What follows belongs to an exercise in optimizing a design on an open flow for small area; a production flow would make more cautious choices. RTL that was checked went through simulation tests only; none was proved equivalent to the original. The series may have gaps, and a smaller design here may also do less where the tests do not look. Only the layout flow was run in runs 2, 4, 5 and 7; the RTL was not checked for function there.

**config.mk**
```make
export PLATFORM = sky130hd
export DESIGN_NAME = mtm_Alu
export DESIGN_NICKNAME = mtm_Alu
export VERILOG_FILES = /design/flow/design.v
export SDC_FILE = /design/flow/constraint.sdc
export NUM_CORES = 4
export LEC_CHECK = 0
export CAP_MARGIN = 20
export CORE_MARGIN = 2
export CORE_UTILIZATION = 40
export SLEW_MARGIN = 20
```
**constraint.sdc**
```tcl
create_clock -name core_clock -period 8.0 [get_ports {clk}]
set_input_delay 1.6000 -clock core_clock [delete_from_list [all_inputs] [get_ports {clk}]]
set_output_delay 1.6000 -clock core_clock [all_outputs]
set_load 0.01 [all_outputs]
```
**design.v**
```verilog
`timescale 1ns/1ps
module mtm_Alu_deserializer(
	input wire clk,
	input wire rst,	
	input wire sin,				
	output reg [9:0] packet,		
	output reg data_valid	
);
    reg state, next_state, data_valid_next;
    reg [3:0] bit_counter, next_bit_counter;
    reg [9:0] buffer, buffer_next, packet_next;
	parameter IDLE = 1'b0, ACQUIRE = 1'b1;
    always @ (posedge clk) begin
		if (!rst) begin
		state <= IDLE;
		data_valid <= 0;
		buffer <= 0;		
		bit_counter <= 0; 
        end	else begin
            state <= next_state;            
            bit_counter <= next_bit_counter;
            buffer <= buffer_next;
            packet <= packet_next;
            data_valid <= data_valid_next;
        end			
	end
    always @* begin
        next_bit_counter = 0;
        buffer_next = 0;
        packet_next = 10'b0000000000;
        data_valid_next = 1'b0;
        case (next_state)
            IDLE: begin
                buffer_next = 0;
                next_bit_counter = 0;
                packet_next = 10'b0000000000;
                data_valid_next = 1'b0;
                if (bit_counter == 10) begin
                    if (sin == 0) begin
                        packet_next = 10'b0000000000;
                        data_valid_next = 1'b0;
                    end else begin
                        packet_next = buffer;
                        data_valid_next = 1'b1;
                    end
                end else begin
                    packet_next = 10'b0000000000;
                    data_valid_next = 1'b0;
                end
            end
            ACQUIRE:
                begin
                    next_bit_counter = bit_counter + 1;  
                    buffer_next = {buffer[8:0], sin};                  
                end
        endcase
    end
	always @* begin
		case (state)
			IDLE: begin
		            if (sin == 0) begin
		                next_state = ACQUIRE;
		            end else begin
		                next_state = IDLE;
                    		end
                	end
            		ACQUIRE: begin
		            if (bit_counter < 10) begin
		                next_state = ACQUIRE;
		            end else begin
		                next_state = IDLE;
                    		end                    
                	end
			    default:
				next_state = IDLE;
		endcase
	end
endmodule  
`timescale 1ns/1ps
module mtm_Alu_core(
	input wire clk,
	input wire rst_n,
	input wire [9:0] frame,
	input wire input_ready,
	output reg [54:0] ALU_out,
	output reg data_ready
	);
	reg [2:0] OP;
	reg [2:0] OP_nxt;
	reg [31:0] A;
	reg [31:0] A_nxt;
	reg [31:0] B;
	reg [31:0] B_nxt;
	localparam 
	AND 	= 3'b000,
	OR 		= 3'b001,
	ADD 	= 3'b100,
	SUB 	= 3'b101;
	reg [2:0] state;
	reg [2:0] state_nxt;
	localparam
	IDLE			= 3'b000,
	CHECK_DATA		= 3'b001,
	BUFFER			= 3'b010,
	CHECK_OP_CRC	= 3'b011,
	CALCULATE		= 3'b100,
	SEND			= 3'b101,
	ERROR			= 3'b111;
	reg [3:0] packet_counter;
	reg [3:0] packet_counter_nxt;
	reg error;
	reg error_nxt;
	reg [9:0] frame_buff;
	reg [9:0] frame_buff_nxt;
	reg [54:0] ALU_out_nxt;
	reg data_ready_nxt;
	reg [31:0] C_buff;
	reg [31:0] C_buff_nxt;
	reg [7:0] CTL;
	reg [7:0] CTL_nxt;
	reg [3:0] CRC4;
	reg [2:0] CRC3;
	reg f_carry, f_overflow, f_zero, f_negative;
	always @(posedge clk) begin
		if (!rst_n) begin
			CTL			<= 0;
			C_buff			<= 0;
			data_ready		<= 0;
			OP			<= 0;
			error			<= 0;
			frame_buff		<= 0;
			A			<= 32'hFFFFFFFF;
			B			<= 32'hFFFFFFFF;
			ALU_out			<= 55'hFFFFFFFFFFFFFF;
			state			<= IDLE;
			packet_counter		<= 0;
		end
		else begin
			CTL		 		<= CTL_nxt;
			data_ready		<= data_ready_nxt;
			frame_buff		<= frame_buff_nxt;
			packet_counter	<= packet_counter_nxt;
			error			<= error_nxt;
			C_buff			<= C_buff_nxt;
			ALU_out 		<= ALU_out_nxt;
			A				<= A_nxt;
			B				<= B_nxt;
			OP				<= OP_nxt;
			state			<= state_nxt;
		end
	end
	always @* begin
		state_nxt = state;
		case(state) 
			IDLE: begin
				if(input_ready == 1) state_nxt = CHECK_DATA;
			end
			CHECK_DATA: begin
				if(error == 1) state_nxt = ERROR; 
				else state_nxt = BUFFER;
			end
			BUFFER: begin
				if(packet_counter == 9) state_nxt = CHECK_OP_CRC;
				else state_nxt = IDLE;
			end
			CHECK_OP_CRC: begin
				if(error == 1) state_nxt = ERROR;
				else state_nxt = CALCULATE;
			end
			CALCULATE: begin
				state_nxt = SEND;
			end
			SEND: begin
				state_nxt = IDLE;
			end
			ERROR: begin
				state_nxt = SEND;
			end
		endcase
	end
	always @* begin
		ALU_out_nxt = 0;
		A_nxt = 0;
		B_nxt = 0;
		CTL_nxt = 0;
		C_buff_nxt = 0;
		OP_nxt = 0;
		error_nxt = 0;
		data_ready_nxt = 0;
		frame_buff_nxt = 0;
		packet_counter_nxt = 0;
		f_carry = 0;
		f_overflow = 0;
		f_zero = 0;
		f_negative = 0;
		CRC4 = 0;
		CRC3 = 0;
		case(state_nxt) 
			IDLE: begin
				OP_nxt = 0;
				ALU_out_nxt = 55'hFFFFFFFFFFFFFF;
				error_nxt = 0;
				A_nxt = A;
				B_nxt = B;
				CTL_nxt = 8'hFF;
				C_buff_nxt = 0;
				data_ready_nxt = 0;
				packet_counter_nxt = packet_counter;
			end
			CHECK_DATA: begin
				OP_nxt = 0;
				ALU_out_nxt = ALU_out;
				error_nxt = 0;
				A_nxt = A;
				B_nxt = B;
				CTL_nxt = CTL;
				C_buff_nxt = C_buff;
				data_ready_nxt = 0;
				frame_buff_nxt = frame;
				packet_counter_nxt = packet_counter;
				if(packet_counter < 8) begin
					if(frame[8] == 1) begin
						error_nxt = 1;		 
						CTL_nxt = 8'b11001001;
					end
				end
				else if(packet_counter == 8) begin
					if(frame[8] == 0) begin
						error_nxt = 1;		 
						CTL_nxt = 8'b11001001;
					end
				end
				else if(frame[9] == 1) begin
					error_nxt = 1;			 
					CTL_nxt = 8'b11001001;
				end
			end
			BUFFER: begin
				OP_nxt = 0;
				ALU_out_nxt = ALU_out;
				error_nxt = 0;
				A_nxt = A;
				B_nxt = B;
				CTL_nxt = CTL;
				C_buff_nxt = C_buff;
				data_ready_nxt = 0;
				frame_buff_nxt = 0;
				packet_counter_nxt = packet_counter + 1;
				if(packet_counter < 4) B_nxt = {B, frame_buff[7:0]};		 
				else if(packet_counter < 8) A_nxt = {A, frame_buff[7:0]};		 
				else if(packet_counter == 8) CTL_nxt = {CTL, frame_buff[7:0]};	 
			end
			CHECK_OP_CRC: begin
				OP_nxt = CTL[6:4];
				ALU_out_nxt = ALU_out;
				error_nxt = 0;
				A_nxt = A;
				B_nxt = B;
				CTL_nxt = CTL;
				C_buff_nxt = C_buff;
				data_ready_nxt = 0;
				frame_buff_nxt = frame_buff;
				packet_counter_nxt = 0;
				CRC4_68({B, A, 1'b1, OP_nxt}, CRC4);
				if((OP_nxt != ADD) && (OP_nxt != OR) && (OP_nxt != SUB) && (OP_nxt != AND)) begin
					error_nxt = 1;				 
					CTL_nxt = 8'b10010011;
				end
				else if(CTL[3:0] != CRC4) begin															 
					error_nxt = 1;				 
					CTL_nxt = 8'b10100101;
				end
				else begin
					error_nxt = 0;				 
					CTL_nxt = 0;
				end
			end
			CALCULATE: begin
				OP_nxt = OP;
				ALU_out_nxt = ALU_out;
				error_nxt = 0;
				A_nxt = A;
				B_nxt = B;
				CTL_nxt = CTL;
				C_buff_nxt = C_buff;
				data_ready_nxt = 0;
				frame_buff_nxt = frame_buff;
				packet_counter_nxt = 0;
				f_carry 	= 0; 
				f_overflow 	= 0; 
				f_zero 		= 0; 
				f_negative 	= 0;
				case(OP)
					AND: begin
						C_buff_nxt = A & B;
					end
					OR: begin
						C_buff_nxt = A | B;
					end
					ADD: begin
						{f_carry, C_buff_nxt} = {1'b0, A} + {1'b0, B};
						f_overflow = ((B[31] ^ C_buff_nxt[31]) ^ A[31]) ^ f_carry;
					end
					SUB: begin
						{f_carry, C_buff_nxt} = {1'b0, A} - {1'b0, B};
						f_overflow = ((B[31] ^ C_buff_nxt[31]) ^ A[31]) ^ f_carry;
					end
				endcase
				if(C_buff_nxt[31] == 1) f_negative = 1;
				if(C_buff_nxt == 0) f_zero = 1;
				CRC3_37({C_buff_nxt, 1'b0, f_carry, f_overflow, f_zero, f_negative}, CRC3);
				CTL_nxt = {1'b0, f_carry, f_overflow, f_zero, f_negative, CRC3};
			end
			SEND: begin
				OP_nxt = OP;
				C_buff_nxt = C_buff;			
				error_nxt = 0;
				A_nxt = 32'hFFFFFFFF;
				B_nxt = 32'hFFFFFFFF;
				CTL_nxt = CTL;
				data_ready_nxt = 1;
				frame_buff_nxt = frame_buff;
				packet_counter_nxt = 0;
				ALU_out_nxt[54:44] = {2'b00, C_buff[31:24], 1'b1};
				ALU_out_nxt[43:33] = {2'b00, C_buff[23:16], 1'b1};
				ALU_out_nxt[32:22] = {2'b00, C_buff[15:8], 1'b1};
				ALU_out_nxt[21:11] = {2'b00, C_buff[7:0], 1'b1};
				ALU_out_nxt[10:0] = {2'b01, CTL, 1'b1};
			end
			ERROR: begin
				OP_nxt = OP;
				C_buff_nxt = 0;
				CTL_nxt = CTL;
				error_nxt = 0;
				A_nxt = 0;
				B_nxt = 0;
				data_ready_nxt = 0;
				frame_buff_nxt = frame_buff;
				packet_counter_nxt = 0;
			end
		endcase
	end
	task CRC3_37;
	  input reg [36:0] data;
	  output reg [2:0] CRC3_result;
	  reg [36:0] data_copy;
	  reg [2:0] Result;
	  begin
		 data_copy = data;
		 Result[0] = data_copy[35] ^ data_copy[32] ^ data_copy[31] ^ data_copy[30] ^ data_copy[28] ^ data_copy[25] ^ data_copy[24] ^ data_copy[23] ^ data_copy[21] ^ data_copy[18] ^ data_copy[17] ^ data_copy[16] ^ data_copy[14] ^ data_copy[11] ^ data_copy[10] ^ data_copy[9] ^ data_copy[7] ^ data_copy[4] ^ data_copy[3] ^ data_copy[2] ^ data_copy[0];
		 Result[1] = data_copy[36] ^ data_copy[35] ^ data_copy[33] ^ data_copy[30] ^ data_copy[29] ^ data_copy[28] ^ data_copy[26] ^ data_copy[23] ^ data_copy[22] ^ data_copy[21] ^ data_copy[19] ^ data_copy[16] ^ data_copy[15] ^ data_copy[14] ^ data_copy[12] ^ data_copy[9] ^ data_copy[8] ^ data_copy[7] ^ data_copy[5] ^ data_copy[2] ^ data_copy[1] ^ data_copy[0];
		 Result[2] = data_copy[36] ^ data_copy[34] ^ data_copy[31] ^ data_copy[30] ^ data_copy[29] ^ data_copy[27] ^ data_copy[24] ^ data_copy[23] ^ data_copy[22] ^ data_copy[20] ^ data_copy[17] ^ data_copy[16] ^ data_copy[15] ^ data_copy[13] ^ data_copy[10] ^ data_copy[9] ^ data_copy[8] ^ data_copy[6] ^ data_copy[3] ^ data_copy[2] ^ data_copy[1];
		 CRC3_result = Result;
	  end
	endtask
	task CRC4_68;
      input reg [67:0] data;
      output reg [3:0] CRC4_result;
      reg [67:0] data_copy;
      reg [3:0] Result;
      begin
         data_copy = data;
         Result[0] = data_copy[66] ^ data_copy[64] ^ data_copy[63] ^ data_copy[60] ^ data_copy[56] ^ data_copy[55] ^ data_copy[54] ^ data_copy[53] ^ data_copy[51] ^ data_copy[49] ^ data_copy[48] ^ data_copy[45] ^ data_copy[41] ^ data_copy[40] ^ data_copy[39] ^ data_copy[38] ^ data_copy[36] ^ data_copy[34] ^ data_copy[33] ^ data_copy[30] ^ data_copy[26] ^ data_copy[25] ^ data_copy[24] ^ data_copy[23] ^ data_copy[21] ^ data_copy[19] ^ data_copy[18] ^ data_copy[15] ^ data_copy[11] ^ data_copy[10] ^ data_copy[9] ^ data_copy[8] ^ data_copy[6] ^ data_copy[4] ^ data_copy[3] ^ data_copy[0];
         Result[1] = data_copy[67] ^ data_copy[66] ^ data_copy[65] ^ data_copy[63] ^ data_copy[61] ^ data_copy[60] ^ data_copy[57] ^ data_copy[53] ^ data_copy[52] ^ data_copy[51] ^ data_copy[50] ^ data_copy[48] ^ data_copy[46] ^ data_copy[45] ^ data_copy[42] ^ data_copy[38] ^ data_copy[37] ^ data_copy[36] ^ data_copy[35] ^ data_copy[33] ^ data_copy[31] ^ data_copy[30] ^ data_copy[27] ^ data_copy[23] ^ data_copy[22] ^ data_copy[21] ^ data_copy[20] ^ data_copy[18] ^ data_copy[16] ^ data_copy[15] ^ data_copy[12] ^ data_copy[8] ^ data_copy[7] ^ data_copy[6] ^ data_copy[5] ^ data_copy[3] ^ data_copy[1] ^ data_copy[0];
         Result[2] = data_copy[67] ^ data_copy[66] ^ data_copy[64] ^ data_copy[62] ^ data_copy[61] ^ data_copy[58] ^ data_copy[54] ^ data_copy[53] ^ data_copy[52] ^ data_copy[51] ^ data_copy[49] ^ data_copy[47] ^ data_copy[46] ^ data_copy[43] ^ data_copy[39] ^ data_copy[38] ^ data_copy[37] ^ data_copy[36] ^ data_copy[34] ^ data_copy[32] ^ data_copy[31] ^ data_copy[28] ^ data_copy[24] ^ data_copy[23] ^ data_copy[22] ^ data_copy[21] ^ data_copy[19] ^ data_copy[17] ^ data_copy[16] ^ data_copy[13] ^ data_copy[9] ^ data_copy[8] ^ data_copy[7] ^ data_copy[6] ^ data_copy[4] ^ data_copy[2] ^ data_copy[1];
         Result[3] = data_copy[67] ^ data_copy[65] ^ data_copy[63] ^ data_copy[62] ^ data_copy[59] ^ data_copy[55] ^ data_copy[54] ^ data_copy[53] ^ data_copy[52] ^ data_copy[50] ^ data_copy[48] ^ data_copy[47] ^ data_copy[44] ^ data_copy[40] ^ data_copy[39] ^ data_copy[38] ^ data_copy[37] ^ data_copy[35] ^ data_copy[33] ^ data_copy[32] ^ data_copy[29] ^ data_copy[25] ^ data_copy[24] ^ data_copy[23] ^ data_copy[22] ^ data_copy[20] ^ data_copy[18] ^ data_copy[17] ^ data_copy[14] ^ data_copy[10] ^ data_copy[9] ^ data_copy[8] ^ data_copy[7] ^ data_copy[5] ^ data_copy[3] ^ data_copy[2];
         CRC4_result = Result;
      end
   endtask
endmodule
`timescale 1ns/1ps
module mtm_Alu_serializer(
	input wire clk,
	input wire rst,	
	input wire [54:0] aluin,
	input wire dataready,				
	output reg sout
);
    reg [1:0] state, next_state;
	reg [54:0] buffer, buffer_next;
	reg[5:0] bit_counter, bit_counter_next;
	reg sout_next;
	parameter IDLE = 2'b00, SET_TYPE = 2'b01, FRAME = 2'b10;
    always @ (posedge clk) begin
		if (!rst) begin
			state <= IDLE;
            		sout <= 1'b1;
			buffer <= 0;
			bit_counter <= 0;
		end	else begin
            		state <= next_state;   
			buffer <= buffer_next;        
			sout <= sout_next;  
			bit_counter <= bit_counter_next;
			end			
		end
    always @* begin        
	sout_next = sout;
	bit_counter_next = bit_counter;
	buffer_next = buffer;
        case (next_state)
            IDLE: begin      
			sout_next = 1;
			bit_counter_next = 0;
			buffer_next = 0;
            end
            SET_TYPE: begin
			buffer_next = aluin;
			sout_next = 1'b1;
			if (aluin[8] == 1) begin
				bit_counter_next = 11;
			end else begin
				bit_counter_next = 55;
			end
        	end
	FRAME: begin
		sout_next = buffer[bit_counter - 1];
		bit_counter_next = bit_counter - 1;			
        	end
        endcase
    end
	always @* begin
		case (state)
			IDLE: begin              
				if (dataready == 1) begin
					next_state = SET_TYPE;
				end else begin
					next_state = IDLE;
				end
            end
            SET_TYPE: begin
				next_state = FRAME;
        	end
			FRAME: begin
				if (bit_counter == 0) begin
					next_state = IDLE;					
				end else begin
					next_state = FRAME;
				end				              
        	end
            default:
                next_state = IDLE;
		endcase
	end
endmodule  
`timescale 1ns/1ps
module mtm_Alu (
    input  wire clk,    
    input  wire rst_n,  
    input  wire sin,    
    output wire sout    
);
wire [31:0] A;
wire [31:0] B;
wire [31:0] C;
wire [7:0] CTL;
wire [7:0] CTL_out;
wire data_valid;
wire [9:0] packet;
wire [54:0] ALU_out;
wire data_ready;
mtm_Alu_deserializer u_mtm_Alu_deserializer(
  .clk(clk),
  .rst(rst_n),
  .sin(sin),
  .packet(packet),
  .data_valid(data_valid)
);
mtm_Alu_core u_mtm_Alu_core(
  .clk(clk),
  .rst_n(rst_n),
  .frame(packet),
  .input_ready(data_valid),
  .ALU_out(ALU_out),
  .data_ready(data_ready)
);
mtm_Alu_serializer u_mtm_Alu_serializer(
  .clk(clk),
  .rst(rst_n),
  .aluin(ALU_out),
  .dataready(data_ready),
  .sout(sout)
);
endmodule
```
**run.sh**
```bash
#!/bin/bash
# synth_recipe.tcl (not shown) runs the flow's synth.tcl, then flattens the netlist and writes it again
# the make line also repeats each setting of config.mk as NAME=value (left out here)
make -C /OpenROAD-flow-scripts/flow DESIGN_CONFIG=/design/flow/config.mk WORK_HOME=/design/flow/orfs CLKGATE_MAP_FILE= SYNTH_SCRIPT=/design/flow/synth_recipe.tcl finish
```
==> run_1/layers.png <==
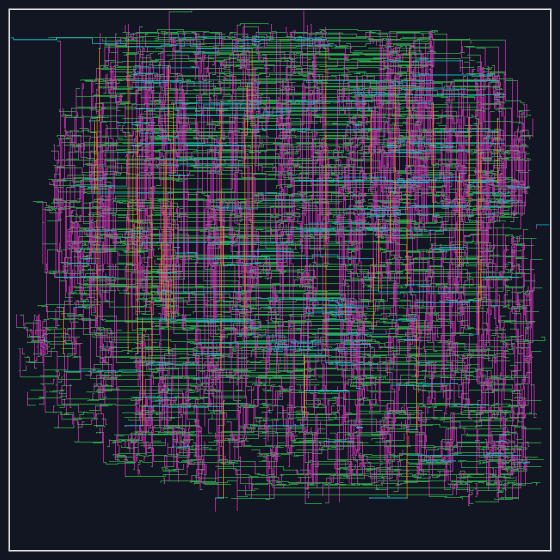
- green: M1 (wire length 27.3 mm)
- magenta: M2 (wire length 25.4 mm)
- cyan: M3 (wire length 2940 microns)
- orange: M4 (wire length 1840 microns)

==> run_1/congestion_map.png <==
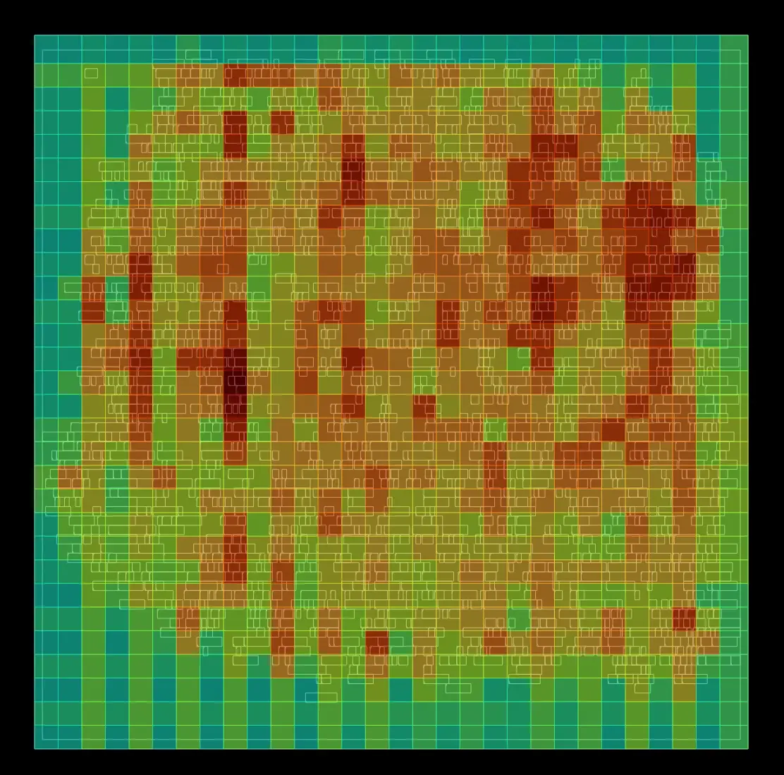
GRT Util Overall: 25.91%
GRT met2 Usage: 40.86%
GRT met3 Usage: 2.098%
final core occ: 44.06%
Avg WL per Cell: 22.50 microns

==> run_1/class_map.png <==
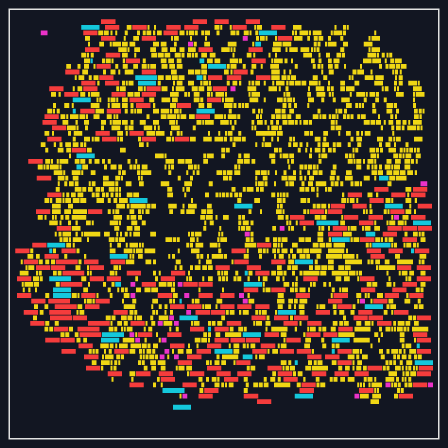
- magenta: remaining buffers and delay cells (cells 29; share of their area 1.3%)
- yellow: remaining logic cells (cells 1699; share of their area 64%)
- red: registers (cells 243; share of their area 29%)
- cyan: clock drivers and dummy loads (cells 52; share of their area 5.8%)

run 1: through the flow:
step	setup WS, ns	cells	hold WS (ns)
global placement	2.746	2503	0.4334
CTS	2.699	2555	0.4494
finish	2.465	2555	0.4423
floorplan	3.495	2090	0.4209
detailed placement	2.741	2503	0.4321
global route	1.984	2555	0.4620
run 1: cell families after synthesis:
group / synth area share, %
xor gates and xnor gates: 7.949
DFF: 29.73
adders and majority gates: 8.331
buffers and inverters: 6.301
muxes: 2.914
AOI/OAI and AO/OA: 26.01
and+or+nand+nor: 18.77
run 1: path summary, 6_finish.rpt:
check	start	to	slack, ns	cells after the start
worst min register to register	u_mtm_Alu_deserializer.buffer[5]$_SDFF_PN0_	u_mtm_Alu_deserializer.buffer[6]$_SDFF_PN0_	0.44	1
worst max register to register	u_mtm_Alu_core.B[12]$_SDFFE_PN1P_	u_mtm_Alu_core.CTL[2]$_SDFFE_PN0P_	2.46	21
worst max-delay path	u_mtm_Alu_core.B[12]$_SDFFE_PN1P_	u_mtm_Alu_core.CTL[2]$_SDFFE_PN0P_	2.46	21
worst min-delay path	u_mtm_Alu_deserializer.buffer[5]$_SDFF_PN0_	u_mtm_Alu_deserializer.buffer[6]$_SDFF_PN0_	0.44	1
run 1: registers in the layout, summed over array words and instances (netlist names), 4 cells and up:
| signal | flops |
|---|---|
| u_mtm_Alu_core.A | 32 |
| u_mtm_Alu_core.B | 32 |
| u_mtm_Alu_core.frame_buff | 8 |
| u_mtm_Alu_core.C_buff | 32 |
| u_mtm_Alu_core.CTL | 8 |
| u_mtm_Alu_serializer.buffer | 42 |
| u_mtm_Alu_core.ALU_out | 42 |
| u_mtm_Alu_core.packet_counter | 4 |
| u_mtm_Alu_deserializer.packet | 10 |
| u_mtm_Alu_deserializer.bit_counter | 4 |
| u_mtm_Alu_deserializer.buffer | 10 |
| u_mtm_Alu_serializer.bit_counter | 6 |
run 1: area by class of cell:
type / instances / area, sq um / share of cell area, %
flip-flops and latches: 243 / 4965 / 27.47
repair buffers: 29 / 222.7 / 1.232
well taps: 532 / 665.6 / 3.683
clock inverters: 18 / 231.5 / 1.281
inverters: 124 / 465.4 / 2.576
multi-input cells: 1575 / 10750 / 59.47
clock buffers: 34 / 774.5 / 4.286
run 1: routing by layer:
| metal | vias to the layer above | share of wire, % | global-route usage [%] |
|---|---|---|---|
| met5 | - | 0 | 0 |
| met2 | 486 | 44 | 40.86 |
| met4 | 0 | 3.2 | 7.839 |
| met3 | 94 | 5.1 | 2.098 |
| met1 | 7431 | 47 | 37.58 |
| li1 | 7286 | - | - |
run 1: worst reg2reg max path, stage by stage (launching register included):
cell and delay, ns:
dfxtp_1 0.46, inv_1 0.10, ha_1 0.62, nand4_1 0.31
a211oi_1 0.44, nand2_1 0.22, a21oi_1 0.35, o2111ai_1 0.25
o21a_1 0.22, o311ai_1 0.37, nor2_1 0.08, o22a_1 0.30
inv_1 0.09, ha_1 0.19, nand4_1 0.10, nor3_1 0.16
nand4_1 0.12, nor4_1 0.31, nand4_1 0.18, o21ai_1 0.20
xor2_1 0.25, o22ai_1 0.10
run 1: synth_stat cells, types with 17 or more instances:
cell type	count	area, sq um
a21oi_1	241	1206
nand2_1	199	747.0
a22oi_1	33	247.7
a21o_1	19	142.6
nor2b_1	52	325.3
xor2_1	20	175.2
xnor2_1	113	989.7
nor3_1	30	150.1
o221ai_1	50	437.9
and2_1	27	168.9
o211ai_1	86	645.6
a211oi_1	19	142.6
nor3b_1	47	352.8
clkbuf_1	124	465.5
nor2_1	167	626.9
o21ai_0	62	310.3
ha_1	108	1351
nand2b_1	17	106.4
nand3_1	28	140.1
dfxtp_1	233	4664
inv_1	123	461.7
==> results.py, run 1 <==
metrics = {
    "run_status": {
        "outcome": "complete, no violations",
    },
    "clock_tree": {
        "htree_levels": 1,
        "cts_resized": 0,
        "cts_sinks": 243,
        "post_cts_buffers": 0,
        "cts_buffer_depth": 3,
        "root_buffer": "clkbuf_16",
        "cts_buffers": 29,
        "clk_pin_slew_ns": 0.06,
        "cts_tree": "yes",
        "clock_latency_ns": 0.57,
    },
    "synthesis": {
        "yosysUniqueCellTypes": 96,
        "syn_nets": 2203,
        "ys_ff_latch": 243,
        "synthCells": 2090,
        "synth_warnings": 5,
        "synth.cell_area_sq_um": 16700,
        "synth_edf_count": 10,
        "synthArstFlopShare_pct": 0,
        "synth_top_flop_cell": "dfxtp_1",
    },
    "worst_setup_path": {
        "worst_setup_path_end_kind": "flip-flop",
        "path_buf_inv": 2,
        "worstSetupPathType": "flip-flop to flip-flop",
        "crit_chain": "inv_1 > ha_1 > nand4_1 > a211oi_1 > nand2_1 > a21oi_1 > o2111ai_1 > o21a_1 > o311ai_1 > nor2_1 > o22a_1 > inv_1 > ha_1 > nand4_1 > nor3_1 > nand4_1 > nor4_1 > nand4_1 > o21ai_1 > xor2_1 > o22ai_1",
        "worstPathArrival_ns": 5.98,
        "cp.required_ns": 8.44,
        "max_stage_delay_ns": 0.62,
        "cp_common_cell": "nand4_1",
        "start_kind": "flip-flop",
        "crit_fanout": 13,
        "cp_top_family": "compound AO/OA/AOI/OAI gates",
    },
    "cells_and_area": {
        "n_antenna_cell": 0,
        "finalInstanceArea_sq_um": 18070,
        "drive_above_1_share_pct": 6.673,
        "syn2layout_area_growth_pct": 8.204,
        "final_cell_mix": "240 x a21oi_1, 233 x dfxtp_1, 199 x nand2_1, 164 x nor2_1, 122 x inv_1",
        "finalNetCount": 2115,
        "final_common_cell": "a21oi_1",
        "fill_cells": 4118,
    },
    "timing": {
        "rsz0062_at_grt": "no",
        "fin_crit_sh_pct": 69.19,
        "report.final.slew_viol_count": 0,
        "tns_ns": 0,
        "final-hold-violation-count": 0,
        "fmax_ghz": 0.1807,
        "fin_skew_ns": 0.01234,
        "period_needed_ns": 5.535,
        "max_slew_margin_pct": 29.02,
    },
    "place": {
        "port_buffers": 3,
        "finalWeightedCongestion": 0.9629,
        "dp_hpwl_mm": 42.42,
        "post_dp_cell_area_sq_um": 17060,
    },
    "die": {
        "die-area_sq_um": 43400,
        "rows": 74,
        "pin_count": 4,
        "start_util_pct": 40.72,
        "die_w_microns": 208.3,
    },
    "drt": {
        "ant_nets": 0,
        "drt_pass1_iterations": 6,
        "viasPerCell": 5.987,
        "initialDrtViolationCount": 1516,
        "post-route-drc-count": 0,
        "vias": 15297,
    },
    "global_route": {
        "grt_pass1_wl_mm": 87.93,
        "antenna_found_initial": 0,
        "gr-total-overflow": 0,
        "grt_max_degree": 89,
        "grt_pass1_vias": 14183,
    },
    "flow_run": {
        "drv_cap": 0,
    },
    "hold_path": {
        "hp-class": "flip-flop to flip-flop",
    },
}
==> run 2: a larger rewrite; changed files in full <==
==> design.v <==
`timescale 1ns/1ps
module mtm_Alu (
    input  wire clk,    
    input  wire rst_n,  
    input  wire sin,    
    output reg  sout    
);
localparam [1:0] RX = 2'd0, CP = 2'd1, TX = 2'd2;
reg  [1:0]  ph;
reg  [3:0]  bc;
reg  [3:0]  fc;
reg  [64:0] q;       
reg         p;       
reg         ls, rs;  
reg         up;      
reg         sd;      
reg         dly;     
reg         t;       
reg  [3:0]  crc;     
reg         op2, op0;
reg         cf;      
reg         ov, z, n;
wire rx = (ph == RX);
wire cp = (ph == CP);
wire tx = !rx && !cp;
wire a   = q[0] ^ p;
wire b   = q[32] ^ p;
wire c   = op2 ? (a ^ b ^ cf) : (op0 ? (a | b) : (a & b));
wire cfn = op2 & (((a ^ op0) & b) | (((a ^ op0) | b) & cf));
reg  tbit;
always @* begin
    case (fc[1:0])
        2'd0:    case (bc[2:0])
                     3'd0:    tbit = 1'b0;
                     3'd1:    tbit = cf;
                     3'd2:    tbit = ov;
                     3'd3:    tbit = z;
                     3'd4:    tbit = n;
                     default: tbit = crc[2];
                 endcase
        2'd1:    tbit = 8'b10010011 >> bc[2:0];    
        2'd2:    tbit = 8'b11001001 >> bc[2:0];    
        default: tbit = 8'b10100101 >> bc[2:0];    
    endcase
    if (!fc[2]) tbit = q[31] ^ p;
end
wire cd  = tx ? tbit : ((t && bc == 4'd8) ? 1'b1 : sin);
wire cfb = cd ^ (tx ? crc[2] : crc[3]);
wire crc_ok = (crc[2:0] == 3'd0) && !cfb;
wire push = rx && !t && (((bc == 4'd8) && !up) || (bc[3] && bc != 4'd8) ||
                         ((bc == 4'd6) && dly));
wire txsh = tx && bc[3] && !fc[2];
wire step = cp && !up;
wire hold = !push && !txsh && !step;
reg  [1:0] ph_n;
reg  [3:0] bc_n, fc_n;
reg        t_n, dly_n, up_n;
always @* begin
    ph_n  = ph;
    bc_n  = bc;
    fc_n  = fc;
    t_n   = t;
    dly_n = dly;
    up_n  = hold && !up;
    case (ph)
    RX: begin
        if (bc == 4'd7) t_n = sin;
        if (bc == 4'd6) dly_n = 1'b0;
        if (bc == 4'd8 && !t) dly_n = up;
        if (bc == 4'd10 && t) dly_n = sin;
        if (bc == 4'd6) begin
            if (!sin) bc_n = 4'd7;
        end else if (bc != 4'd15) begin
            bc_n = bc + 4'd1;
        end else begin
            bc_n = 4'd6;
            if (!t && !fc[3]) begin
                fc_n = fc + 4'd1;
            end else if (t && fc[3] && !dly && crc_ok) begin
                ph_n = CP;
                fc_n = 4'd0;
                bc_n = 4'd0;
            end else begin
                ph_n = TX;
                fc_n = (!t || !fc[3]) ? 4'd5 : dly ? 4'd6 : 4'd7;
            end
        end
    end
    CP: begin
        if (step) begin
            {fc_n[0], bc_n} = {fc[0], bc} + 5'd1;
            if (fc[0] && bc == 4'd15) begin
                ph_n = TX;
                fc_n = 4'd0;
                bc_n = 4'd6;
            end
        end
    end
    default: begin
        if (bc == 4'd4 && fc[2]) begin
            ph_n = RX;
            bc_n = 4'd6;
            fc_n = 4'd0;
        end else begin
            bc_n = (bc == 4'd15) ? 4'd4 : bc + 4'd1;
            if (bc == 4'd5) fc_n = fc + 4'd1;
        end
    end
    endcase
    if (!rst_n) begin
        ph_n = RX;
        bc_n = 4'd6;
        fc_n = 4'd0;
        up_n = 1'b0;
    end
end
wire rx_n   = (ph_n == RX);
wire cp_n   = (ph_n == CP);
wire tx_n   = !rx_n && !cp_n;
wire push_n = rx_n && !t_n && (((bc_n == 4'd8) && !up_n) || (bc_n[3] && bc_n != 4'd8) ||
                               ((bc_n == 4'd6) && dly_n));
wire txsh_n = tx_n && bc_n[3] && !fc_n[2];
wire ls_n   = push_n || txsh_n || (!(cp_n && !up_n) && !up_n);
wire lo = (dly ? sd : sin) ^ p;
wire hi = 1'b0;
wire mid = step ? (c ^ p) : q[32];
integer i;
always @(posedge clk) begin
    sd  <= sin;
    p   <= !p;
    ls  <= ls_n;
    rs  <= !ls_n;
    ph  <= ph_n;
    bc  <= bc_n;
    fc  <= fc_n;
    t   <= t_n;
    dly <= dly_n;
    up  <= up_n;
    q[0]  <= !((lo | rs) & (q[1] | ls));
    for (i = 1; i < 64; i = i + 1)
        if (i != 31) q[i] <= !((q[i-1] | rs) & (q[i+1] | ls));
    q[31] <= !((q[30] | rs) & (mid | ls));
    q[64] <= !((q[63] | rs) & (hi | ls));
    if ((rx || tx) && bc[3]) crc <= {crc[2:0], 1'b0} ^ {2'b00, cfb, cfb};
    if (rx) begin
        cf <= 1'b0;
        z  <= 1'b1;
        if (t && bc == 4'd9)  op2 <= sin;
        if (t && bc == 4'd11) op0 <= sin;
    end
    if (step) begin
        cf <= cfn;
        ov <= cf ^ cfn;
        z  <= z & !c;
        n  <= c;
    end
    sout <= !tx || !(bc == 4'd6 || (bc == 4'd7 && !fc[2]) || (bc[3] && !tbit));
    if (tx && bc == 4'd4 && fc[2]) crc <= 4'd0;
    if (!rst_n) begin
        p    <= 1'b0;
        ls   <= 1'b1;
        rs   <= 1'b0;
        crc  <= 4'd0;
        sout <= 1'b1;
    end
end
endmodule
==> config.mk <==
export PLATFORM = sky130hd
export DESIGN_NAME = mtm_Alu
export DESIGN_NICKNAME = mtm_Alu
export VERILOG_FILES = /design/flow/design.v
export SDC_FILE = /design/flow/constraint.sdc
export NUM_CORES = 4
export LEC_CHECK = 0
export ABC_AREA = 1
export CAP_MARGIN = 20
export CORE_MARGIN = 2
export CORE_UTILIZATION = 40
export SLEW_MARGIN = 20
==> run_2/layers.png <==
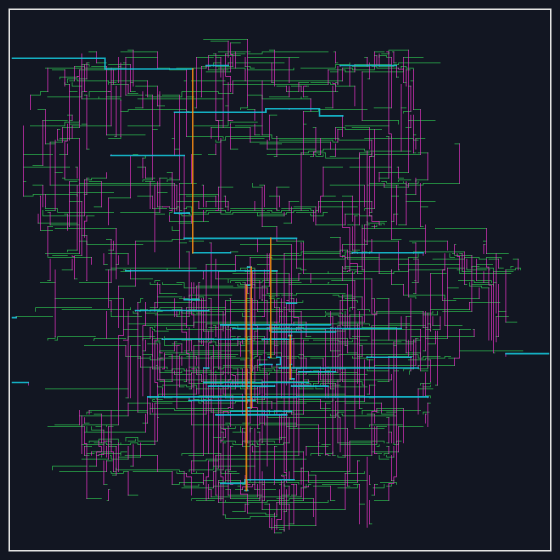
- magenta: M2 (wire length 3530 microns)
- green: M1 (wire length 3970 microns)
- cyan: M3 (wire length 484 microns)
- orange: M4 (wire length 131 microns)

==> run_2/class_map.png <==
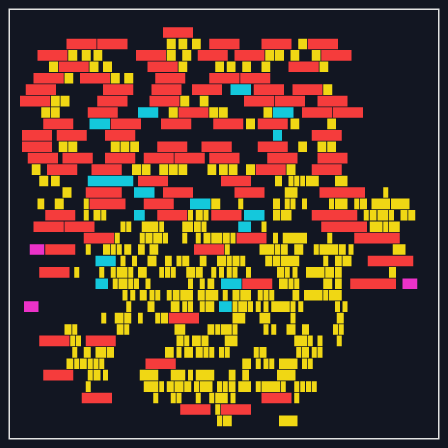
- yellow: remaining logic cells (cells 338; share of their area 46%)
- magenta: remaining buffers and delay cells (cells 3; share of their area 0.75%)
- cyan: clock drivers and dummy loads (cells 15; share of their area 4.9%)
- red: registers (cells 93; share of their area 48%)

==> results.py, run 2 <==
metrics = {
    "clock_tree": {
        "clock_latency_ns": 0.35,
        "cts_tree": "yes",
        "cts_resized": 0,
        "root_buffer": "clkbuf_8",
        "cts_buffers": 9,
        "post_cts_buffers": 0,
        "cts_sinks": 93,
        "cts_buffer_depth": 2,
        "clk_pin_slew_ns": 0.09,
    },
    "worst_setup_path": {
        "crit_fanout": 7,
        "worst_setup_path_end_kind": "flip-flop",
        "worstSetupPathType": "input pin to flip-flop",
        "worstPathArrival_ns": 3.46,
        "start_kind": "input pin",
        "crit_start": "sin",
        "cp.required_ns": 8.22,
        "reg2reg_depth": 17,
        "r2r_setup_slack_ns": 5.19,
    },
    "cells_and_area": {
        "drive_above_1_share_pct": 10.47,
        "syn2layout_area_growth_pct": 7.991,
        "final_cell_mix": "85 x dfxtp_1, 65 x o22ai_1, 63 x nand2_1, 46 x inv_1, 29 x nor2_1",
        "finalNonFillerCells": 578,
        "final_common_cell": "dfxtp_1",
        "largest_reg_flops": 65,
        "fill_cells": 952,
        "finalNetCount": 460,
    },
    "synthesis": {
        "yosys-top-cells-area": "dfxtp_1 45%, o22ai_1 11%, nand2_1 6.2%",
        "synth_top_cells_by_count": "87 x dfxtp_1, 65 x o22ai_1, 63 x nand2_1, 46 x inv_1, 29 x nor2_1",
        "syn_nets": 463,
        "synth_top_flop_cell": "dfxtp_1",
        "synthCells": 448,
        "synth_top_area_cell": "dfxtp_1",
        "synth_warnings": 1,
        "synthArstFlopShare_pct": 0,
        "synth_top_area_share_pct": 45.40,
        "synth.cell_area_sq_um": 3836,
        "synth_edf_count": 6,
        "ys_ff_latch": 93,
        "synth.most_common_cell": "dfxtp_1",
    },
    "drt": {
        "met3_length_microns": 483,
        "top_layer": "met4",
        "wirelength_met1_mm": 3.965,
        "initialDrtViolationCount": 228,
        "post-route-drc-count": 0,
        "viasPerCell": 5.272,
    },
    "global_route": {
        "antenna_found_initial": 0,
        "globalRouteTotalUtil_pct": 17.00,
        "gr-total-overflow": 0,
        "grt_pass1_wl_mm": 13.77,
        "grt_pass1_vias": 2827,
        "grt_max_degree": 66,
    },
    "hold_path": {
        "hold_start": "q[64]$_DFF_P_",
        "min_path_cells": 1,
        "hp-class": "flip-flop to flip-flop",
    },
    "flow_run": {
        "drv_cap": 0,
    },
    "timing": {
        "rsz0062_at_grt": "no",
        "period_needed_ns": 3.234,
        "tns_ns": 0,
        "max_slew_margin_pct": 59.49,
        "fmax_ghz": 0.3092,
        "fin_skew_ns": 0.01414,
    },
    "die": {
        "pin_count": 4,
        "die-area_sq_um": 10390,
        "start_util_pct": 41.32,
    },
    "place": {
        "port_buffers": 3,
        "finalWeightedCongestion": 0.9836,
        "dp_hpwl_mm": 5.925,
    },
    "run_status": {
        "outcome": "complete, no violations",
    },
}
==> run_2/route_heat.png <==
Scale bar: 20 microns. 20 x 20 tiles, from dark purple (low) to yellow (high), scaled to the fullest tile. Values are wire area over tile area, all layers added.
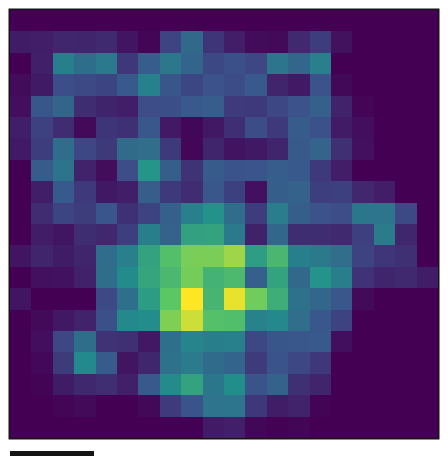
- emptiest ninth of the die: south-east
- fullest tile: 0.67
- nearly empty tiles: 30%
- densest ninth of the die: center
- tiles over half the peak: 7.5%

[run 2: cell count changes after synthesis, sizes merged, moves of 80 or more]
cell	before	now
a21oi	243	17
clkbuf	124	14
dfxtp	233	87
ha	108	12
nand2	199	67
nor2	167	34
o211ai	87	7
xnor2	116	4
[run 2: worst max-delay path by stage]
stage	depth (start not counted)	slack [ns]	to
final	14	4.77	ls$_SDFF_PN1_
after global routing	15	4.54	rs$_SDFF_PN0_
after CTS	14	4.78	ls$_SDFF_PN1_
after detailed placement	14	4.42	ls$_SDFF_PN1_
after global placement	14	4.43	ls$_SDFF_PN1_
after floorplan	14	5.30	ls$_SDFF_PN1_
[run 2: cell type report]
class	instances	area share [%]
clock buffer	9	2.990
clock inverter	6	1.691
inverter	57	5.225
multi-input combinational	281	38.90
sequential	93	46.57
tap	129	3.896
timing repair buffer	3	0.7249
[run 2: cell families after synthesis]
family,Yosys count,share of synthesized area [%]
AOI/OAI and AO/OA,123,19.83
xor gates and xnor gates,8,1.826
adders and majority gates,12,3.914
buffers and inverters,74,7.893
DFF,93,50.10
and+or+nand+nor,138,16.44
[run 2: worst max-delay path, cell delays in order]
cell	delay, ns
clkdlybuf4s50_1	0.62
inv_1	0.12
o211ai_1	0.12
nand3_1	0.12
nand2_2	0.15
nand4_2	0.13
nand2_1	0.10
nand2_1	0.05
nand2_1	0.07
nand2_2	0.07
o21bai_2	0.12
nand2_1	0.05
nand2_1	0.07
a21oi_1	0.06
[run 2: per-layer routing]
metal	track usage, %	vias to the layer above
met4	5.744	0
li1	-	1553
met1	24.67	1406
met2	24.29	77
met5	0	-
met3	4.856	11
[run 2: per-stage QoR]
stage	instance area [sq um]	hold WS (ns)	worst slack, ns	utilization, %
2_1_floorplan	3836	0.3881	5.301	-
3_3_place_gp	3944	0.4018	4.433	42.48
3_5_place_dp	3944	0.4047	4.416	42.48
4_1_cts	4138	0.4179	4.776	44.57
5_1_grt	4143	0.4320	4.544	44.62
6_report	4143	0.4115	4.766	44.62
==> run 3, diff against run 2 <==
--- a/design.v
+++ b/design.v
@@ -120,7 +120,9 @@
 wire push_n = rx_n && !t_n && (((bc_n == 4'd8) && !up_n) || (bc_n[3] && bc_n != 4'd8) ||
                                ((bc_n == 4'd6) && dly_n));
 wire txsh_n = tx_n && bc_n[3] && !fc_n[2];
-wire ls_n   = push_n || txsh_n || (!(cp_n && !up_n) && !up_n);
+wire b8_14  = bc[3] && (bc[2:0] != 3'd7);
+wire ls_n   = (rx && !t && (b8_14 || (bc == 4'd15 && dly && !fc[3]))) ||
+              (tx && !fc[2] && (b8_14 || bc == 4'd7)) || (!cp_n && !up_n);
 wire lo = (dly ? sd : sin) ^ p;
 wire hi = 1'b0;
 wire mid = step ? (c ^ p) : q[32];
==> run_3/layers.png <==
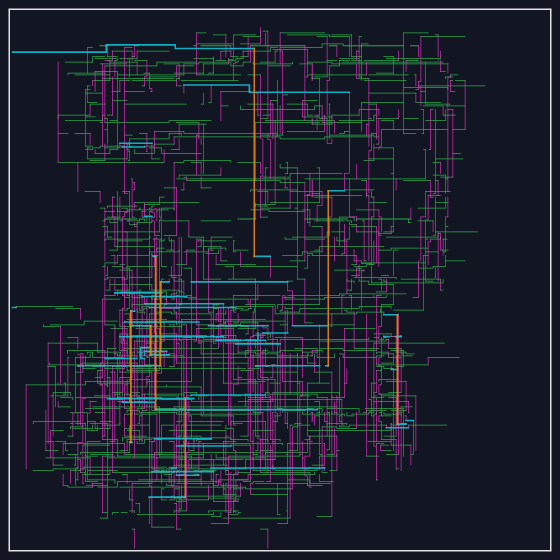
- magenta: M2 (wire length 3520 microns)
- green: M1 (wire length 3790 microns)
- cyan: M3 (wire length 434 microns)
- orange: M4 (wire length 184 microns)

==> run_3/port_trees.png <==
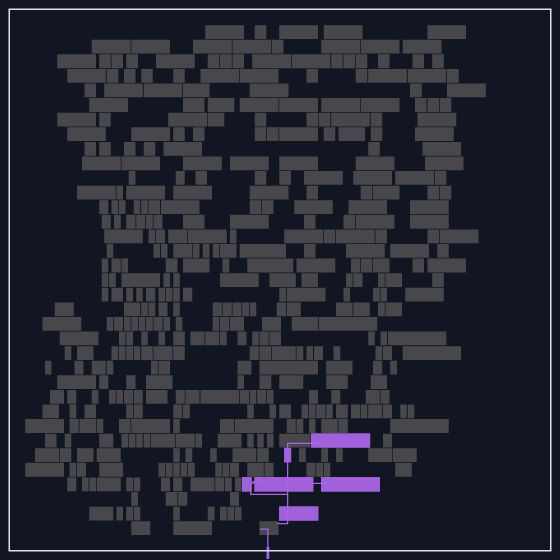
- purple: sin (bits 1; direction input; edge south; end cells 6; buffers 1; wire 48.7 microns)

==> results.py, run 3 <==
metrics = {
    "global_route": {
        "antenna_found_initial": 0,
        "grt_pass1_wl_mm": 13.20,
        "globalRouteTotalUtil_pct": 16.68,
        "grt_pass1_vias": 2783,
        "gr-total-overflow": 0,
        "grt_max_degree": 66,
    },
    "worst_setup_path": {
        "crit_start": "sin",
        "crit_end": "ls$_SDFF_PN1_",
        "crit_fanout": 6,
        "timing.rr.start": "bc[1]$_SDFFE_PN1P_",
        "start_kind": "input pin",
        "r2r_setup_slack_ns": 5.53,
        "worstPathArrival_ns": 3.34,
        "timing.rr.end": "ls$_SDFF_PN1_",
        "reg2reg_depth": 18,
        "worstSetupPathType": "input pin to flip-flop",
    },
    "cells_and_area": {
        "regMostFlops": "q",
        "largest_reg_flops": 65,
        "final_common_cell": "dfxtp_1",
        "finalNonFillerCells": 538,
        "multi_input_area_sq_um": 1548,
        "drive_above_1_share_pct": 8.665,
        "utilization_pct": 44.16,
        "syn2layout_area_growth_pct": 8.099,
        "final_cell_mix": "83 x dfxtp_1, 65 x o22ai_1, 56 x nand2_1, 45 x inv_1, 28 x nor2_1",
        "final-seq-area_sq_um": 1949,
        "n_antenna_cell": 0,
        "fill_cells": 870,
    },
    "synthesis": {
        "yosysUniqueCellTypes": 34,
        "ys_ff_latch": 93,
        "synth_edf_count": 8,
        "synth_top_cells_by_count": "85 x dfxtp_1, 65 x o22ai_1, 56 x nand2_1, 45 x inv_1, 28 x nor2_1",
        "synth.most_common_cell": "dfxtp_1",
        "synth_top_area_cell": "dfxtp_1",
        "synth_warnings": 1,
        "synthCells": 425,
        "synthArstFlopShare_pct": 0,
        "synth.cell_area_sq_um": 3739,
        "syn_nets": 441,
    },
    "die": {
        "die-area_sq_um": 10140,
        "start_util_pct": 40.85,
        "pin_count": 4,
        "die_w_microns": 100.7,
        "rows": 35,
    },
    "place": {
        "preCtsSetupSlack_ns": 4.555,
        "place_inst": 522,
        "port_buffers": 3,
        "dp_hpwl_mm": 5.584,
        "finalWeightedCongestion": 0.9891,
    },
    "run_status": {
        "outcome": "complete, no violations",
    },
    "clock_tree": {
        "cts_tree": "yes",
        "root_buffer": "clkbuf_8",
        "cts_sinks": 93,
        "htree_levels": 3,
        "cts_buffer_depth": 2,
        "cts_resized": 0,
        "cts_buffers": 9,
        "clock_latency_ns": 0.36,
        "clk_pin_slew_ns": 0.09,
    },
    "timing": {
        "tns_ns": 0,
        "fin_ws_ns": 4.912,
        "fin_crit_sh_pct": 38.60,
        "report.final.slew_viol_count": 0,
        "rsz0062_at_grt": "no",
        "final-hold-violation-count": 0,
        "max_slew_margin_pct": 59.14,
        "fin_skew_ns": 0.01372,
    },
    "drt": {
        "initialDrtViolationCount": 248,
        "post-route-drc-count": 0,
        "detail_route.wl_per_cell_microns": 14.73,
        "drt_pass1_iterations": 5,
        "ant_nets": 0,
        "viasPerCell": 5.552,
    },
    "hold_path": {
        "hp-class": "flip-flop to flip-flop",
    },
}
==> run_3/route_heat.png <==
Scale bar: 20 microns. 20 x 20 tiles, from dark purple (low) to yellow (high), scaled to the fullest tile. Values are wire area over tile area, all layers added.
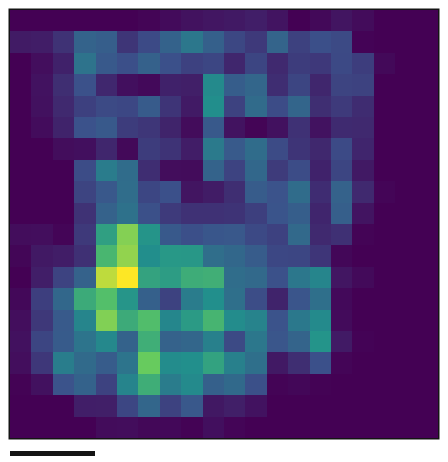
- mean over tiles: 0.13
- fullest tile: 0.71
- tiles over half the peak: 6.5%

==> run 3: cells by family (layout without fill, tap and decap cells) <==
group | after synthesis | after routing | share of synthesized area, %
AOI/OAI and AO/OA | 125 | 125 | 20.65
buffers and inverters | 65 | 67 | 6.660
and+or+nand+nor | 122 | 122 | 14.76
xor gates and xnor gates | 7 | 7 | 1.640
DFF | 93 | 93 | 51.94
adders and majority gates | 13 | 13 | 4.351
==> run 3: worst min path at each step <==
stage	startpoint	end	slack (ns)	depth (start not counted)
2_1_floorplan	q[64]$_DFF_P_	q[63]$_DFF_P_	0.39	1
6_report	q[64]$_DFF_P_	q[63]$_DFF_P_	0.41	1
3_3_place_gp	q[64]$_DFF_P_	q[63]$_DFF_P_	0.40	1
5_1_grt	q[64]$_DFF_P_	q[63]$_DFF_P_	0.44	1
3_5_place_dp	q[64]$_DFF_P_	q[63]$_DFF_P_	0.40	1
4_1_cts	q[64]$_DFF_P_	q[63]$_DFF_P_	0.42	1
==> run 3: stage by stage <==
stage / hold slack, ns / cell area (sq um)
3_3_place_gp: 0.3993 / 3841
5_1_grt: 0.4443 / 4041
3_5_place_dp: 0.4017 / 3841
4_1_cts: 0.4154 / 4036
6_report: 0.4121 / 4041
2_1_floorplan: 0.3881 / 3739
==> run 3: worst max-delay path, stage by stage <==
cell and delay, ns:
clkdlybuf4s50_1 0.50, inv_1 0.16, o211ai_1 0.16, nand3_1 0.20, nand3_2 0.11, nor2_2 0.10
nand2_1 0.08, nand2_1 0.08, nand2_1 0.06, nand3_2 0.09, nand3_2 0.08, nand2_1 0.08
nand2_1 0.05
==> run 3: per-layer routing <==
layer	vias to the layer above	share of wire, %	GRT usage (%)
met5	-	0	0
met4	0	2.3	6.428
met3	18	5.5	5.132
met2	89	44	24.97
met1	1384	48	22.54
li1	1496	-	-
==> run 3: cell type report <==
class / count / share of cell area [%]
Clock buffer: 9 / 3.065
Inverter: 48 / 4.458
Sequential cell: 93 / 48.24
Multi-Input combinational cell: 267 / 38.30
Tap cell: 111 / 3.437
Clock inverter: 7 / 1.765
Timing Repair Buffer: 3 / 0.7430
==> run 4, diff against run 3 <==
==> design.v (replaced) <==
`timescale 1ns/1ps
module mtm_Alu (
    input  wire clk,    
    input  wire rst_n,  
    input  wire sin,    
    output wire sout    
);
localparam [1:0] RX = 2'd0, CP = 2'd1, TX = 2'd2;
reg  [1:0]  ph;
reg  [3:0]  bc;
reg  [3:0]  fc;
reg  [64:0] q;       
reg         p;       
reg         ls, rs;  
reg         up;      
reg         sd;      
reg         dly;     
reg         t;       
reg  [3:0]  crc;     
reg         op2, op0;
reg         cf;      
reg         ov, z;
wire rx = (ph == RX);
wire cp = (ph == CP);
wire tx = !rx && !cp;
wire pay   = !bc[3];                 
wire b7    = (bc == 4'd7);
wire b8    = (bc == 4'd8);
wire full  = (fc == 4'd6);           
wire tend  = tx && b8 && fc[2] && fc[0];
wire a   = q[0] ^ p;
wire b   = q[32] ^ p;
wire c   = op2 ? (a ^ b ^ cf) : (op0 ? (a | b) : (a & b));
wire cfn = op2 & (((a ^ op0) & b) | (((a ^ op0) | b) & cf));
wire step = cp && !up;
reg  tbit;
always @* begin
    case ({fc[3], fc[1]})
        2'b10:   tbit = (bc[2:0] == 3'd0) ? 1'b0 : (bc[2:0] == 3'd4) ? (q[63] ^ p) :
                        bc[2] ? crc[2] : cf;    
        2'b00:   tbit = 8'b10010011 >> bc[2:0];    
        2'b01:   tbit = 8'b11001001 >> bc[2:0];    
        default: tbit = 8'b10100101 >> bc[2:0];    
    endcase
    if (!fc[2]) tbit = q[31] ^ p;
end
wire cd  = tx ? tbit : (sin | (t && bc == 4'd0));
wire cfb = cd ^ (tx ? crc[2] : crc[3]);
wire crc_ok = (crc[2:0] == 3'd0) && !cfb;
wire push = rx && !t && (pay || (b8 && dly));
wire txsh = tx && pay && !fc[2];
wire up_n = ls && !push && !txsh;
reg  [1:0] ph_n;
reg  [3:0] bc_n, fc_n;
always @* begin
    ph_n = ph;
    fc_n = fc;
    if (rx && b8)
        bc_n = sin ? bc : 4'd15;
    else if (tend || (cp && !step))
        bc_n = bc;
    else
        bc_n = bc + 4'd1;
    if (b7 && (tx || step || (rx && !t && !full)))
        fc_n = fc + 4'd1;
    if (rx && b7) begin
        if (!t && !full) begin
        end else if (t && full && !dly && crc_ok) begin
            ph_n = CP;
        end else begin
            ph_n = TX;
            if (!full) fc_n = 4'd4;
            else if (t && !dly) fc_n = 4'd14;
            else if (!t) fc_n = 4'd4;
        end
    end
    if (step && b7 && fc[0])
        ph_n = TX;
    if (tend) begin
        ph_n = RX;
        fc_n = 4'd14;
    end
    if (!rst_n) begin
        ph_n = RX;
        bc_n = 4'd8;
        fc_n = 4'd14;
    end
end
wire cp_n   = (cp && !(step && b7 && fc[0])) || (rx && b7 && t && full && !dly && crc_ok);
wire push_n = rx && !t && ((!bc[3] && !b7) || (b7 && dly && !full));
wire txsh_n = tx && !fc[2] && ((!bc[3] && !b7) || (bc == 4'd15));
wire ls_n   = push_n || txsh_n || (!cp_n && !up_n);
wire lo  = (dly ? sd : sin) ^ p;
wire hi  = 1'b0;
wire mid = step ? (c ^ p) : q[32];
integer i;
always @(posedge clk) begin
    sd  <= sin;
    p   <= !p;
    ls  <= ls_n;
    rs  <= !ls_n;
    ph  <= ph_n;
    bc  <= bc_n;
    fc  <= fc_n;
    up  <= up_n;
    q[0]  <= !((lo | rs) & (q[1] | ls));
    for (i = 1; i < 64; i = i + 1)
        if (i != 31) q[i] <= !((q[i-1] | rs) & (q[i+1] | ls));
    q[31] <= !((q[30] | rs) & (mid | ls));
    q[64] <= !((q[63] | rs) & (hi | ls));
    if (!cp && pay) crc <= {crc[2:0], 1'b0} ^ {2'b00, cfb, cfb};
    if (tend) crc <= 4'd0;
    if (rx) begin
        if (bc == 4'd15) t <= sin;
        if (b8) dly <= 1'b0;
        if (!t && bc == 4'd0) dly <= up;
        if (t && bc == 4'd2) dly <= sin;
        if (t && bc == 4'd1) op2 <= sin;
        if (t && bc == 4'd3) op0 <= sin;
        cf <= 1'b0;
        z  <= 1'b1;
    end
    if (tx && fc == 4'd12 && pay && bc[2:0] != 3'd0) begin
        cf <= ov;
        ov <= z;
    end
    if (step) begin
        cf <= cfn;
        ov <= cf ^ cfn;
        z  <= z & !c;
    end
    if (!rst_n) begin
        p   <= 1'b0;
        ls  <= 1'b1;
        rs  <= 1'b0;
        up  <= 1'b0;
        crc <= 4'd0;
    end
end
assign sout = !tx || !((bc == 4'd14) || ((bc == 4'd15) && !fc[2]) || (pay && !tbit));
endmodule
--- a/config.mk
+++ b/config.mk
@@ -9,4 +9,5 @@
 export CAP_MARGIN = 20
 export CORE_MARGIN = 2
 export CORE_UTILIZATION = 40
+export CTS_CLUSTER_SIZE = 24
 export SLEW_MARGIN = 20
==> run_4/layers.png <==
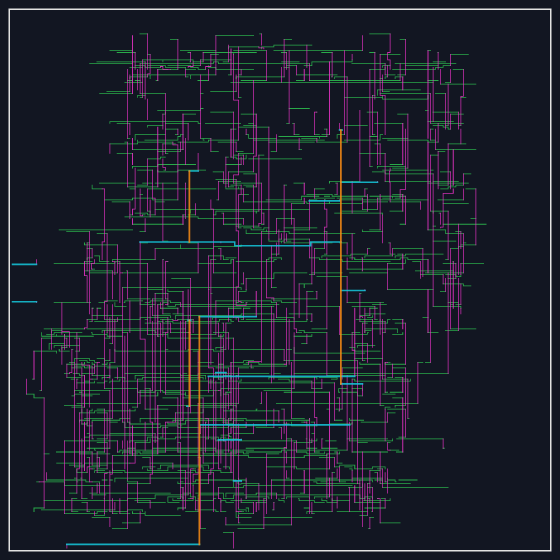
- orange: M4 (wire length 116 microns)
- green: M1 (wire length 3640 microns)
- magenta: M2 (wire length 3040 microns)
- cyan: M3 (wire length 165 microns)

==> run_4/class_map.png <==
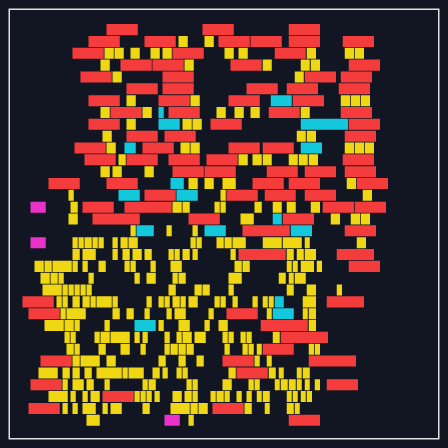
- red: registers (cells 91; share of their area 51%)
- yellow: remaining logic cells (cells 297; share of their area 43%)
- magenta: remaining buffers and delay cells (cells 3; share of their area 0.81%)
- cyan: clock drivers and dummy loads (cells 16; share of their area 5.3%)

==> results.py, run 4 <==
metrics = {
    "global_route": {
        "globalRouteTotalUtil_pct": 15.12,
        "grt_pass1_wl_mm": 11.83,
    },
    "timing": {
        "report.final.slew_viol_count": 0,
        "fmax_ghz": 0.2533,
        "final-hold-violation-count": 0,
        "fin_crit_sh_pct": 49.34,
        "hold_slack_ns": 0.4229,
        "period_needed_ns": 3.947,
    },
    "die": {
        "die_w_microns": 98.35,
        "die-area_sq_um": 9673,
        "start_util_pct": 41.03,
        "pin_count": 4,
        "rows": 34,
    },
    "worst_setup_path": {
        "path_buf_inv": 2,
        "cp_top_family": "buffers and inverters",
        "worstPathArrival_ns": 2.35,
        "cp.depth": 10,
        "start_kind": "flip-flop",
        "max_stage_delay_ns": 0.55,
        "r2r_setup_slack_ns": 5.91,
    },
    "hold_path": {
        "hp-class": "flip-flop to flip-flop",
        "min_to": "q[63]$_DFF_P_",
    },
    "place": {
        "finalWeightedCongestion": 0.9067,
        "post_dp_cell_area_sq_um": 3649,
        "dp_hpwl_mm": 4.905,
    },
    "run_status": {
        "outcome": "complete, no violations",
    },
    "cells_and_area": {
        "finalNetCount": 414,
        "final_common_cell": "dfxtp_1",
        "largest_reg_flops": 65,
        "drive_above_1_share_pct": 9.091,
        "n_antenna_cell": 0,
    },
    "clock_tree": {
        "cts_tree": "yes",
        "cts_sinks": 91,
        "cts_buffer_depth": 2,
        "clock_latency_ns": 0.35,
        "cts_buffers": 9,
        "root_buffer": "clkbuf_8",
        "clk_pin_slew_ns": 0.09,
        "post_cts_buffers": 0,
    },
    "synthesis": {
        "synth.most_common_cell": "dfxtp_1",
        "yosys-top-cells-area": "dfxtp_1 47%, o22ai_1 11%, edfxtp_1 5.9%",
        "synthCells": 406,
    },
    "drt": {
        "drt_pass1_iterations": 4,
        "viasPerCell": 5.198,
        "initialDrtViolationCount": 105,
        "vias": 2677,
    },
    "flow_run": {
        "drv_cap": 0,
    },
}
==> run_4/port_trees.png <==
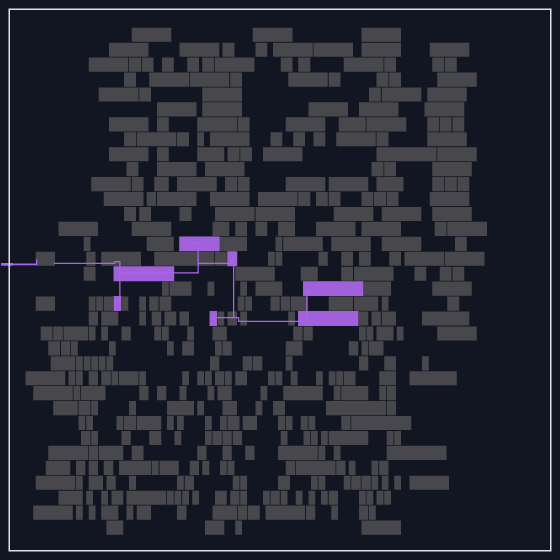
- purple: sin (bits 1; direction input; edge west; end cells 7; buffers 1; wire 89.2 microns)

[run 4: how the worst max path moves through the flow]
stage                             from    to  slack (ns)
floorplan           bc[0]$_SDFFE_PN0P_  sout        5.08
global placement    bc[0]$_SDFFE_PN0P_  sout        4.49
detailed placement  bc[0]$_SDFFE_PN0P_  sout        4.44
CTS                 bc[0]$_SDFFE_PN0P_  sout        4.04
global route        bc[0]$_SDFFE_PN0P_  sout        3.89
finish              bc[0]$_SDFFE_PN0P_  sout        4.05
[run 4: final cells by class]
type                       instances  area (sq um)
sequential                        91          1899
clock inverter                     6         70.07
fill                             883          4827
clock buffer                      10         127.6
tap                              108         135.1
multi-input combinational        251          1415
inverter                          46         173.9
timing repair buffer               3         30.03
[run 4: per-layer routing]
| layer | vias up | part of all wire (%) | global-route usage, % |
|---|---|---|---|
| li1 | 1396 | - | - |
| met1 | 1244 | 52 | 22.31 |
| met2 | 26 | 44 | 21.40 |
| met3 | 11 | 2.4 | 3.651 |
| met4 | 0 | 1.7 | 5.690 |
| met5 | - | 0 | 0 |
[run 4: cell families after synthesis]
kind of cell	Yosys count	synth area share (%)
AND/OR/NAND/NOR	128	16.76
AO/OA/AOI/OAI	106	17.85
flip-flops	91	53.13
buffers and inverters	64	7.132
adder cells (fa/ha/maj)	9	3.162
XOR/XNOR	8	1.968
[run 4: through the flow]
step                std cells  worst slack (ns)  util (%)
global route              515             3.889     44.38
finish                    515             4.053     44.38
CTS                       515             4.035     44.32
detailed placement        499             4.443     42.04
floorplan                 406             5.077         -
global placement          499             4.485     42.04
==> run 5, diff against run 4 <==
--- a/config.mk
+++ b/config.mk
@@ -9,5 +9,6 @@
 export CAP_MARGIN = 20
 export CORE_MARGIN = 2
 export CORE_UTILIZATION = 40
-export CTS_CLUSTER_SIZE = 24
+export CTS_CLUSTER_DIAMETER = 60
+export CTS_CLUSTER_SIZE = 32
 export SLEW_MARGIN = 20
==> run_5/congestion_map.png <==
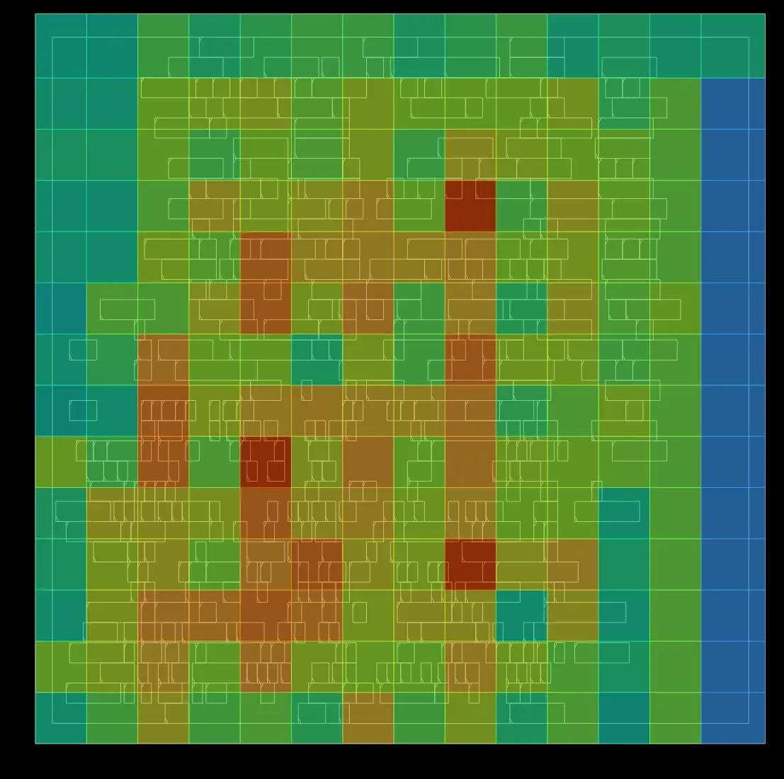
GRT met3 Usage: 3.651%
final core occ: 44.38%
grt met1 use: 22.31%

==> results.py, run 5 <==
metrics = {
    "global_route": {
        "grtUsageMet2_pct": 21.40,
        "antenna_found_initial": 0,
        "gr-total-overflow": 0,
        "globalRouteTotalUtil_pct": 15.12,
        "grt_max_degree": 67,
        "grt_pass1_wl_mm": 11.83,
        "grt_pass1_vias": 2455,
        "grt_busiest_layer": "met1",
    },
    "timing": {
        "setup_viol": 0,
        "worst_pin_slew_ns": 0.6468,
        "final-hold-violation-count": 0,
        "fin_skew_ns": 0.007741,
        "fmax_ghz": 0.2533,
        "report.final.slew_viol_count": 0,
        "rsz0062_at_grt": "no",
        "period_needed_ns": 3.947,
        "fin_crit_sh_pct": 49.34,
        "max_slew_margin_pct": 56.88,
        "tns_ns": 0,
    },
    "clock_tree": {
        "htree_levels": 3,
        "cts_sinks": 91,
        "root_buffer": "clkbuf_8",
        "clk_pin_slew_ns": 0.09,
        "clock_latency_ns": 0.35,
        "cts_buffer_depth": 2,
        "cts_resized": 0,
        "cts_tree": "yes",
        "cts_buffers": 9,
        "post_cts_buffers": 0,
        "hold_buffers": 0,
    },
    "cells_and_area": {
        "drive_above_1_share_pct": 9.091,
        "largest_reg_flops": 65,
        "regMostFlops": "q",
        "final_common_cell": "dfxtp_1",
        "syn2layout_area_growth_pct": 8.152,
        "final_cell_mix": "82 x dfxtp_1, 63 x o22ai_1, 47 x nand2_1, 41 x inv_1, 33 x nor2_1",
        "n_antenna_cell": 0,
        "fill_cells": 883,
        "finalNetCount": 414,
    },
    "synthesis": {
        "synthMuxAreaShare_pct": 0,
        "synth_top_area_cell": "dfxtp_1",
        "synth_fa_ha_area_share_pct": 3.162,
        "ys_ff_latch": 91,
        "synthCells": 406,
        "synth_xor_area_share_pct": 1.968,
        "ys_seq_area_share_pct": 53.13,
        "yosys.area_share.simple_pct": 16.76,
        "synth_top_flop_cell": "dfxtp_1",
        "synth_top_area_share_pct": 47.22,
        "synth_top_cells_by_count": "84 x dfxtp_1, 63 x o22ai_1, 47 x nand2_1, 41 x inv_1, 33 x nor2_1",
        "synth_compound_gate_area_share_pct": 17.85,
        "synth.most_common_cell": "dfxtp_1",
        "yosysUniqueCellTypes": 37,
        "synth_top_family_by_area": "compound AO/OA/AOI/OAI gates",
        "synth_edf_count": 7,
        "synth.cell_area_sq_um": 3561,
        "synth_warnings": 1,
        "syn_avg_cell_area_sq_um": 8.771,
        "yosys-top-cells-area": "dfxtp_1 47%, o22ai_1 11%, edfxtp_1 5.9%",
        "synthArstFlopShare_pct": 0,
        "syn_nets": 418,
    },
    "worst_setup_path": {
        "cpMaxStageDelayCell": "clkdlybuf4s50_1",
        "worstPathArrival_ns": 2.35,
        "worst_setup_path_end_kind": "output pin",
        "start_kind": "flip-flop",
        "max_stage_delay_ns": 0.55,
        "cp.required_ns": 6.40,
        "crit_fanout": 6,
        "worstSetupPathType": "flip-flop to output pin",
        "crit_chain": "inv_1 > ha_1 > nand2_2 > nand2_1 > nor2_1 > a21oi_1 > nand2_1 > nand2_2 > a21oi_1 > clkdlybuf4s50_1",
    },
    "drt": {
        "drt_pass1_iterations": 4,
        "ant_nets": 0,
        "wl_mm": 6.960,
        "vias": 2677,
        "detail_route.wl_per_cell_microns": 13.51,
        "viasPerCell": 5.198,
        "initialDrtViolationCount": 105,
        "post-route-drc-count": 0,
    },
    "die": {
        "pin_count": 4,
        "rows": 34,
        "die_y_microns": 98.35,
        "die-area_sq_um": 9673,
        "core_sq_um": 8678,
        "die_w_microns": 98.35,
        "start_util_pct": 41.03,
    },
    "place": {
        "finalWeightedCongestion": 0.9067,
        "dp_hpwl_mm": 4.905,
        "port_buffers": 3,
    },
    "hold_path": {
        "hp-class": "flip-flop to flip-flop",
    },
    "flow_run": {
        "drv_cap": 0,
    },
    "run_status": {
        "outcome": "complete, no violations",
    },
}
==> run_5/route_heat.png <==
Scale bar: 20 microns. 20 x 20 tiles, from dark purple (low) to yellow (high), scaled to the fullest tile. Values are wire area over tile area, all layers added.
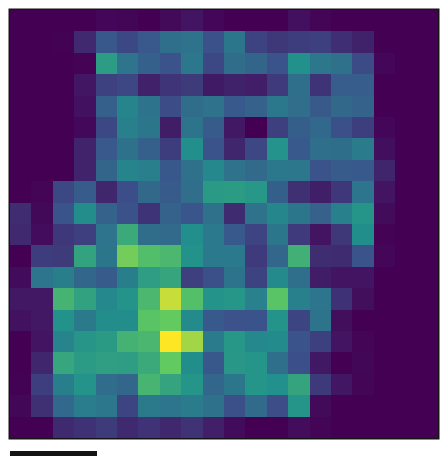
- mean over tiles: 0.11
- emptiest ninth of the die: south-east
- fullest tile: 0.48
- densest ninth of the die: south
- tiles over half the peak: 13%
- nearly empty tiles: 28%

run 5: cell families (layout without fill, tap and decap cells):
family | count (synthesis) | in the layout
AO/OA/AOI/OAI | 106 | 106
XOR/XNOR | 8 | 8
adder cells (fa/ha/maj) | 9 | 9
buffers and inverters | 64 | 65
flip-flops | 91 | 91
AND/OR/NAND/NOR | 128 | 128
run 5: area by class of cell:
type	count	area (sq um)	area share (%)
multi-input combinational	251	1415	36.74
timing repair buffer	3	30.03	0.7797
inverter	46	173.9	4.516
clock inverter	6	70.07	1.819
clock buffer	10	127.6	3.314
sequential	91	1899	49.32
tap	108	135.1	3.509
run 5: layer usage:
metal	wire, microns	part of all wire, %
met2	3037	44
met5	0	0
met3	165	2.4
met4	116	1.7
met1	3641	52
run 5: worst paths after layout:
| check | endpoint | from | depth (start not counted) | slack, ns |
|---|---|---|---|---|
| hold / removal | q[63]$_DFF_P_ | q[64]$_DFF_P_ | 1 | 0.42 |
| setup reg to reg | ls$_SDFF_PN1_ | bc[0]$_SDFFE_PN0P_ | 15 | 5.91 |
| setup / recovery | sout | bc[0]$_SDFFE_PN0P_ | 10 | 4.05 |
| hold reg to reg | q[63]$_DFF_P_ | q[64]$_DFF_P_ | 1 | 0.42 |
run 5: through the flow:
step / hold WS (ns) / cell area, sq um / std cells / setup WS (ns)
floorplan: 0.3989 / 3561 / 406 / 5.077
global placement: 0.4048 / 3649 / 499 / 4.485
detailed placement: 0.4144 / 3649 / 499 / 4.443
CTS: 0.4269 / 3846 / 515 / 4.035
global route: 0.4376 / 3851 / 515 / 3.889
finish: 0.4229 / 3851 / 515 / 4.053
run 5: critical path, delay by kind of cell, from the launching register on:
kind                     cells  cell delay (ns)
AO/OA/AOI/OAI                2             0.22
adder cells (fa/ha/maj)      1             0.29
buffers and inverters        2             0.68
flip-flops                   1             0.41
AND/OR/NAND/NOR              5             0.40
==> run 6, diff against run 5 <==
--- a/design.v
+++ b/design.v
@@ -19,7 +19,7 @@
 reg  [3:0]  crc;     
 reg         op2, op0;
 reg         cf;      
-reg         ov, z;
+reg         ov, z, n;
 wire rx = (ph == RX);
 wire cp = (ph == CP);
 wire tx = !rx && !cp;
@@ -36,8 +36,7 @@
 reg  tbit;
 always @* begin
     case ({fc[3], fc[1]})
-        2'b10:   tbit = (bc[2:0] == 3'd0) ? 1'b0 : (bc[2:0] == 3'd4) ? (q[63] ^ p) :
-                        bc[2] ? crc[2] : cf;    
+        2'b10:   tbit = (bc[2:0] == 3'd0) ? 1'b0 : (bc[2] && bc[1:0] != 2'd0) ? crc[2] : cf;
         2'b00:   tbit = 8'b10010011 >> bc[2:0];    
         2'b01:   tbit = 8'b11001001 >> bc[2:0];    
         default: tbit = 8'b10100101 >> bc[2:0];    
@@ -123,11 +122,13 @@
     if (tx && fc == 4'd12 && pay && bc[2:0] != 3'd0) begin
         cf <= ov;
         ov <= z;
+        z  <= n;
     end
     if (step) begin
         cf <= cfn;
         ov <= cf ^ cfn;
         z  <= z & !c;
+        n  <= c;
     end
     if (!rst_n) begin
         p   <= 1'b0;
--- a/config.mk
+++ b/config.mk
@@ -9,6 +9,4 @@
 export CAP_MARGIN = 20
 export CORE_MARGIN = 2
 export CORE_UTILIZATION = 40
-export CTS_CLUSTER_DIAMETER = 60
-export CTS_CLUSTER_SIZE = 32
 export SLEW_MARGIN = 20
==> run_6/layers.png <==
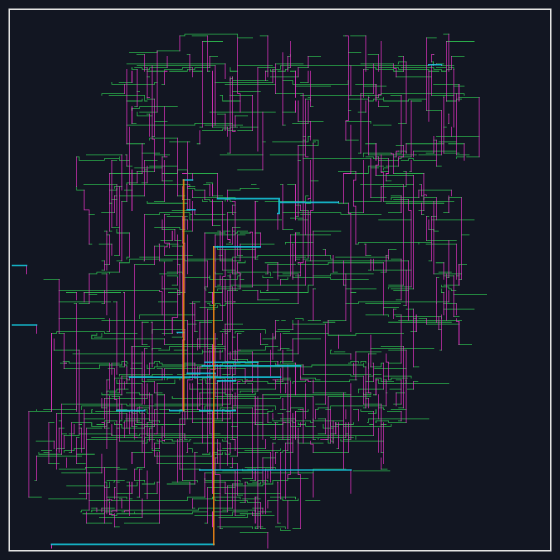
- cyan: M3 (wire length 182 microns)
- green: M1 (wire length 3350 microns)
- orange: M4 (wire length 96.6 microns)
- magenta: M2 (wire length 3050 microns)

==> run_6/route_heat.png <==
Scale bar: 20 microns. 20 x 20 tiles, from dark purple (low) to yellow (high), scaled to the fullest tile. Values are wire area over tile area, all layers added.
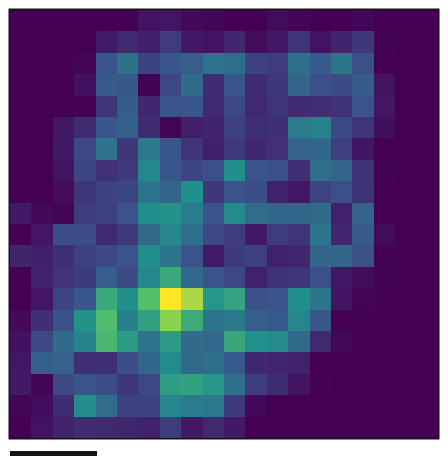
- fullest tile: 0.61
- nearly empty tiles: 31%
- densest ninth of the die: south
- mean over tiles: 0.11
- tiles over half the peak: 5.2%
- emptiest ninth of the die: south-east

==> results.py, run 6 <==
metrics = {
    "synthesis": {
        "yosysUniqueCellTypes": 36,
        "synth_xor_area_share_pct": 1.707,
        "synth_compound_gate_area_share_pct": 17.87,
        "ys_seq_area_share_pct": 53.52,
        "synthMuxAreaShare_pct": 0,
        "synth_fa_ha_area_share_pct": 3.136,
        "ys_ff_latch": 92,
        "synth_top_cells_by_count": "84 x dfxtp_1, 63 x o22ai_1, 48 x nand2_1, 41 x inv_1, 25 x nor2_1",
        "synth_top_area_cell": "dfxtp_1",
        "synth_top_area_share_pct": 46.83,
        "yosys.area_share.simple_pct": 16.83,
        "synth_top_flop_cell": "dfxtp_1",
        "yosys-top-cells-area": "dfxtp_1 47%, o22ai_1 11%, edfxtp_1 6.7%",
        "synth_edf_count": 8,
        "syn_avg_cell_area_sq_um": 8.888,
        "synth_top_family_by_area": "compound AO/OA/AOI/OAI gates",
        "syn_nets": 416,
    },
    "clock_tree": {
        "root_buffer": "clkbuf_8",
        "htree_levels": 3,
        "clk_pin_slew_ns": 0.09,
        "cts_tree": "yes",
        "cts_resized": 0,
        "clock_latency_ns": 0.34,
        "hold_buffers": 0,
        "cts_buffer_depth": 2,
        "post_cts_buffers": 0,
        "cts_buffers": 9,
    },
    "worst_setup_path": {
        "worstSetupPathType": "flip-flop to output pin",
        "cp.depth": 12,
        "cp_top_family": "buffers and inverters",
        "timing.rr.start": "bc[0]$_SDFFE_PN0P_",
        "reg2reg_depth": 13,
        "cp_common_cell": "inv_1",
        "cpMaxStageDelayCell": "clkdlybuf4s50_1",
        "worst_setup_path_end_kind": "output pin",
        "crit_chain": "inv_1 > ha_1 > inv_1 > nor2_2 > nor2_1 > nand3_1 > nand2_1 > inv_1 > nand2_2 > nand2_2 > a21oi_1 > clkdlybuf4s50_1",
        "worstPathArrival_ns": 2.48,
        "max_stage_delay_ns": 0.56,
        "r2r_setup_slack_ns": 5.87,
    },
    "drt": {
        "initialDrtViolationCount": 142,
        "wl_mm": 6.677,
        "ant_nets": 0,
        "detail_route.wl_per_cell_microns": 13.02,
        "drt_pass1_iterations": 5,
    },
    "timing": {
        "max_slew_margin_pct": 30.21,
        "period_needed_ns": 4.078,
        "fin_ws_ns": 3.922,
        "fmax_ghz": 0.2452,
        "report.final.slew_viol_count": 0,
    },
    "hold_path": {
        "hold_start": "q[64]$_DFF_P_",
        "hp-class": "flip-flop to flip-flop",
    },
    "place": {
        "port_buffers": 3,
        "preCtsSetupSlack_ns": 4.277,
        "dp_hpwl_mm": 4.657,
        "finalWeightedCongestion": 0.8658,
    },
    "cells_and_area": {
        "final_cell_mix": "82 x dfxtp_1, 63 x o22ai_1, 48 x nand2_1, 41 x inv_1, 25 x nor2_1",
        "drive_above_1_share_pct": 10.12,
        "finalNetCount": 412,
        "final_common_cell": "dfxtp_1",
        "syn2layout_area_growth_pct": 8.014,
        "regMostFlops": "q",
    },
    "run_status": {
        "outcome": "complete, no violations",
    },
    "global_route": {
        "grt_pass1_wl_mm": 11.60,
        "grt_pass1_vias": 2571,
        "grt_max_degree": 67,
        "antenna_found_initial": 0,
    },
    "die": {
        "pin_count": 4,
        "core_sq_um": 8721,
        "die_w_microns": 98.75,
    },
    "flow_run": {
        "drv_cap": 0,
    },
}
==> run_6/congestion_map.png <==
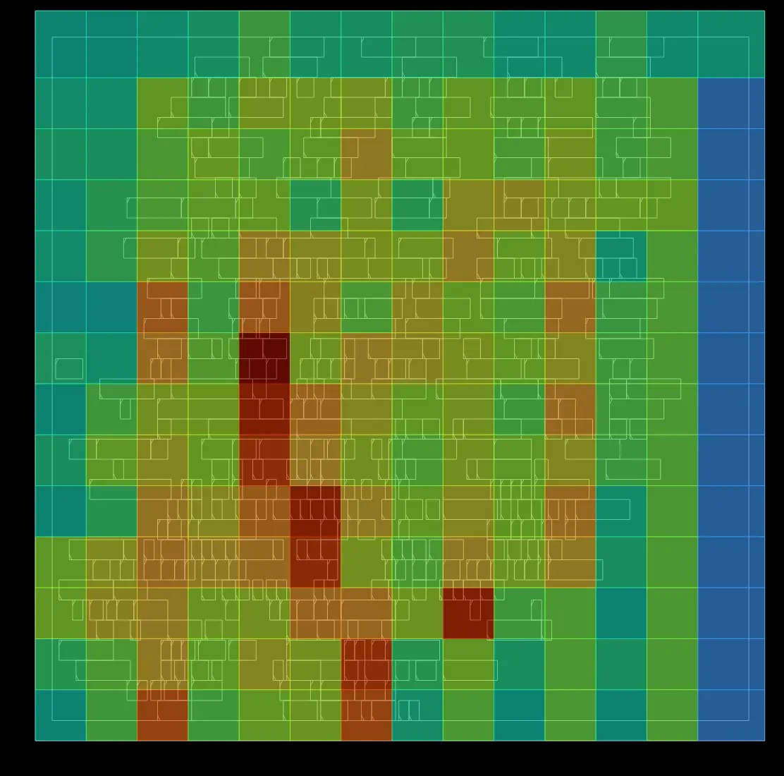
final core occ: 44.48%
GRT Util Overall: 14.64%
grt met1 use: 19.68%
GRT met2 Usage: 23.02%
GRT busiest layer: met2

-- run 6: cell types whose count changed in the layout (fill, tap and decap cells not counted), sizes merged, moves of 2 or more --
cell and change:
a21oi -2, nand2 +4, nor3 -2, o21ai +2, nor2 -4, nand4 +2
-- run 6: worst min path at each step --
| stage | to | slack [ns] | depth (start not counted) |
|---|---|---|---|
| floorplan | q[63]$_DFF_P_ | 0.40 | 1 |
| finish | q[63]$_DFF_P_ | 0.42 | 1 |
| detailed placement | q[63]$_DFF_P_ | 0.41 | 1 |
| CTS | q[63]$_DFF_P_ | 0.43 | 1 |
| global placement | q[63]$_DFF_P_ | 0.41 | 1 |
| global route | q[63]$_DFF_P_ | 0.46 | 1 |
-- run 6: cell families after synthesis --
family | after synthesis
simple gates | 128
compound gates | 105
flops | 92
buf+inv | 63
fa+ha+maj | 9
xor+xnor | 7
-- run 6: per-layer routing --
metal | GRT usage [%] | vias to the layer above | wire [microns]
li1 | - | 1396 | -
met1 | 19.68 | 1231 | 3348
met2 | 23.02 | 30 | 3049
met3 | 2.766 | 5 | 181
met4 | 6.428 | 0 | 96
met5 | 0 | - | 0
-- run 6: area by class of cell --
class | instances | area (sq um)
fillers | 866 | 4842
clock buffers | 10 | 127.6
multi-input cells | 249 | 1420
well taps | 108 | 135.1
flip-flops and latches | 92 | 1927
inverters | 45 | 168.9
clock inverters | 6 | 70.07
repair buffers | 3 | 30.03
-- run 6: stage by stage --
step	hold WS, ns	utilization, %	std cells	cell area [sq um]
after CTS	0.4290	44.45	513	3876
after detailed placement	0.4119	42.18	497	3679
after global routing	0.4564	44.48	513	3879
final	0.4248	44.48	513	3879
after global placement	0.4087	42.18	497	3679
after floorplan	0.3989	-	404	3591
==> run 7, diff against run 6 <==
--- a/design.v
+++ b/design.v
@@ -19,14 +19,14 @@
 reg  [3:0]  crc;     
 reg         op2, op0;
 reg         cf;      
-reg         ov, z, n;
+reg         ov, z;
 wire rx = (ph == RX);
 wire cp = (ph == CP);
 wire tx = !rx && !cp;
 wire pay   = !bc[3];                 
 wire b7    = (bc == 4'd7);
 wire b8    = (bc == 4'd8);
-wire full  = (fc == 4'd6);           
+wire full  = !fc[3] && fc[2] && fc[1];  
 wire tend  = tx && b8 && fc[2] && fc[0];
 wire a   = q[0] ^ p;
 wire b   = q[32] ^ p;
@@ -36,7 +36,8 @@
 reg  tbit;
 always @* begin
     case ({fc[3], fc[1]})
-        2'b10:   tbit = (bc[2:0] == 3'd0) ? 1'b0 : (bc[2] && bc[1:0] != 2'd0) ? crc[2] : cf;
+        2'b10:   tbit = (bc[2:0] == 3'd0) ? 1'b0 : (bc[2:0] == 3'd4) ? (q[63] ^ p) :
+                        bc[2] ? crc[2] : cf;    
         2'b00:   tbit = 8'b10010011 >> bc[2:0];    
         2'b01:   tbit = 8'b11001001 >> bc[2:0];    
         default: tbit = 8'b10100101 >> bc[2:0];    
@@ -119,16 +120,14 @@
         cf <= 1'b0;
         z  <= 1'b1;
     end
-    if (tx && fc == 4'd12 && pay && bc[2:0] != 3'd0) begin
+    if (tx && fc[3] && fc[2] && !fc[1] && pay && bc[2:0] != 3'd0) begin
         cf <= ov;
         ov <= z;
-        z  <= n;
     end
     if (step) begin
         cf <= cfn;
         ov <= cf ^ cfn;
         z  <= z & !c;
-        n  <= c;
     end
     if (!rst_n) begin
         p   <= 1'b0;
==> flow/run.sh (new file) <==
#!/bin/bash
set -euo pipefail
export CTS_ARGS="-sink_clustering_enable -repair_clock_nets -dont_use_dummy_load"
bash standard.sh > standard.log 2>&1
==> standard.sh (new file) <==
#!/bin/bash
# synth_recipe.tcl (not shown) runs the flow's synth.tcl, then flattens the netlist and writes it again
# the make line also repeats each setting of config.mk as NAME=value (left out here)
make -C /OpenROAD-flow-scripts/flow DESIGN_CONFIG=/design/flow/config.mk WORK_HOME=/design/flow/orfs CLKGATE_MAP_FILE= SYNTH_SCRIPT=/design/flow/synth_recipe.tcl "${@:-finish}"
removed: run.sh
==> run_7/layers.png <==
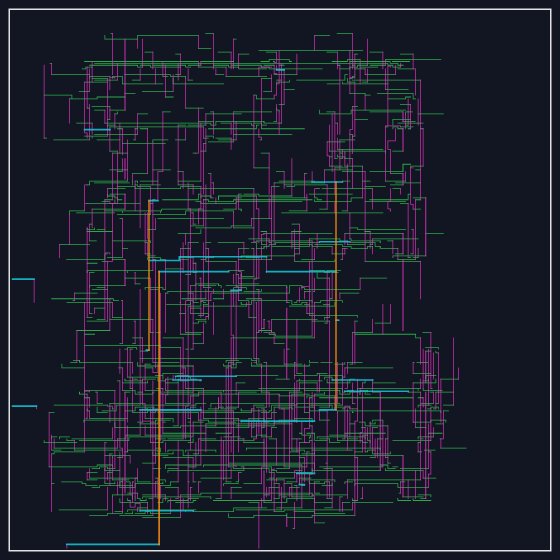
- green: M1 (wire length 3440 microns)
- cyan: M3 (wire length 170 microns)
- magenta: M2 (wire length 2830 microns)
- orange: M4 (wire length 118 microns)

==> run_7/congestion_map.png <==
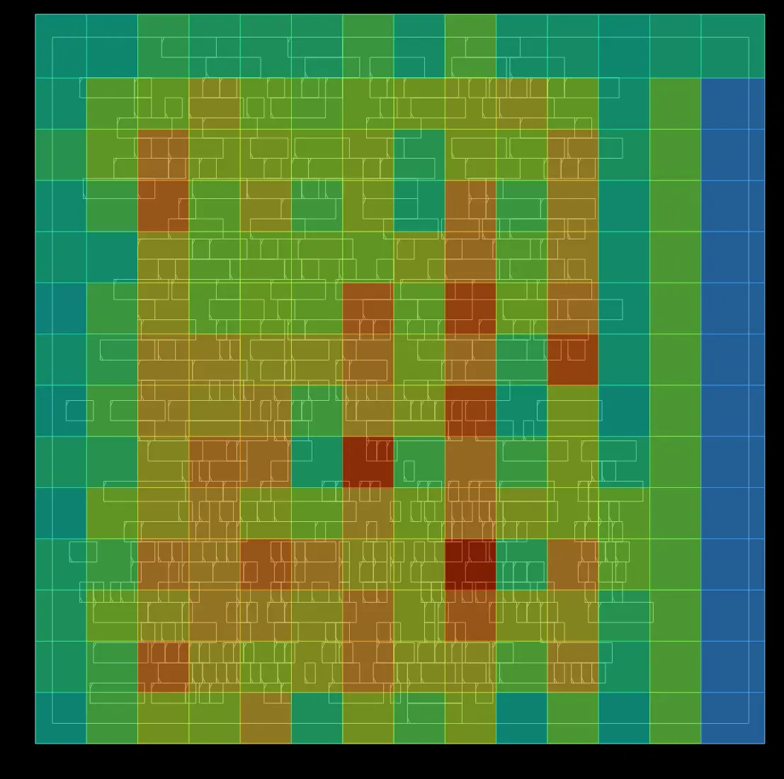
final core occ: 43.34%
GRT met3 Usage: 2.577%
Avg WL per Cell: 12.97 microns
GRT Util Overall: 14.27%
GRT met2 Usage: 21.25%

==> results.py, run 7 <==
metrics = {
    "synthesis": {
        "syn_nets": 414,
        "synth.most_common_cell": "dfxtp_1",
        "syn_avg_cell_area_sq_um": 8.802,
        "synth_top_cells_by_count": "84 x dfxtp_1, 64 x o22ai_1, 52 x nand2_1, 36 x inv_1, 34 x nor2_1",
        "synth_top_area_cell": "dfxtp_1",
    },
    "worst_setup_path": {
        "r2r_setup_slack_ns": 5.83,
        "max_stage_delay_ns": 0.56,
        "worst_setup_path_end_kind": "output pin",
        "crit_fanout": 6,
        "worstSetupPathType": "flip-flop to output pin",
        "reg2reg_depth": 8,
    },
    "drt": {
        "initialDrtViolationCount": 151,
        "post-route-drc-count": 0,
        "wl_mm": 6.562,
        "viasPerCell": 5.251,
        "vias": 2657,
        "drt_pass1_iterations": 4,
    },
    "timing": {
        "fin_skew_ns": 0.02738,
        "setup_viol": 0,
        "report.final.slew_viol_count": 0,
        "fin_crit_sh_pct": 49.60,
        "worst_pin_slew_ns": 0.6366,
        "max_slew_margin_pct": 57.56,
    },
    "clock_tree": {
        "cts_sinks": 91,
        "cts_buffers": 9,
        "clock_latency_ns": 0.35,
        "cts_resized": 0,
        "htree_levels": 3,
        "clk_pin_slew_ns": 0.08,
    },
    "cells_and_area": {
        "finalNonFillerCells": 506,
        "n_antenna_cell": 0,
        "final_cell_mix": "82 x dfxtp_1, 64 x o22ai_1, 52 x nand2_1, 36 x inv_1, 34 x nor2_1",
        "final_common_cell": "dfxtp_1",
        "finalNetCount": 410,
    },
    "hold_path": {
        "hp-class": "flip-flop to flip-flop",
        "hold_start": "q[35]$_DFF_P_",
        "min_path_cells": 1,
    },
    "run_status": {
        "outcome": "complete, no violations",
    },
    "die": {
        "start_util_pct": 40.97,
        "rows": 34,
        "core_sq_um": 8678,
    },
    "global_route": {
        "grt_max_degree": 67,
    },
    "place": {
        "port_buffers": 3,
    },
}
==> run_7/port_trees.png <==
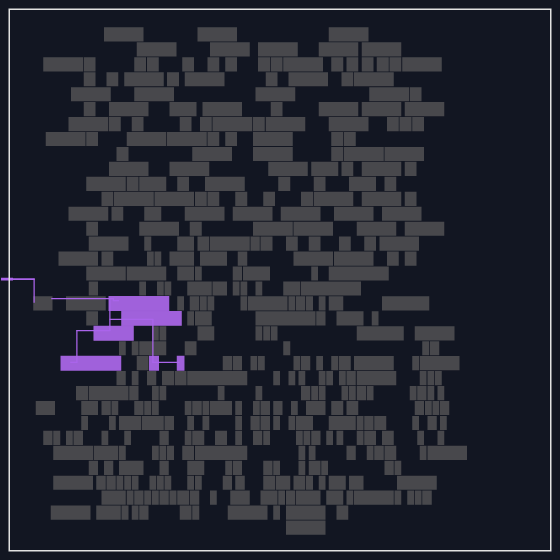
- purple: sin (bits 1; direction input; edge west; end cells 6; buffers 1; wire 59.9 microns)

-- run 7: cell count changes in the layout (fill, tap and decap cells not counted), moves of 2 or more --
cell,change
a21oi_1,+2
a21oi_2,+2
a31oi_1,-4
a32oi_1,+2
ha_1,-2
inv_1,-5
inv_2,+2
inv_6,-2
nand2_1,+4
nand3_2,-2
nor2_1,+9
nor2_2,-2
nor3_1,-4
or2_2,+2
-- run 7: layer usage --
layer,up-vias,track usage (%),routed length (microns)
met4,0,6.006,118
met5,-,0,0
met2,41,21.25,2833
met1,1220,20.40,3441
li1,1387,-,-
met3,9,2.577,169
-- run 7: cell type report --
type / count / area, sq um
clock buffer: 9 / 123.9
fill: 877 / 4917
inverter: 44 / 172.7
multi-input combinational: 251 / 1400
sequential: 91 / 1899
tap: 108 / 135.1
timing repair buffer: 3 / 30.03
-- run 7: cells by family (layout without fill, tap and decap cells) --
group,count (synthesis),in the layout,synth area share [%]
and+or+nand+nor,132,132,16.78
AOI/OAI and AO/OA,105,105,18.40
DFF,91,91,53.20
buffers and inverters,62,56,7.424
adders and majority gates,7,7,2.463
xor gates and xnor gates,7,7,1.724
-- run 7: how the worst max path moves through the flow --
stage,from,slack [ns],endpoint
after floorplan,bc[0]$_SDFFE_PN0P_,4.96,sout
after global placement,bc[0]$_SDFFE_PN0P_,4.46,sout
after detailed placement,bc[0]$_SDFFE_PN0P_,4.40,sout
after CTS,bc[0]$_SDFFE_PN0P_,4.01,sout
after global routing,bc[0]$_SDFFE_PN0P_,3.81,sout
final,bc[0]$_SDFFE_PN0P_,4.03,sout
-- run 7: per-stage QoR --
stage          setup slack [ns]  hold slack [ns]
6_report                  4.032           0.4240
5_1_grt                   3.811           0.4367
4_1_cts                   4.012           0.4275
3_5_place_dp              4.398           0.4220
3_3_place_gp              4.462           0.4052
2_1_floorplan             4.956           0.3989
-- run 7: worst reg2reg max path: cells and delay by family (launching register included) --
| kind | cells | cell delay, ns |
|---|---|---|
| AO/OA/AOI/OAI | 3 | 0.56 |
| XOR/XNOR | 1 | 0.33 |
| adder cells (fa/ha/maj) | 1 | 0.31 |
| buffers and inverters | 1 | 0.09 |
| flip-flops | 1 | 0.38 |
| AND/OR/NAND/NOR | 2 | 0.35 |
==> run 8, diff against run 7 <==
--- a/design.v
+++ b/design.v
@@ -32,7 +32,7 @@
 wire b   = q[32] ^ p;
 wire c   = op2 ? (a ^ b ^ cf) : (op0 ? (a | b) : (a & b));
 wire cfn = op2 & (((a ^ op0) & b) | (((a ^ op0) | b) & cf));
-wire step = cp && !up;
+wire step = cp && rs && !up;    
 reg  tbit;
 always @* begin
     case ({fc[3], fc[1]})
@@ -86,7 +86,7 @@
         fc_n = 4'd14;
     end
 end
-wire cp_n   = (cp && !(step && b7 && fc[0])) || (rx && b7 && t && full && !dly && crc_ok);
+wire cp_n   = cp && !(step && b7 && fc[0]);
 wire push_n = rx && !t && ((!bc[3] && !b7) || (b7 && dly && !full));
 wire txsh_n = tx && !fc[2] && ((!bc[3] && !b7) || (bc == 4'd15));
 wire ls_n   = push_n || txsh_n || (!cp_n && !up_n);
==> run.sh (new file) <==
#!/bin/bash
# synth_recipe.tcl (not shown) runs the flow's synth.tcl, then flattens the netlist and writes it again
# the make line also repeats each setting of config.mk as NAME=value (left out here)
make -C /OpenROAD-flow-scripts/flow DESIGN_CONFIG=/design/flow/config.mk WORK_HOME=/design/flow/orfs CLKGATE_MAP_FILE= SYNTH_SCRIPT=/design/flow/synth_recipe.tcl finish
removed: flow/run.sh
removed: standard.sh
==> run_8/port_trees.png <==
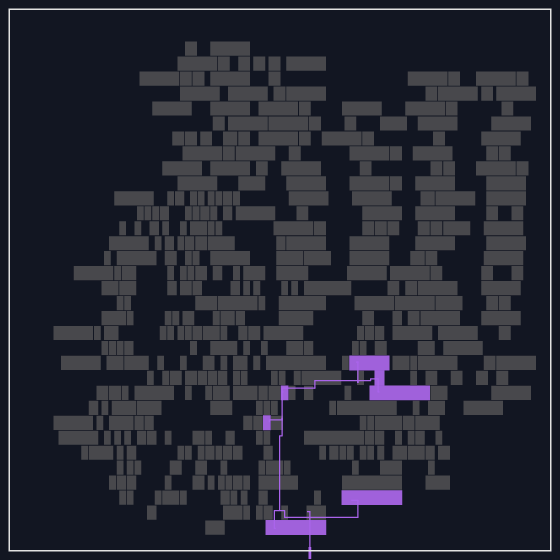
- purple: sin (bits 1; direction input; edge south; end cells 7; buffers 1; wire 82.8 microns)

==> run_8/route_heat.png <==
Scale bar: 20 microns. 20 x 20 tiles, from dark purple (low) to yellow (high), scaled to the fullest tile. Values are wire area over tile area, all layers added.
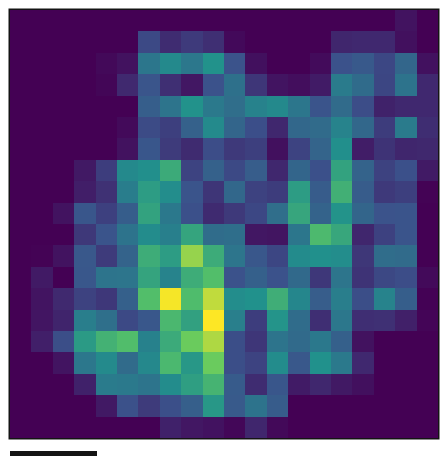
- densest ninth of the die: south
- tiles over half the peak: 11%
- nearly empty tiles: 30%
- emptiest ninth of the die: north-west

==> results.py, run 8 <==
metrics = {
    "cells_and_area": {
        "finalNetCount": 410,
        "largest_reg_flops": 65,
        "drive_above_1_share_pct": 10.37,
        "fill_cells": 874,
        "regMostFlops": "q",
        "final_cell_mix": "82 x dfxtp_1, 63 x o22ai_1, 52 x nand2_1, 40 x inv_1, 35 x nor2_1",
    },
    "timing": {
        "fmax_ghz": 0.2541,
        "tns_ns": 0,
        "fin_skew_ns": 0.01969,
        "max_slew_margin_pct": 56.81,
        "period_needed_ns": 3.935,
        "setup_viol": 0,
        "fin_crit_sh_pct": 49.19,
        "report.final.slew_viol_count": 0,
        "rsz0062_at_grt": "no",
        "final-hold-violation-count": 0,
    },
    "clock_tree": {
        "cts_sinks": 91,
        "cts_resized": 0,
        "root_buffer": "clkbuf_8",
        "post_cts_buffers": 0,
        "clock_latency_ns": 0.36,
        "cts_buffers": 9,
        "cts_buffer_depth": 2,
        "htree_levels": 3,
        "hold_buffers": 0,
    },
    "worst_setup_path": {
        "worstPathArrival_ns": 2.34,
        "max_stage_delay_ns": 0.54,
        "crit_chain": "inv_1 > ha_1 > nand2_2 > nand2_1 > nor2_1 > a21oi_1 > nand2_1 > nand2_1 > a21oi_1 > clkdlybuf4s50_1",
        "r2r_setup_slack_ns": 5.81,
        "cpMaxStageDelayCell": "clkdlybuf4s50_1",
        "reg2reg_depth": 8,
        "path_buf_inv": 2,
    },
    "drt": {
        "viasPerCell": 5.162,
        "ant_nets": 0,
        "wl_mm": 6.736,
        "vias": 2648,
        "post-route-drc-count": 0,
        "initialDrtViolationCount": 113,
    },
    "hold_path": {
        "hp-class": "flip-flop to flip-flop",
        "min_to": "q[63]$_DFF_P_",
        "min_path_cells": 1,
        "hold_start": "q[64]$_DFF_P_",
    },
    "synthesis": {
        "synth_top_area_cell": "dfxtp_1",
        "synth_edf_count": 7,
        "synth.cell_area_sq_um": 3546,
        "yosys.area_share.simple_pct": 17.36,
        "ys_ff_latch": 91,
        "syn_nets": 414,
        "syn_avg_cell_area_sq_um": 8.777,
        "synthArstFlopShare_pct": 0,
        "yosysUniqueCellTypes": 35,
        "synth_warnings": 1,
    },
    "die": {
        "die_w_microns": 98.15,
        "rows": 34,
        "die_y_microns": 98.15,
        "pin_count": 4,
        "die-area_sq_um": 9633,
        "start_util_pct": 40.86,
    },
    "global_route": {
        "grt_max_degree": 67,
        "gr-total-overflow": 0,
        "globalRouteTotalUtil_pct": 14.94,
        "grt_pass1_wl_mm": 11.79,
        "antenna_found_initial": 0,
    },
    "run_status": {
        "outcome": "complete, no violations",
    },
    "place": {
        "port_buffers": 3,
        "finalWeightedCongestion": 0.9430,
    },
}
==> run_8/congestion_map.png <==
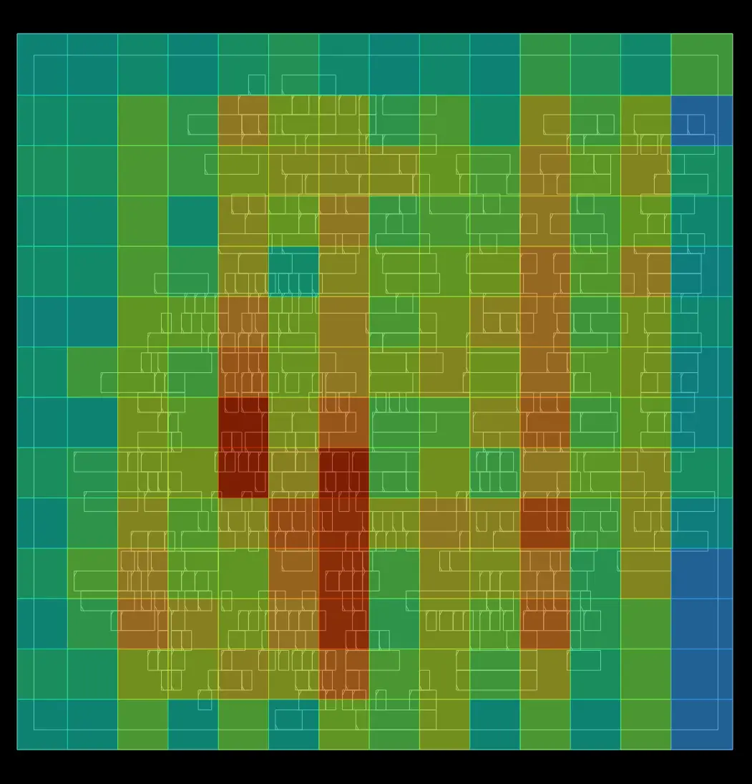
final core occ: 44.10%
GRT met3 Usage: 3.436%

run 8: cell count changes after synthesis, sizes merged, moves of 2 or more:
cell,delta
clkbuf,+3
buf,-3
nor3,+2
a21oi,-2
nand3,-3
nor2,+2
nand2,-2
inv,+2
run 8: metal layers:
layer  global-route usage, %  routed length [microns]  vias up
li1                        -                        -     1390
met1                   19.43                     3327     1221
met2                   23.81                     3140       27
met3                   3.436                      145       10
met4                   6.639                      122        0
met5                       0                        0        -
run 8: cells by family after synthesis:
| logic type | count (synthesis) |
|---|---|
| AO/OA/AOI/OAI | 102 |
| XOR/XNOR | 8 |
| adder cells (fa/ha/maj) | 7 |
| buffers and inverters | 64 |
| flip-flops | 91 |
| AND/OR/NAND/NOR | 132 |
run 8: final cells by class:
cell class	instances	area, sq um	area share, %
Sequential cell	91	1899	49.62
Multi-Input combinational cell	249	1389	36.29
Inverter	46	180.2	4.707
Tap cell	108	135.1	3.531
Clock buffer	9	123.9	3.236
Clock inverter	7	70.07	1.831
Timing Repair Buffer	3	30.03	0.7846
run 8: per-stage QoR:
| step | setup WS, ns | hold slack (ns) | area [sq um] | utilization, % | std cells |
|---|---|---|---|---|---|
| 2_1_floorplan | 5.054 | 0.3881 | 3546 | - | 404 |
| 3_3_place_gp | 4.518 | 0.3998 | 3628 | 41.81 | 497 |
| 3_5_place_dp | 4.465 | 0.3977 | 3628 | 41.81 | 497 |
| 4_1_cts | 4.050 | 0.4155 | 3822 | 44.05 | 513 |
| 5_1_grt | 3.905 | 0.4419 | 3827 | 44.10 | 513 |
| 6_report | 4.065 | 0.4128 | 3827 | 44.10 | 513 |
run 8: worst max-delay path by stage:
stage	endpoint	from	depth (start not counted)
6_report	sout	bc[0]$_SDFFE_PN0P_	10
5_1_grt	sout	bc[0]$_SDFFE_PN0P_	10
4_1_cts	sout	bc[0]$_SDFFE_PN0P_	10
3_5_place_dp	sout	bc[0]$_SDFFE_PN0P_	10
3_3_place_gp	sout	bc[0]$_SDFFE_PN0P_	10
2_1_floorplan	sout	bc[0]$_SDFFE_PN0P_	9
run 8: worst reg2reg max path: stages, from the launching register on:
cell and delay (ns):
dfxtp_1 0.50, xnor2_1 0.22, inv_1 0.11, ha_1 0.30
or2_2 0.30, a32oi_1 0.30, nor2_1 0.07, o21ai_0 0.17
o21ai_0 0.10
==> run 9, diff against run 8 <==
==> flow/run.sh (new file) <==
#!/bin/bash
# The standard layout (standard.sh, standard synthesis unchanged), with two changes:
# clock tree synthesis adds no dummy loads, and the port buffers are buf_1 cells.
# make's output goes to standard.log; each step's full log stays under orfs/logs.
set -euo pipefail
export CTS_ARGS="-sink_clustering_enable -repair_clock_nets -dont_use_dummy_load"
export BUFFER_PORTS_ARGS="-buffer_cell sky130_fd_sc_hd__buf_1"
bash standard.sh > standard.log 2>&1
==> standard.sh (new file) <==
#!/bin/bash
# synth_recipe.tcl (not shown) runs the flow's synth.tcl, then flattens the netlist and writes it again
# the make line also repeats each setting of config.mk as NAME=value (left out here)
make -C /OpenROAD-flow-scripts/flow DESIGN_CONFIG=/design/flow/config.mk WORK_HOME=/design/flow/orfs CLKGATE_MAP_FILE= SYNTH_SCRIPT=/design/flow/synth_recipe.tcl "${@:-finish}"
removed: run.sh
==> run_9/port_trees.png <==
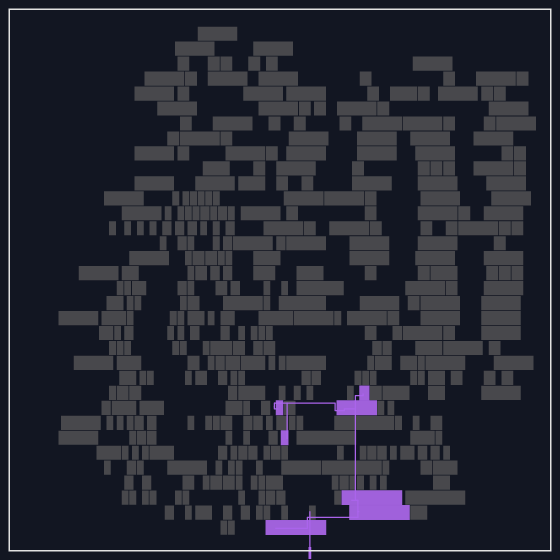
- purple: sin (bits 1; direction input; edge south; end cells 7; buffers 1; wire 73.8 microns)

==> run_9/route_heat.png <==
Scale bar: 20 microns. 20 x 20 tiles, from dark purple (low) to yellow (high), scaled to the fullest tile. Values are wire area over tile area, all layers added.
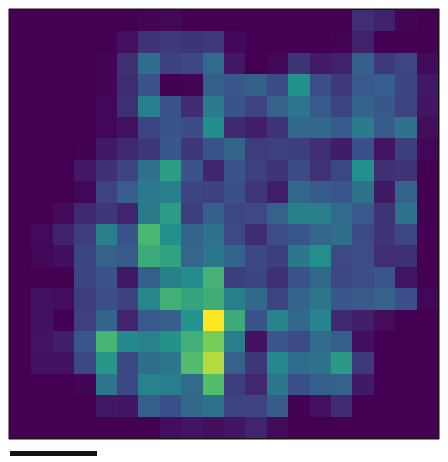
- fullest tile: 0.59
- emptiest ninth of the die: north-west
- nearly empty tiles: 31%
- mean over tiles: 0.11

==> results.py, run 9 <==
metrics = {
    "synthesis": {
        "synth_compound_gate_area_share_pct": 17.36,
        "yosysUniqueCellTypes": 35,
        "yosys-top-cells-area": "dfxtp_1 47%, o22ai_1 11%, edfxtp_1 5.9%",
        "syn_avg_cell_area_sq_um": 8.777,
        "synth_xor_area_share_pct": 1.976,
        "ys_seq_area_share_pct": 53.35,
        "synth.cell_area_sq_um": 3546,
        "syn_nets": 414,
        "synthMuxAreaShare_pct": 0,
        "synthCells": 404,
        "synthArstFlopShare_pct": 0,
        "synth_edf_count": 7,
    },
    "timing": {
        "report.final.slew_viol_count": 0,
        "fin_crit_sh_pct": 43.74,
        "max_slew_margin_pct": 57.55,
        "setup_viol": 0,
        "hold_slack_ns": 0.4123,
        "final-hold-violation-count": 0,
        "tns_ns": 0,
    },
    "worst_setup_path": {
        "worstPathArrival_ns": 1.90,
        "start_kind": "flip-flop",
        "worst_setup_path_end_kind": "output pin",
        "reg2reg_depth": 8,
        "r2r_setup_slack_ns": 5.79,
    },
    "cells_and_area": {
        "finalInstanceArea_sq_um": 3739,
        "fill_cells": 884,
        "finalNetCount": 410,
        "utilization_pct": 43.08,
        "largest_reg_flops": 65,
    },
    "die": {
        "die-area_sq_um": 9633,
        "pin_count": 4,
        "die_w_microns": 98.15,
    },
    "drt": {
        "vias": 2641,
        "ant_nets": 0,
        "detail_route.wl_per_cell_microns": 13.15,
        "post-route-drc-count": 0,
        "viasPerCell": 5.219,
    },
    "clock_tree": {
        "cts_resized": 0,
        "post_cts_buffers": 0,
        "hold_buffers": 0,
    },
    "place": {
        "port_buffers": 3,
        "finalWeightedCongestion": 0.9246,
        "post_dp_cell_area_sq_um": 3610,
    },
    "global_route": {
        "grt_max_degree": 67,
        "globalRouteTotalUtil_pct": 14.33,
        "grt_pass1_wl_mm": 11.26,
    },
    "run_status": {
        "outcome": "complete, no violations",
    },
}
==> run_9/class_map.png <==
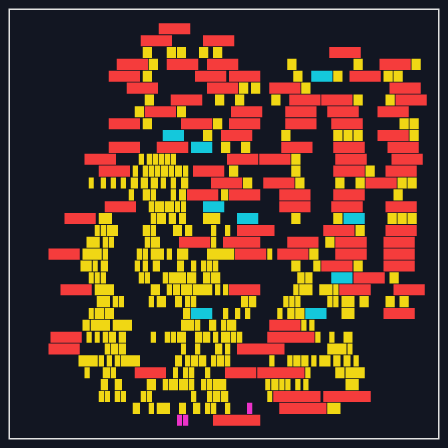
- yellow: remaining logic cells (cells 295; share of their area 44%)
- cyan: clock-net drivers (cells 9; share of their area 3.4%)
- magenta: remaining buffers and delay cells (cells 3; share of their area 0.31%)
- red: registers (cells 91; share of their area 53%)

run 9: cell types whose count changed in the layout (fill, tap and decap cells not counted), sizes merged:
cell | previous run | this run
buf | 0 | 3
clkdlybuf4s50 | 3 | 0
clkinvlp | 3 | 0
inv | 48 | 45
clkinv | 2 | 1
run 9: cell families after synthesis:
logic type	after synthesis
flip-flops	91
adder cells (fa/ha/maj)	7
buffers and inverters	64
XOR/XNOR	8
AO/OA/AOI/OAI	102
AND/OR/NAND/NOR	132
run 9: stage by stage:
step / setup WS [ns] / instances
after global routing: 4.336 / 506
after global placement: 4.903 / 497
after detailed placement: 4.860 / 497
after CTS: 4.481 / 506
after floorplan: 5.054 / 404
final: 4.501 / 506
run 9: worst max-delay path: stages, from the launching register on:
cell and delay, ns:
dfxtp_1 0.40, inv_1 0.13, ha_1 0.29, nand2_2 0.11, nand2_1 0.07, nor2_1 0.09, a21oi_1 0.07, nand2_1 0.06
nand2_1 0.07, a21oi_1 0.13, buf_1 0.16
run 9: layout make-up:
cell class                      instances  area, sq um  share of cell area (%)
Multi-Input combinational cell        249         1389                   37.15
Clock buffer                            9        123.9                   3.313
Timing Repair Buffer                    3        11.26                  0.3012
Sequential cell                        91         1899                   50.80
Tap cell                              108        135.1                   3.614
Inverter                               46        180.2                   4.819
run 9: how the worst max path moves through the flow:
stage,from,slack [ns],to,cells past startpoint
after global routing,bc[0]$_SDFFE_PN0P_,4.34,sout,10
final,bc[0]$_SDFFE_PN0P_,4.50,sout,10
after floorplan,bc[0]$_SDFFE_PN0P_,5.05,sout,9
after global placement,bc[0]$_SDFFE_PN0P_,4.90,sout,10
after CTS,bc[0]$_SDFFE_PN0P_,4.48,sout,10
after detailed placement,bc[0]$_SDFFE_PN0P_,4.86,sout,10
run 9: routing by layer:
metal / vias to the layer above / part of all wire, % / global-route usage [%]
met4: 0 / 2.3 / 6.112
met3: 10 / 3.0 / 3.508
met5: - / 0 / 0
li1: 1376 / - / -
met2: 34 / 46 / 23.08
met1: 1221 / 49 / 18.44
==> run 10, diff against run 9 <==
--- a/design.v
+++ b/design.v
@@ -5,7 +5,7 @@
     input  wire sin,    
     output wire sout    
 );
-localparam [1:0] RX = 2'd0, CP = 2'd1, TX = 2'd2;
+localparam [1:0] RX = 2'd0, CP = 2'd1, TX = 2'd2, TE = 2'd3;
 reg  [1:0]  ph;
 reg  [3:0]  bc;
 reg  [3:0]  fc;
@@ -19,15 +19,17 @@
 reg  [3:0]  crc;     
 reg         op2, op0;
 reg         cf;      
-reg         ov, z;
+reg         ov;      
 wire rx = (ph == RX);
 wire cp = (ph == CP);
-wire tx = !rx && !cp;
+wire tx = (ph == TX);
+wire te = (ph == TE);
 wire pay   = !bc[3];                 
 wire b7    = (bc == 4'd7);
 wire b8    = (bc == 4'd8);
 wire full  = !fc[3] && fc[2] && fc[1];  
 wire tend  = tx && b8 && fc[2] && fc[0];
+wire eend  = te && b8;
 wire a   = q[0] ^ p;
 wire b   = q[32] ^ p;
 wire c   = op2 ? (a ^ b ^ cf) : (op0 ? (a | b) : (a & b));
@@ -35,14 +37,17 @@
 wire step = cp && rs && !up;    
 reg  tbit;
 always @* begin
-    case ({fc[3], fc[1]})
-        2'b10:   tbit = (bc[2:0] == 3'd0) ? 1'b0 : (bc[2:0] == 3'd4) ? (q[63] ^ p) :
-                        bc[2] ? crc[2] : cf;    
-        2'b00:   tbit = 8'b10010011 >> bc[2:0];    
-        2'b01:   tbit = 8'b11001001 >> bc[2:0];    
-        default: tbit = 8'b10100101 >> bc[2:0];    
-    endcase
-    if (!fc[2]) tbit = q[31] ^ p;
+    if (te)
+        case ({t && full, dly})
+            2'b11:   tbit = 8'b11001001 >> bc[2:0];    
+            2'b10:   tbit = 8'b10100101 >> bc[2:0];    
+            default: tbit = 8'b10010011 >> bc[2:0];    
+        endcase
+    else if (fc[2])
+        tbit = (bc[2:0] == 3'd0) ? 1'b0 : (bc[2:0] == 3'd4) ? (q[63] ^ p) :
+               bc[2] ? crc[2] : cf;    
+    else
+        tbit = q[31] ^ p;
 end
 wire cd  = tx ? tbit : (sin | (t && bc == 4'd0));
 wire cfb = cd ^ (tx ? crc[2] : crc[3]);
@@ -57,26 +62,25 @@
     fc_n = fc;
     if (rx && b8)
         bc_n = sin ? bc : 4'd15;
-    else if (tend || (cp && !step))
+    else if (tend || eend || (cp && !step))
         bc_n = bc;
     else
         bc_n = bc + 4'd1;
-    if (b7 && (tx || step || (rx && !t && !full)))
+    if ((b7 && (tx || step || (rx && !t && !full))) || tend)
         fc_n = fc + 4'd1;
-    if (rx && b7) begin
-        if (!t && !full) begin
-        end else if (t && full && !dly && crc_ok) begin
+    if (rx && b7 && (t || full)) begin
+        if (t && full && !dly && crc_ok) begin
             ph_n = CP;
         end else begin
-            ph_n = TX;
-            if (!full) fc_n = 4'd4;
-            else if (t && !dly) fc_n = 4'd14;
-            else if (!t) fc_n = 4'd4;
+            ph_n = TE;
+            bc_n = 4'd9;
         end
     end
     if (step && b7 && fc[0])
         ph_n = TX;
-    if (tend) begin
+    if (tend)
+        ph_n = RX;
+    if (eend) begin
         ph_n = RX;
         fc_n = 4'd14;
     end
@@ -109,7 +113,7 @@
     q[31] <= !((q[30] | rs) & (mid | ls));
     q[64] <= !((q[63] | rs) & (hi | ls));
     if (!cp && pay) crc <= {crc[2:0], 1'b0} ^ {2'b00, cfb, cfb};
-    if (tend) crc <= 4'd0;
+    if (tend || eend) crc <= 4'd0;
     if (rx) begin
         if (bc == 4'd15) t <= sin;
         if (b8) dly <= 1'b0;
@@ -118,16 +122,15 @@
         if (t && bc == 4'd1) op2 <= sin;
         if (t && bc == 4'd3) op0 <= sin;
         cf <= 1'b0;
-        z  <= 1'b1;
     end
-    if (tx && fc[3] && fc[2] && !fc[1] && pay && bc[2:0] != 3'd0) begin
+    if (tx && fc[2] && pay && bc[2:0] != 3'd0) begin
         cf <= ov;
-        ov <= z;
+        ov <= t;
     end
     if (step) begin
         cf <= cfn;
         ov <= cf ^ cfn;
-        z  <= z & !c;
+        t  <= t & !c;
     end
     if (!rst_n) begin
         p   <= 1'b0;
@@ -137,5 +140,5 @@
         crc <= 4'd0;
     end
 end
-assign sout = !tx || !((bc == 4'd14) || ((bc == 4'd15) && !fc[2]) || (pay && !tbit));
+assign sout = (rx || cp) || !((bc == 4'd14) || ((bc == 4'd15) && tx && !fc[2]) || (pay && !tbit));
 endmodule
==> flow/run.sh (replaced) <==
#!/bin/bash
# The standard layout (standard.sh, standard synthesis unchanged), with two changes:
# clock tree synthesis adds no dummy loads, and the port buffers are buf_1 cells.
# make's output goes to standard.log; each step's full log stays under orfs/logs.
set -euo pipefail
export CTS_ARGS="-sink_clustering_enable -repair_clock_nets -dont_use_dummy_load -buf_list {sky130_fd_sc_hd__clkbuf_4 sky130_fd_sc_hd__clkbuf_8}"
export BUFFER_PORTS_ARGS="-buffer_cell sky130_fd_sc_hd__buf_1"
bash standard.sh > standard.log 2>&1
==> run_10/route_heat.png <==
Scale bar: 20 microns. 19 x 19 tiles, from dark purple (low) to yellow (high), scaled to the fullest tile. Values are wire area over tile area, all layers added.
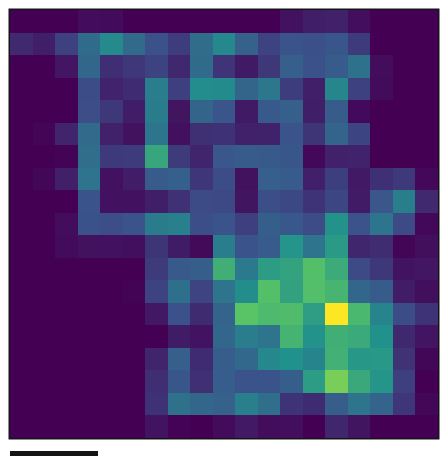
- emptiest ninth of the die: south-west
- nearly empty tiles: 31%
- densest ninth of the die: south-east

==> run_10/layers.png <==
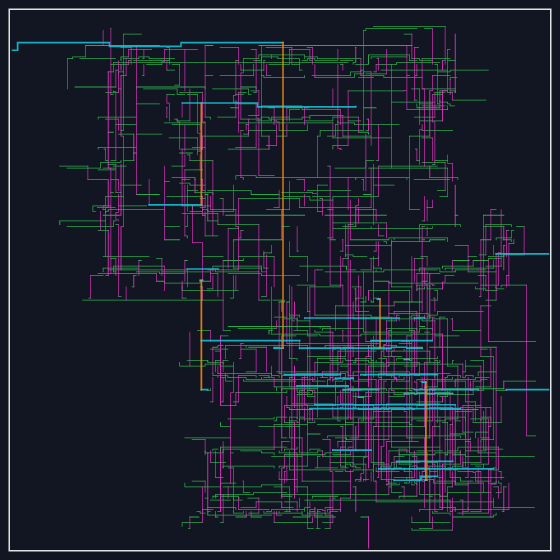
- orange: M4 (wire length 120 microns)
- green: M1 (wire length 3360 microns)
- magenta: M2 (wire length 3030 microns)
- cyan: M3 (wire length 353 microns)

==> results.py, run 10 <==
metrics = {
    "cells_and_area": {
        "regMostFlops": "q",
        "finalInstanceArea_sq_um": 3691,
        "final_common_cell": "dfxtp_1",
        "n_antenna_cell": 0,
        "largest_reg_flops": 65,
        "drive_above_1_share_pct": 10.26,
        "finalNetCount": 402,
        "final_cell_mix": "82 x dfxtp_1, 63 x o22ai_1, 58 x nand2_1, 27 x nand3_1, 26 x inv_1",
    },
    "synthesis": {
        "synth_top_cells_by_count": "84 x dfxtp_1, 63 x o22ai_1, 58 x nand2_1, 27 x nand3_1, 26 x inv_1",
        "synth_top_flop_cell": "dfxtp_1",
        "syn_nets": 405,
        "synth_edf_count": 6,
        "ys_seq_area_share_pct": 53.41,
        "syn_avg_cell_area_sq_um": 8.825,
        "synth.most_common_cell": "dfxtp_1",
        "synth_top_area_share_pct": 48.24,
        "synth_warnings": 1,
    },
    "global_route": {
        "grt_pass1_wl_mm": 11.83,
        "grt_max_degree": 67,
        "antenna_found_initial": 0,
        "grt_busiest_layer": "met2",
        "grt_pass1_vias": 2594,
        "grtUsageMet2_pct": 23.61,
    },
    "timing": {
        "rsz0062_at_grt": "no",
        "tns_ns": 0,
        "fin_crit_sh_pct": 45.39,
        "worst_pin_slew_ns": 0.6201,
        "setup_viol": 0,
        "max_slew_margin_pct": 58.66,
        "hold_slack_ns": 0.3961,
        "fmax_ghz": 0.2754,
    },
    "clock_tree": {
        "cts_tree": "yes",
        "cts_resized": 0,
        "cts_buffers": 9,
        "cts_buffer_depth": 2,
    },
    "place": {
        "finalWeightedCongestion": 0.9176,
        "dp_hpwl_mm": 4.787,
        "port_buffers": 3,
        "post_dp_cell_area_sq_um": 3562,
    },
    "drt": {
        "post-route-drc-count": 0,
        "ant_nets": 0,
        "initialDrtViolationCount": 127,
        "detail_route.wl_per_cell_microns": 13.77,
    },
    "worst_setup_path": {
        "timing.rr.start": "p$_SDFF_PN0_",
        "worst_setup_path_end_kind": "output pin",
        "timing.rr.end": "q[31]$_DFF_P_",
        "start_kind": "flip-flop",
        "worstPathArrival_ns": 2.03,
        "reg2reg_depth": 8,
        "worstSetupPathType": "flip-flop to output pin",
        "cp.required_ns": 6.40,
    },
    "run_status": {
        "outcome": "complete, no violations",
    },
    "hold_path": {
        "hold_start": "q[29]$_DFF_P_",
    },
    "flow_run": {
        "drv_cap": 0,
    },
    "die": {
        "die_w_microns": 97.35,
        "die_y_microns": 97.35,
    },
}
==> run_10/class_map.png <==
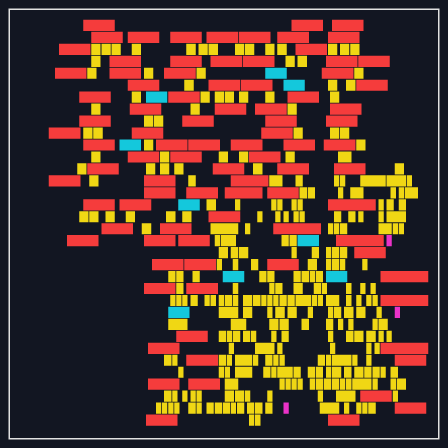
- red: registers (cells 90; share of their area 53%)
- magenta: remaining buffers and delay cells (cells 3; share of their area 0.32%)
- cyan: clock-net drivers (cells 9; share of their area 3.5%)
- yellow: remaining logic cells (cells 288; share of their area 44%)

run 10: cell types whose count changed after synthesis, moves of 3 or more:
cell	change
inv_1	-14
xor2_1	-3
o21ai_0	-3
o211ai_1	-3
nand3_1	+11
o21ai_1	+5
nand2_1	+6
inv_2	+4
nor2_1	-12
a31oi_1	+3
run 10: cell type report:
cell class,count,area [sq um]
well taps,108,135.1
inverters,34,127.6
multi-input cells,254,1424
flip-flops and latches,90,1869
fillers,856,4902
repair buffers,3,11.26
clock buffers,9,123.9
run 10: worst max-delay path, stage by stage (launching register included):
cell	delay (ns)
dfxtp_1	0.36
inv_1	0.18
ha_1	0.30
inv_1	0.09
a21oi_1	0.13
nand2_1	0.06
nand2_1	0.08
nand2_1	0.05
a21oi_1	0.13
nand2_1	0.07
nand2_1	0.05
nand2_1	0.05
buf_1	0.13
run 10: logic make-up (layout without fill, tap and decap cells):
| logic type | after synthesis | count (layout) | synth area share, % |
|---|---|---|---|
| AO/OA/AOI/OAI | 106 | 106 | 18.27 |
| flip-flops | 90 | 90 | 53.41 |
| XOR/XNOR | 4 | 4 | 1.221 |
| buffers and inverters | 51 | 46 | 5.743 |
| AND/OR/NAND/NOR | 137 | 137 | 18.84 |
| adder cells (fa/ha/maj) | 7 | 7 | 2.512 |
run 10: routing by layer:
layer / vias up / wire length, microns
li1: 1389 / -
met1: 1264 / 3356
met2: 59 / 3028
met3: 11 / 353
met4: 0 / 119
met5: - / 0
run 10: metrics by stage:
step           std cells
3_5_place_dp         489
4_1_cts              498
2_1_floorplan        395
6_report             498
3_3_place_gp         489
5_1_grt              498
run 10: worst max-delay path by stage:
stage / end / slack [ns] / from
global placement: sout / 4.79 / bc[0]$_SDFF_PN0_
floorplan: sout / 5.03 / bc[1]$_SDFF_PN0_
detailed placement: sout / 4.77 / bc[0]$_SDFF_PN0_
finish: sout / 4.37 / bc[0]$_SDFF_PN0_
global route: sout / 4.18 / bc[1]$_SDFF_PN0_
CTS: sout / 4.39 / bc[0]$_SDFF_PN0_

==> port drivers added, routing unchanged <==
In the flow no input, the clock included, has a driving cell. The finished layouts below were timed again as built, in two steps.
Step 1 (the two cells are an assumption about what drives the block):
set clk [get_ports {clk}]
set_driving_cell -lib_cell sky130_fd_sc_hd__clkbuf_16 $clk
set_driving_cell -lib_cell sky130_fd_sc_hd__buf_2 [delete_from_list [all_inputs] $clk]
Step 2 times the ports against the registers' clock, not the clock port: input delays grow and output delays shrink by t, the midpoint of the rising clock arrivals with the driver on.
Three values: no drivers, after step 1, after step 2; two values: the first two.
run | t, ns | slack for setup (ns) | clock arrival spread, ns
run 1 | 0.616 | 2.465 / 2.465 / 2.465 | 0.013 / 0.012
run 2 | 0.374 | 4.766 / 4.770 / 4.396 | 0.015 / 0.016
run 3 | 0.387 | 4.912 / 4.924 / 4.537 | 0.016 / 0.017
run 4 | 0.377 | 4.053 / 4.023 / 4.400 | 0.008 / 0.008
run 5 | 0.377 | 4.053 / 4.023 / 4.400 | 0.008 / 0.008
run 6 | 0.374 | 3.922 / 3.888 / 4.262 | 0.007 / 0.006
run 7 | 0.368 | 4.032 / 4.001 / 4.369 | 0.032 / 0.032
run 8 | 0.379 | 4.065 / 4.035 / 4.414 | 0.020 / 0.020
run 9 | 0.368 | 4.501 / 4.471 / 4.839 | 0.032 / 0.032
run 10 | 0.373 | 4.369 / 4.334 / 4.707 | 0.034 / 0.034
After both steps setup and hold are still met in every run listed. The setup slack of run 3, which loses most, moves by +0.012 ns with the drivers and by -0.375 ns with both steps.
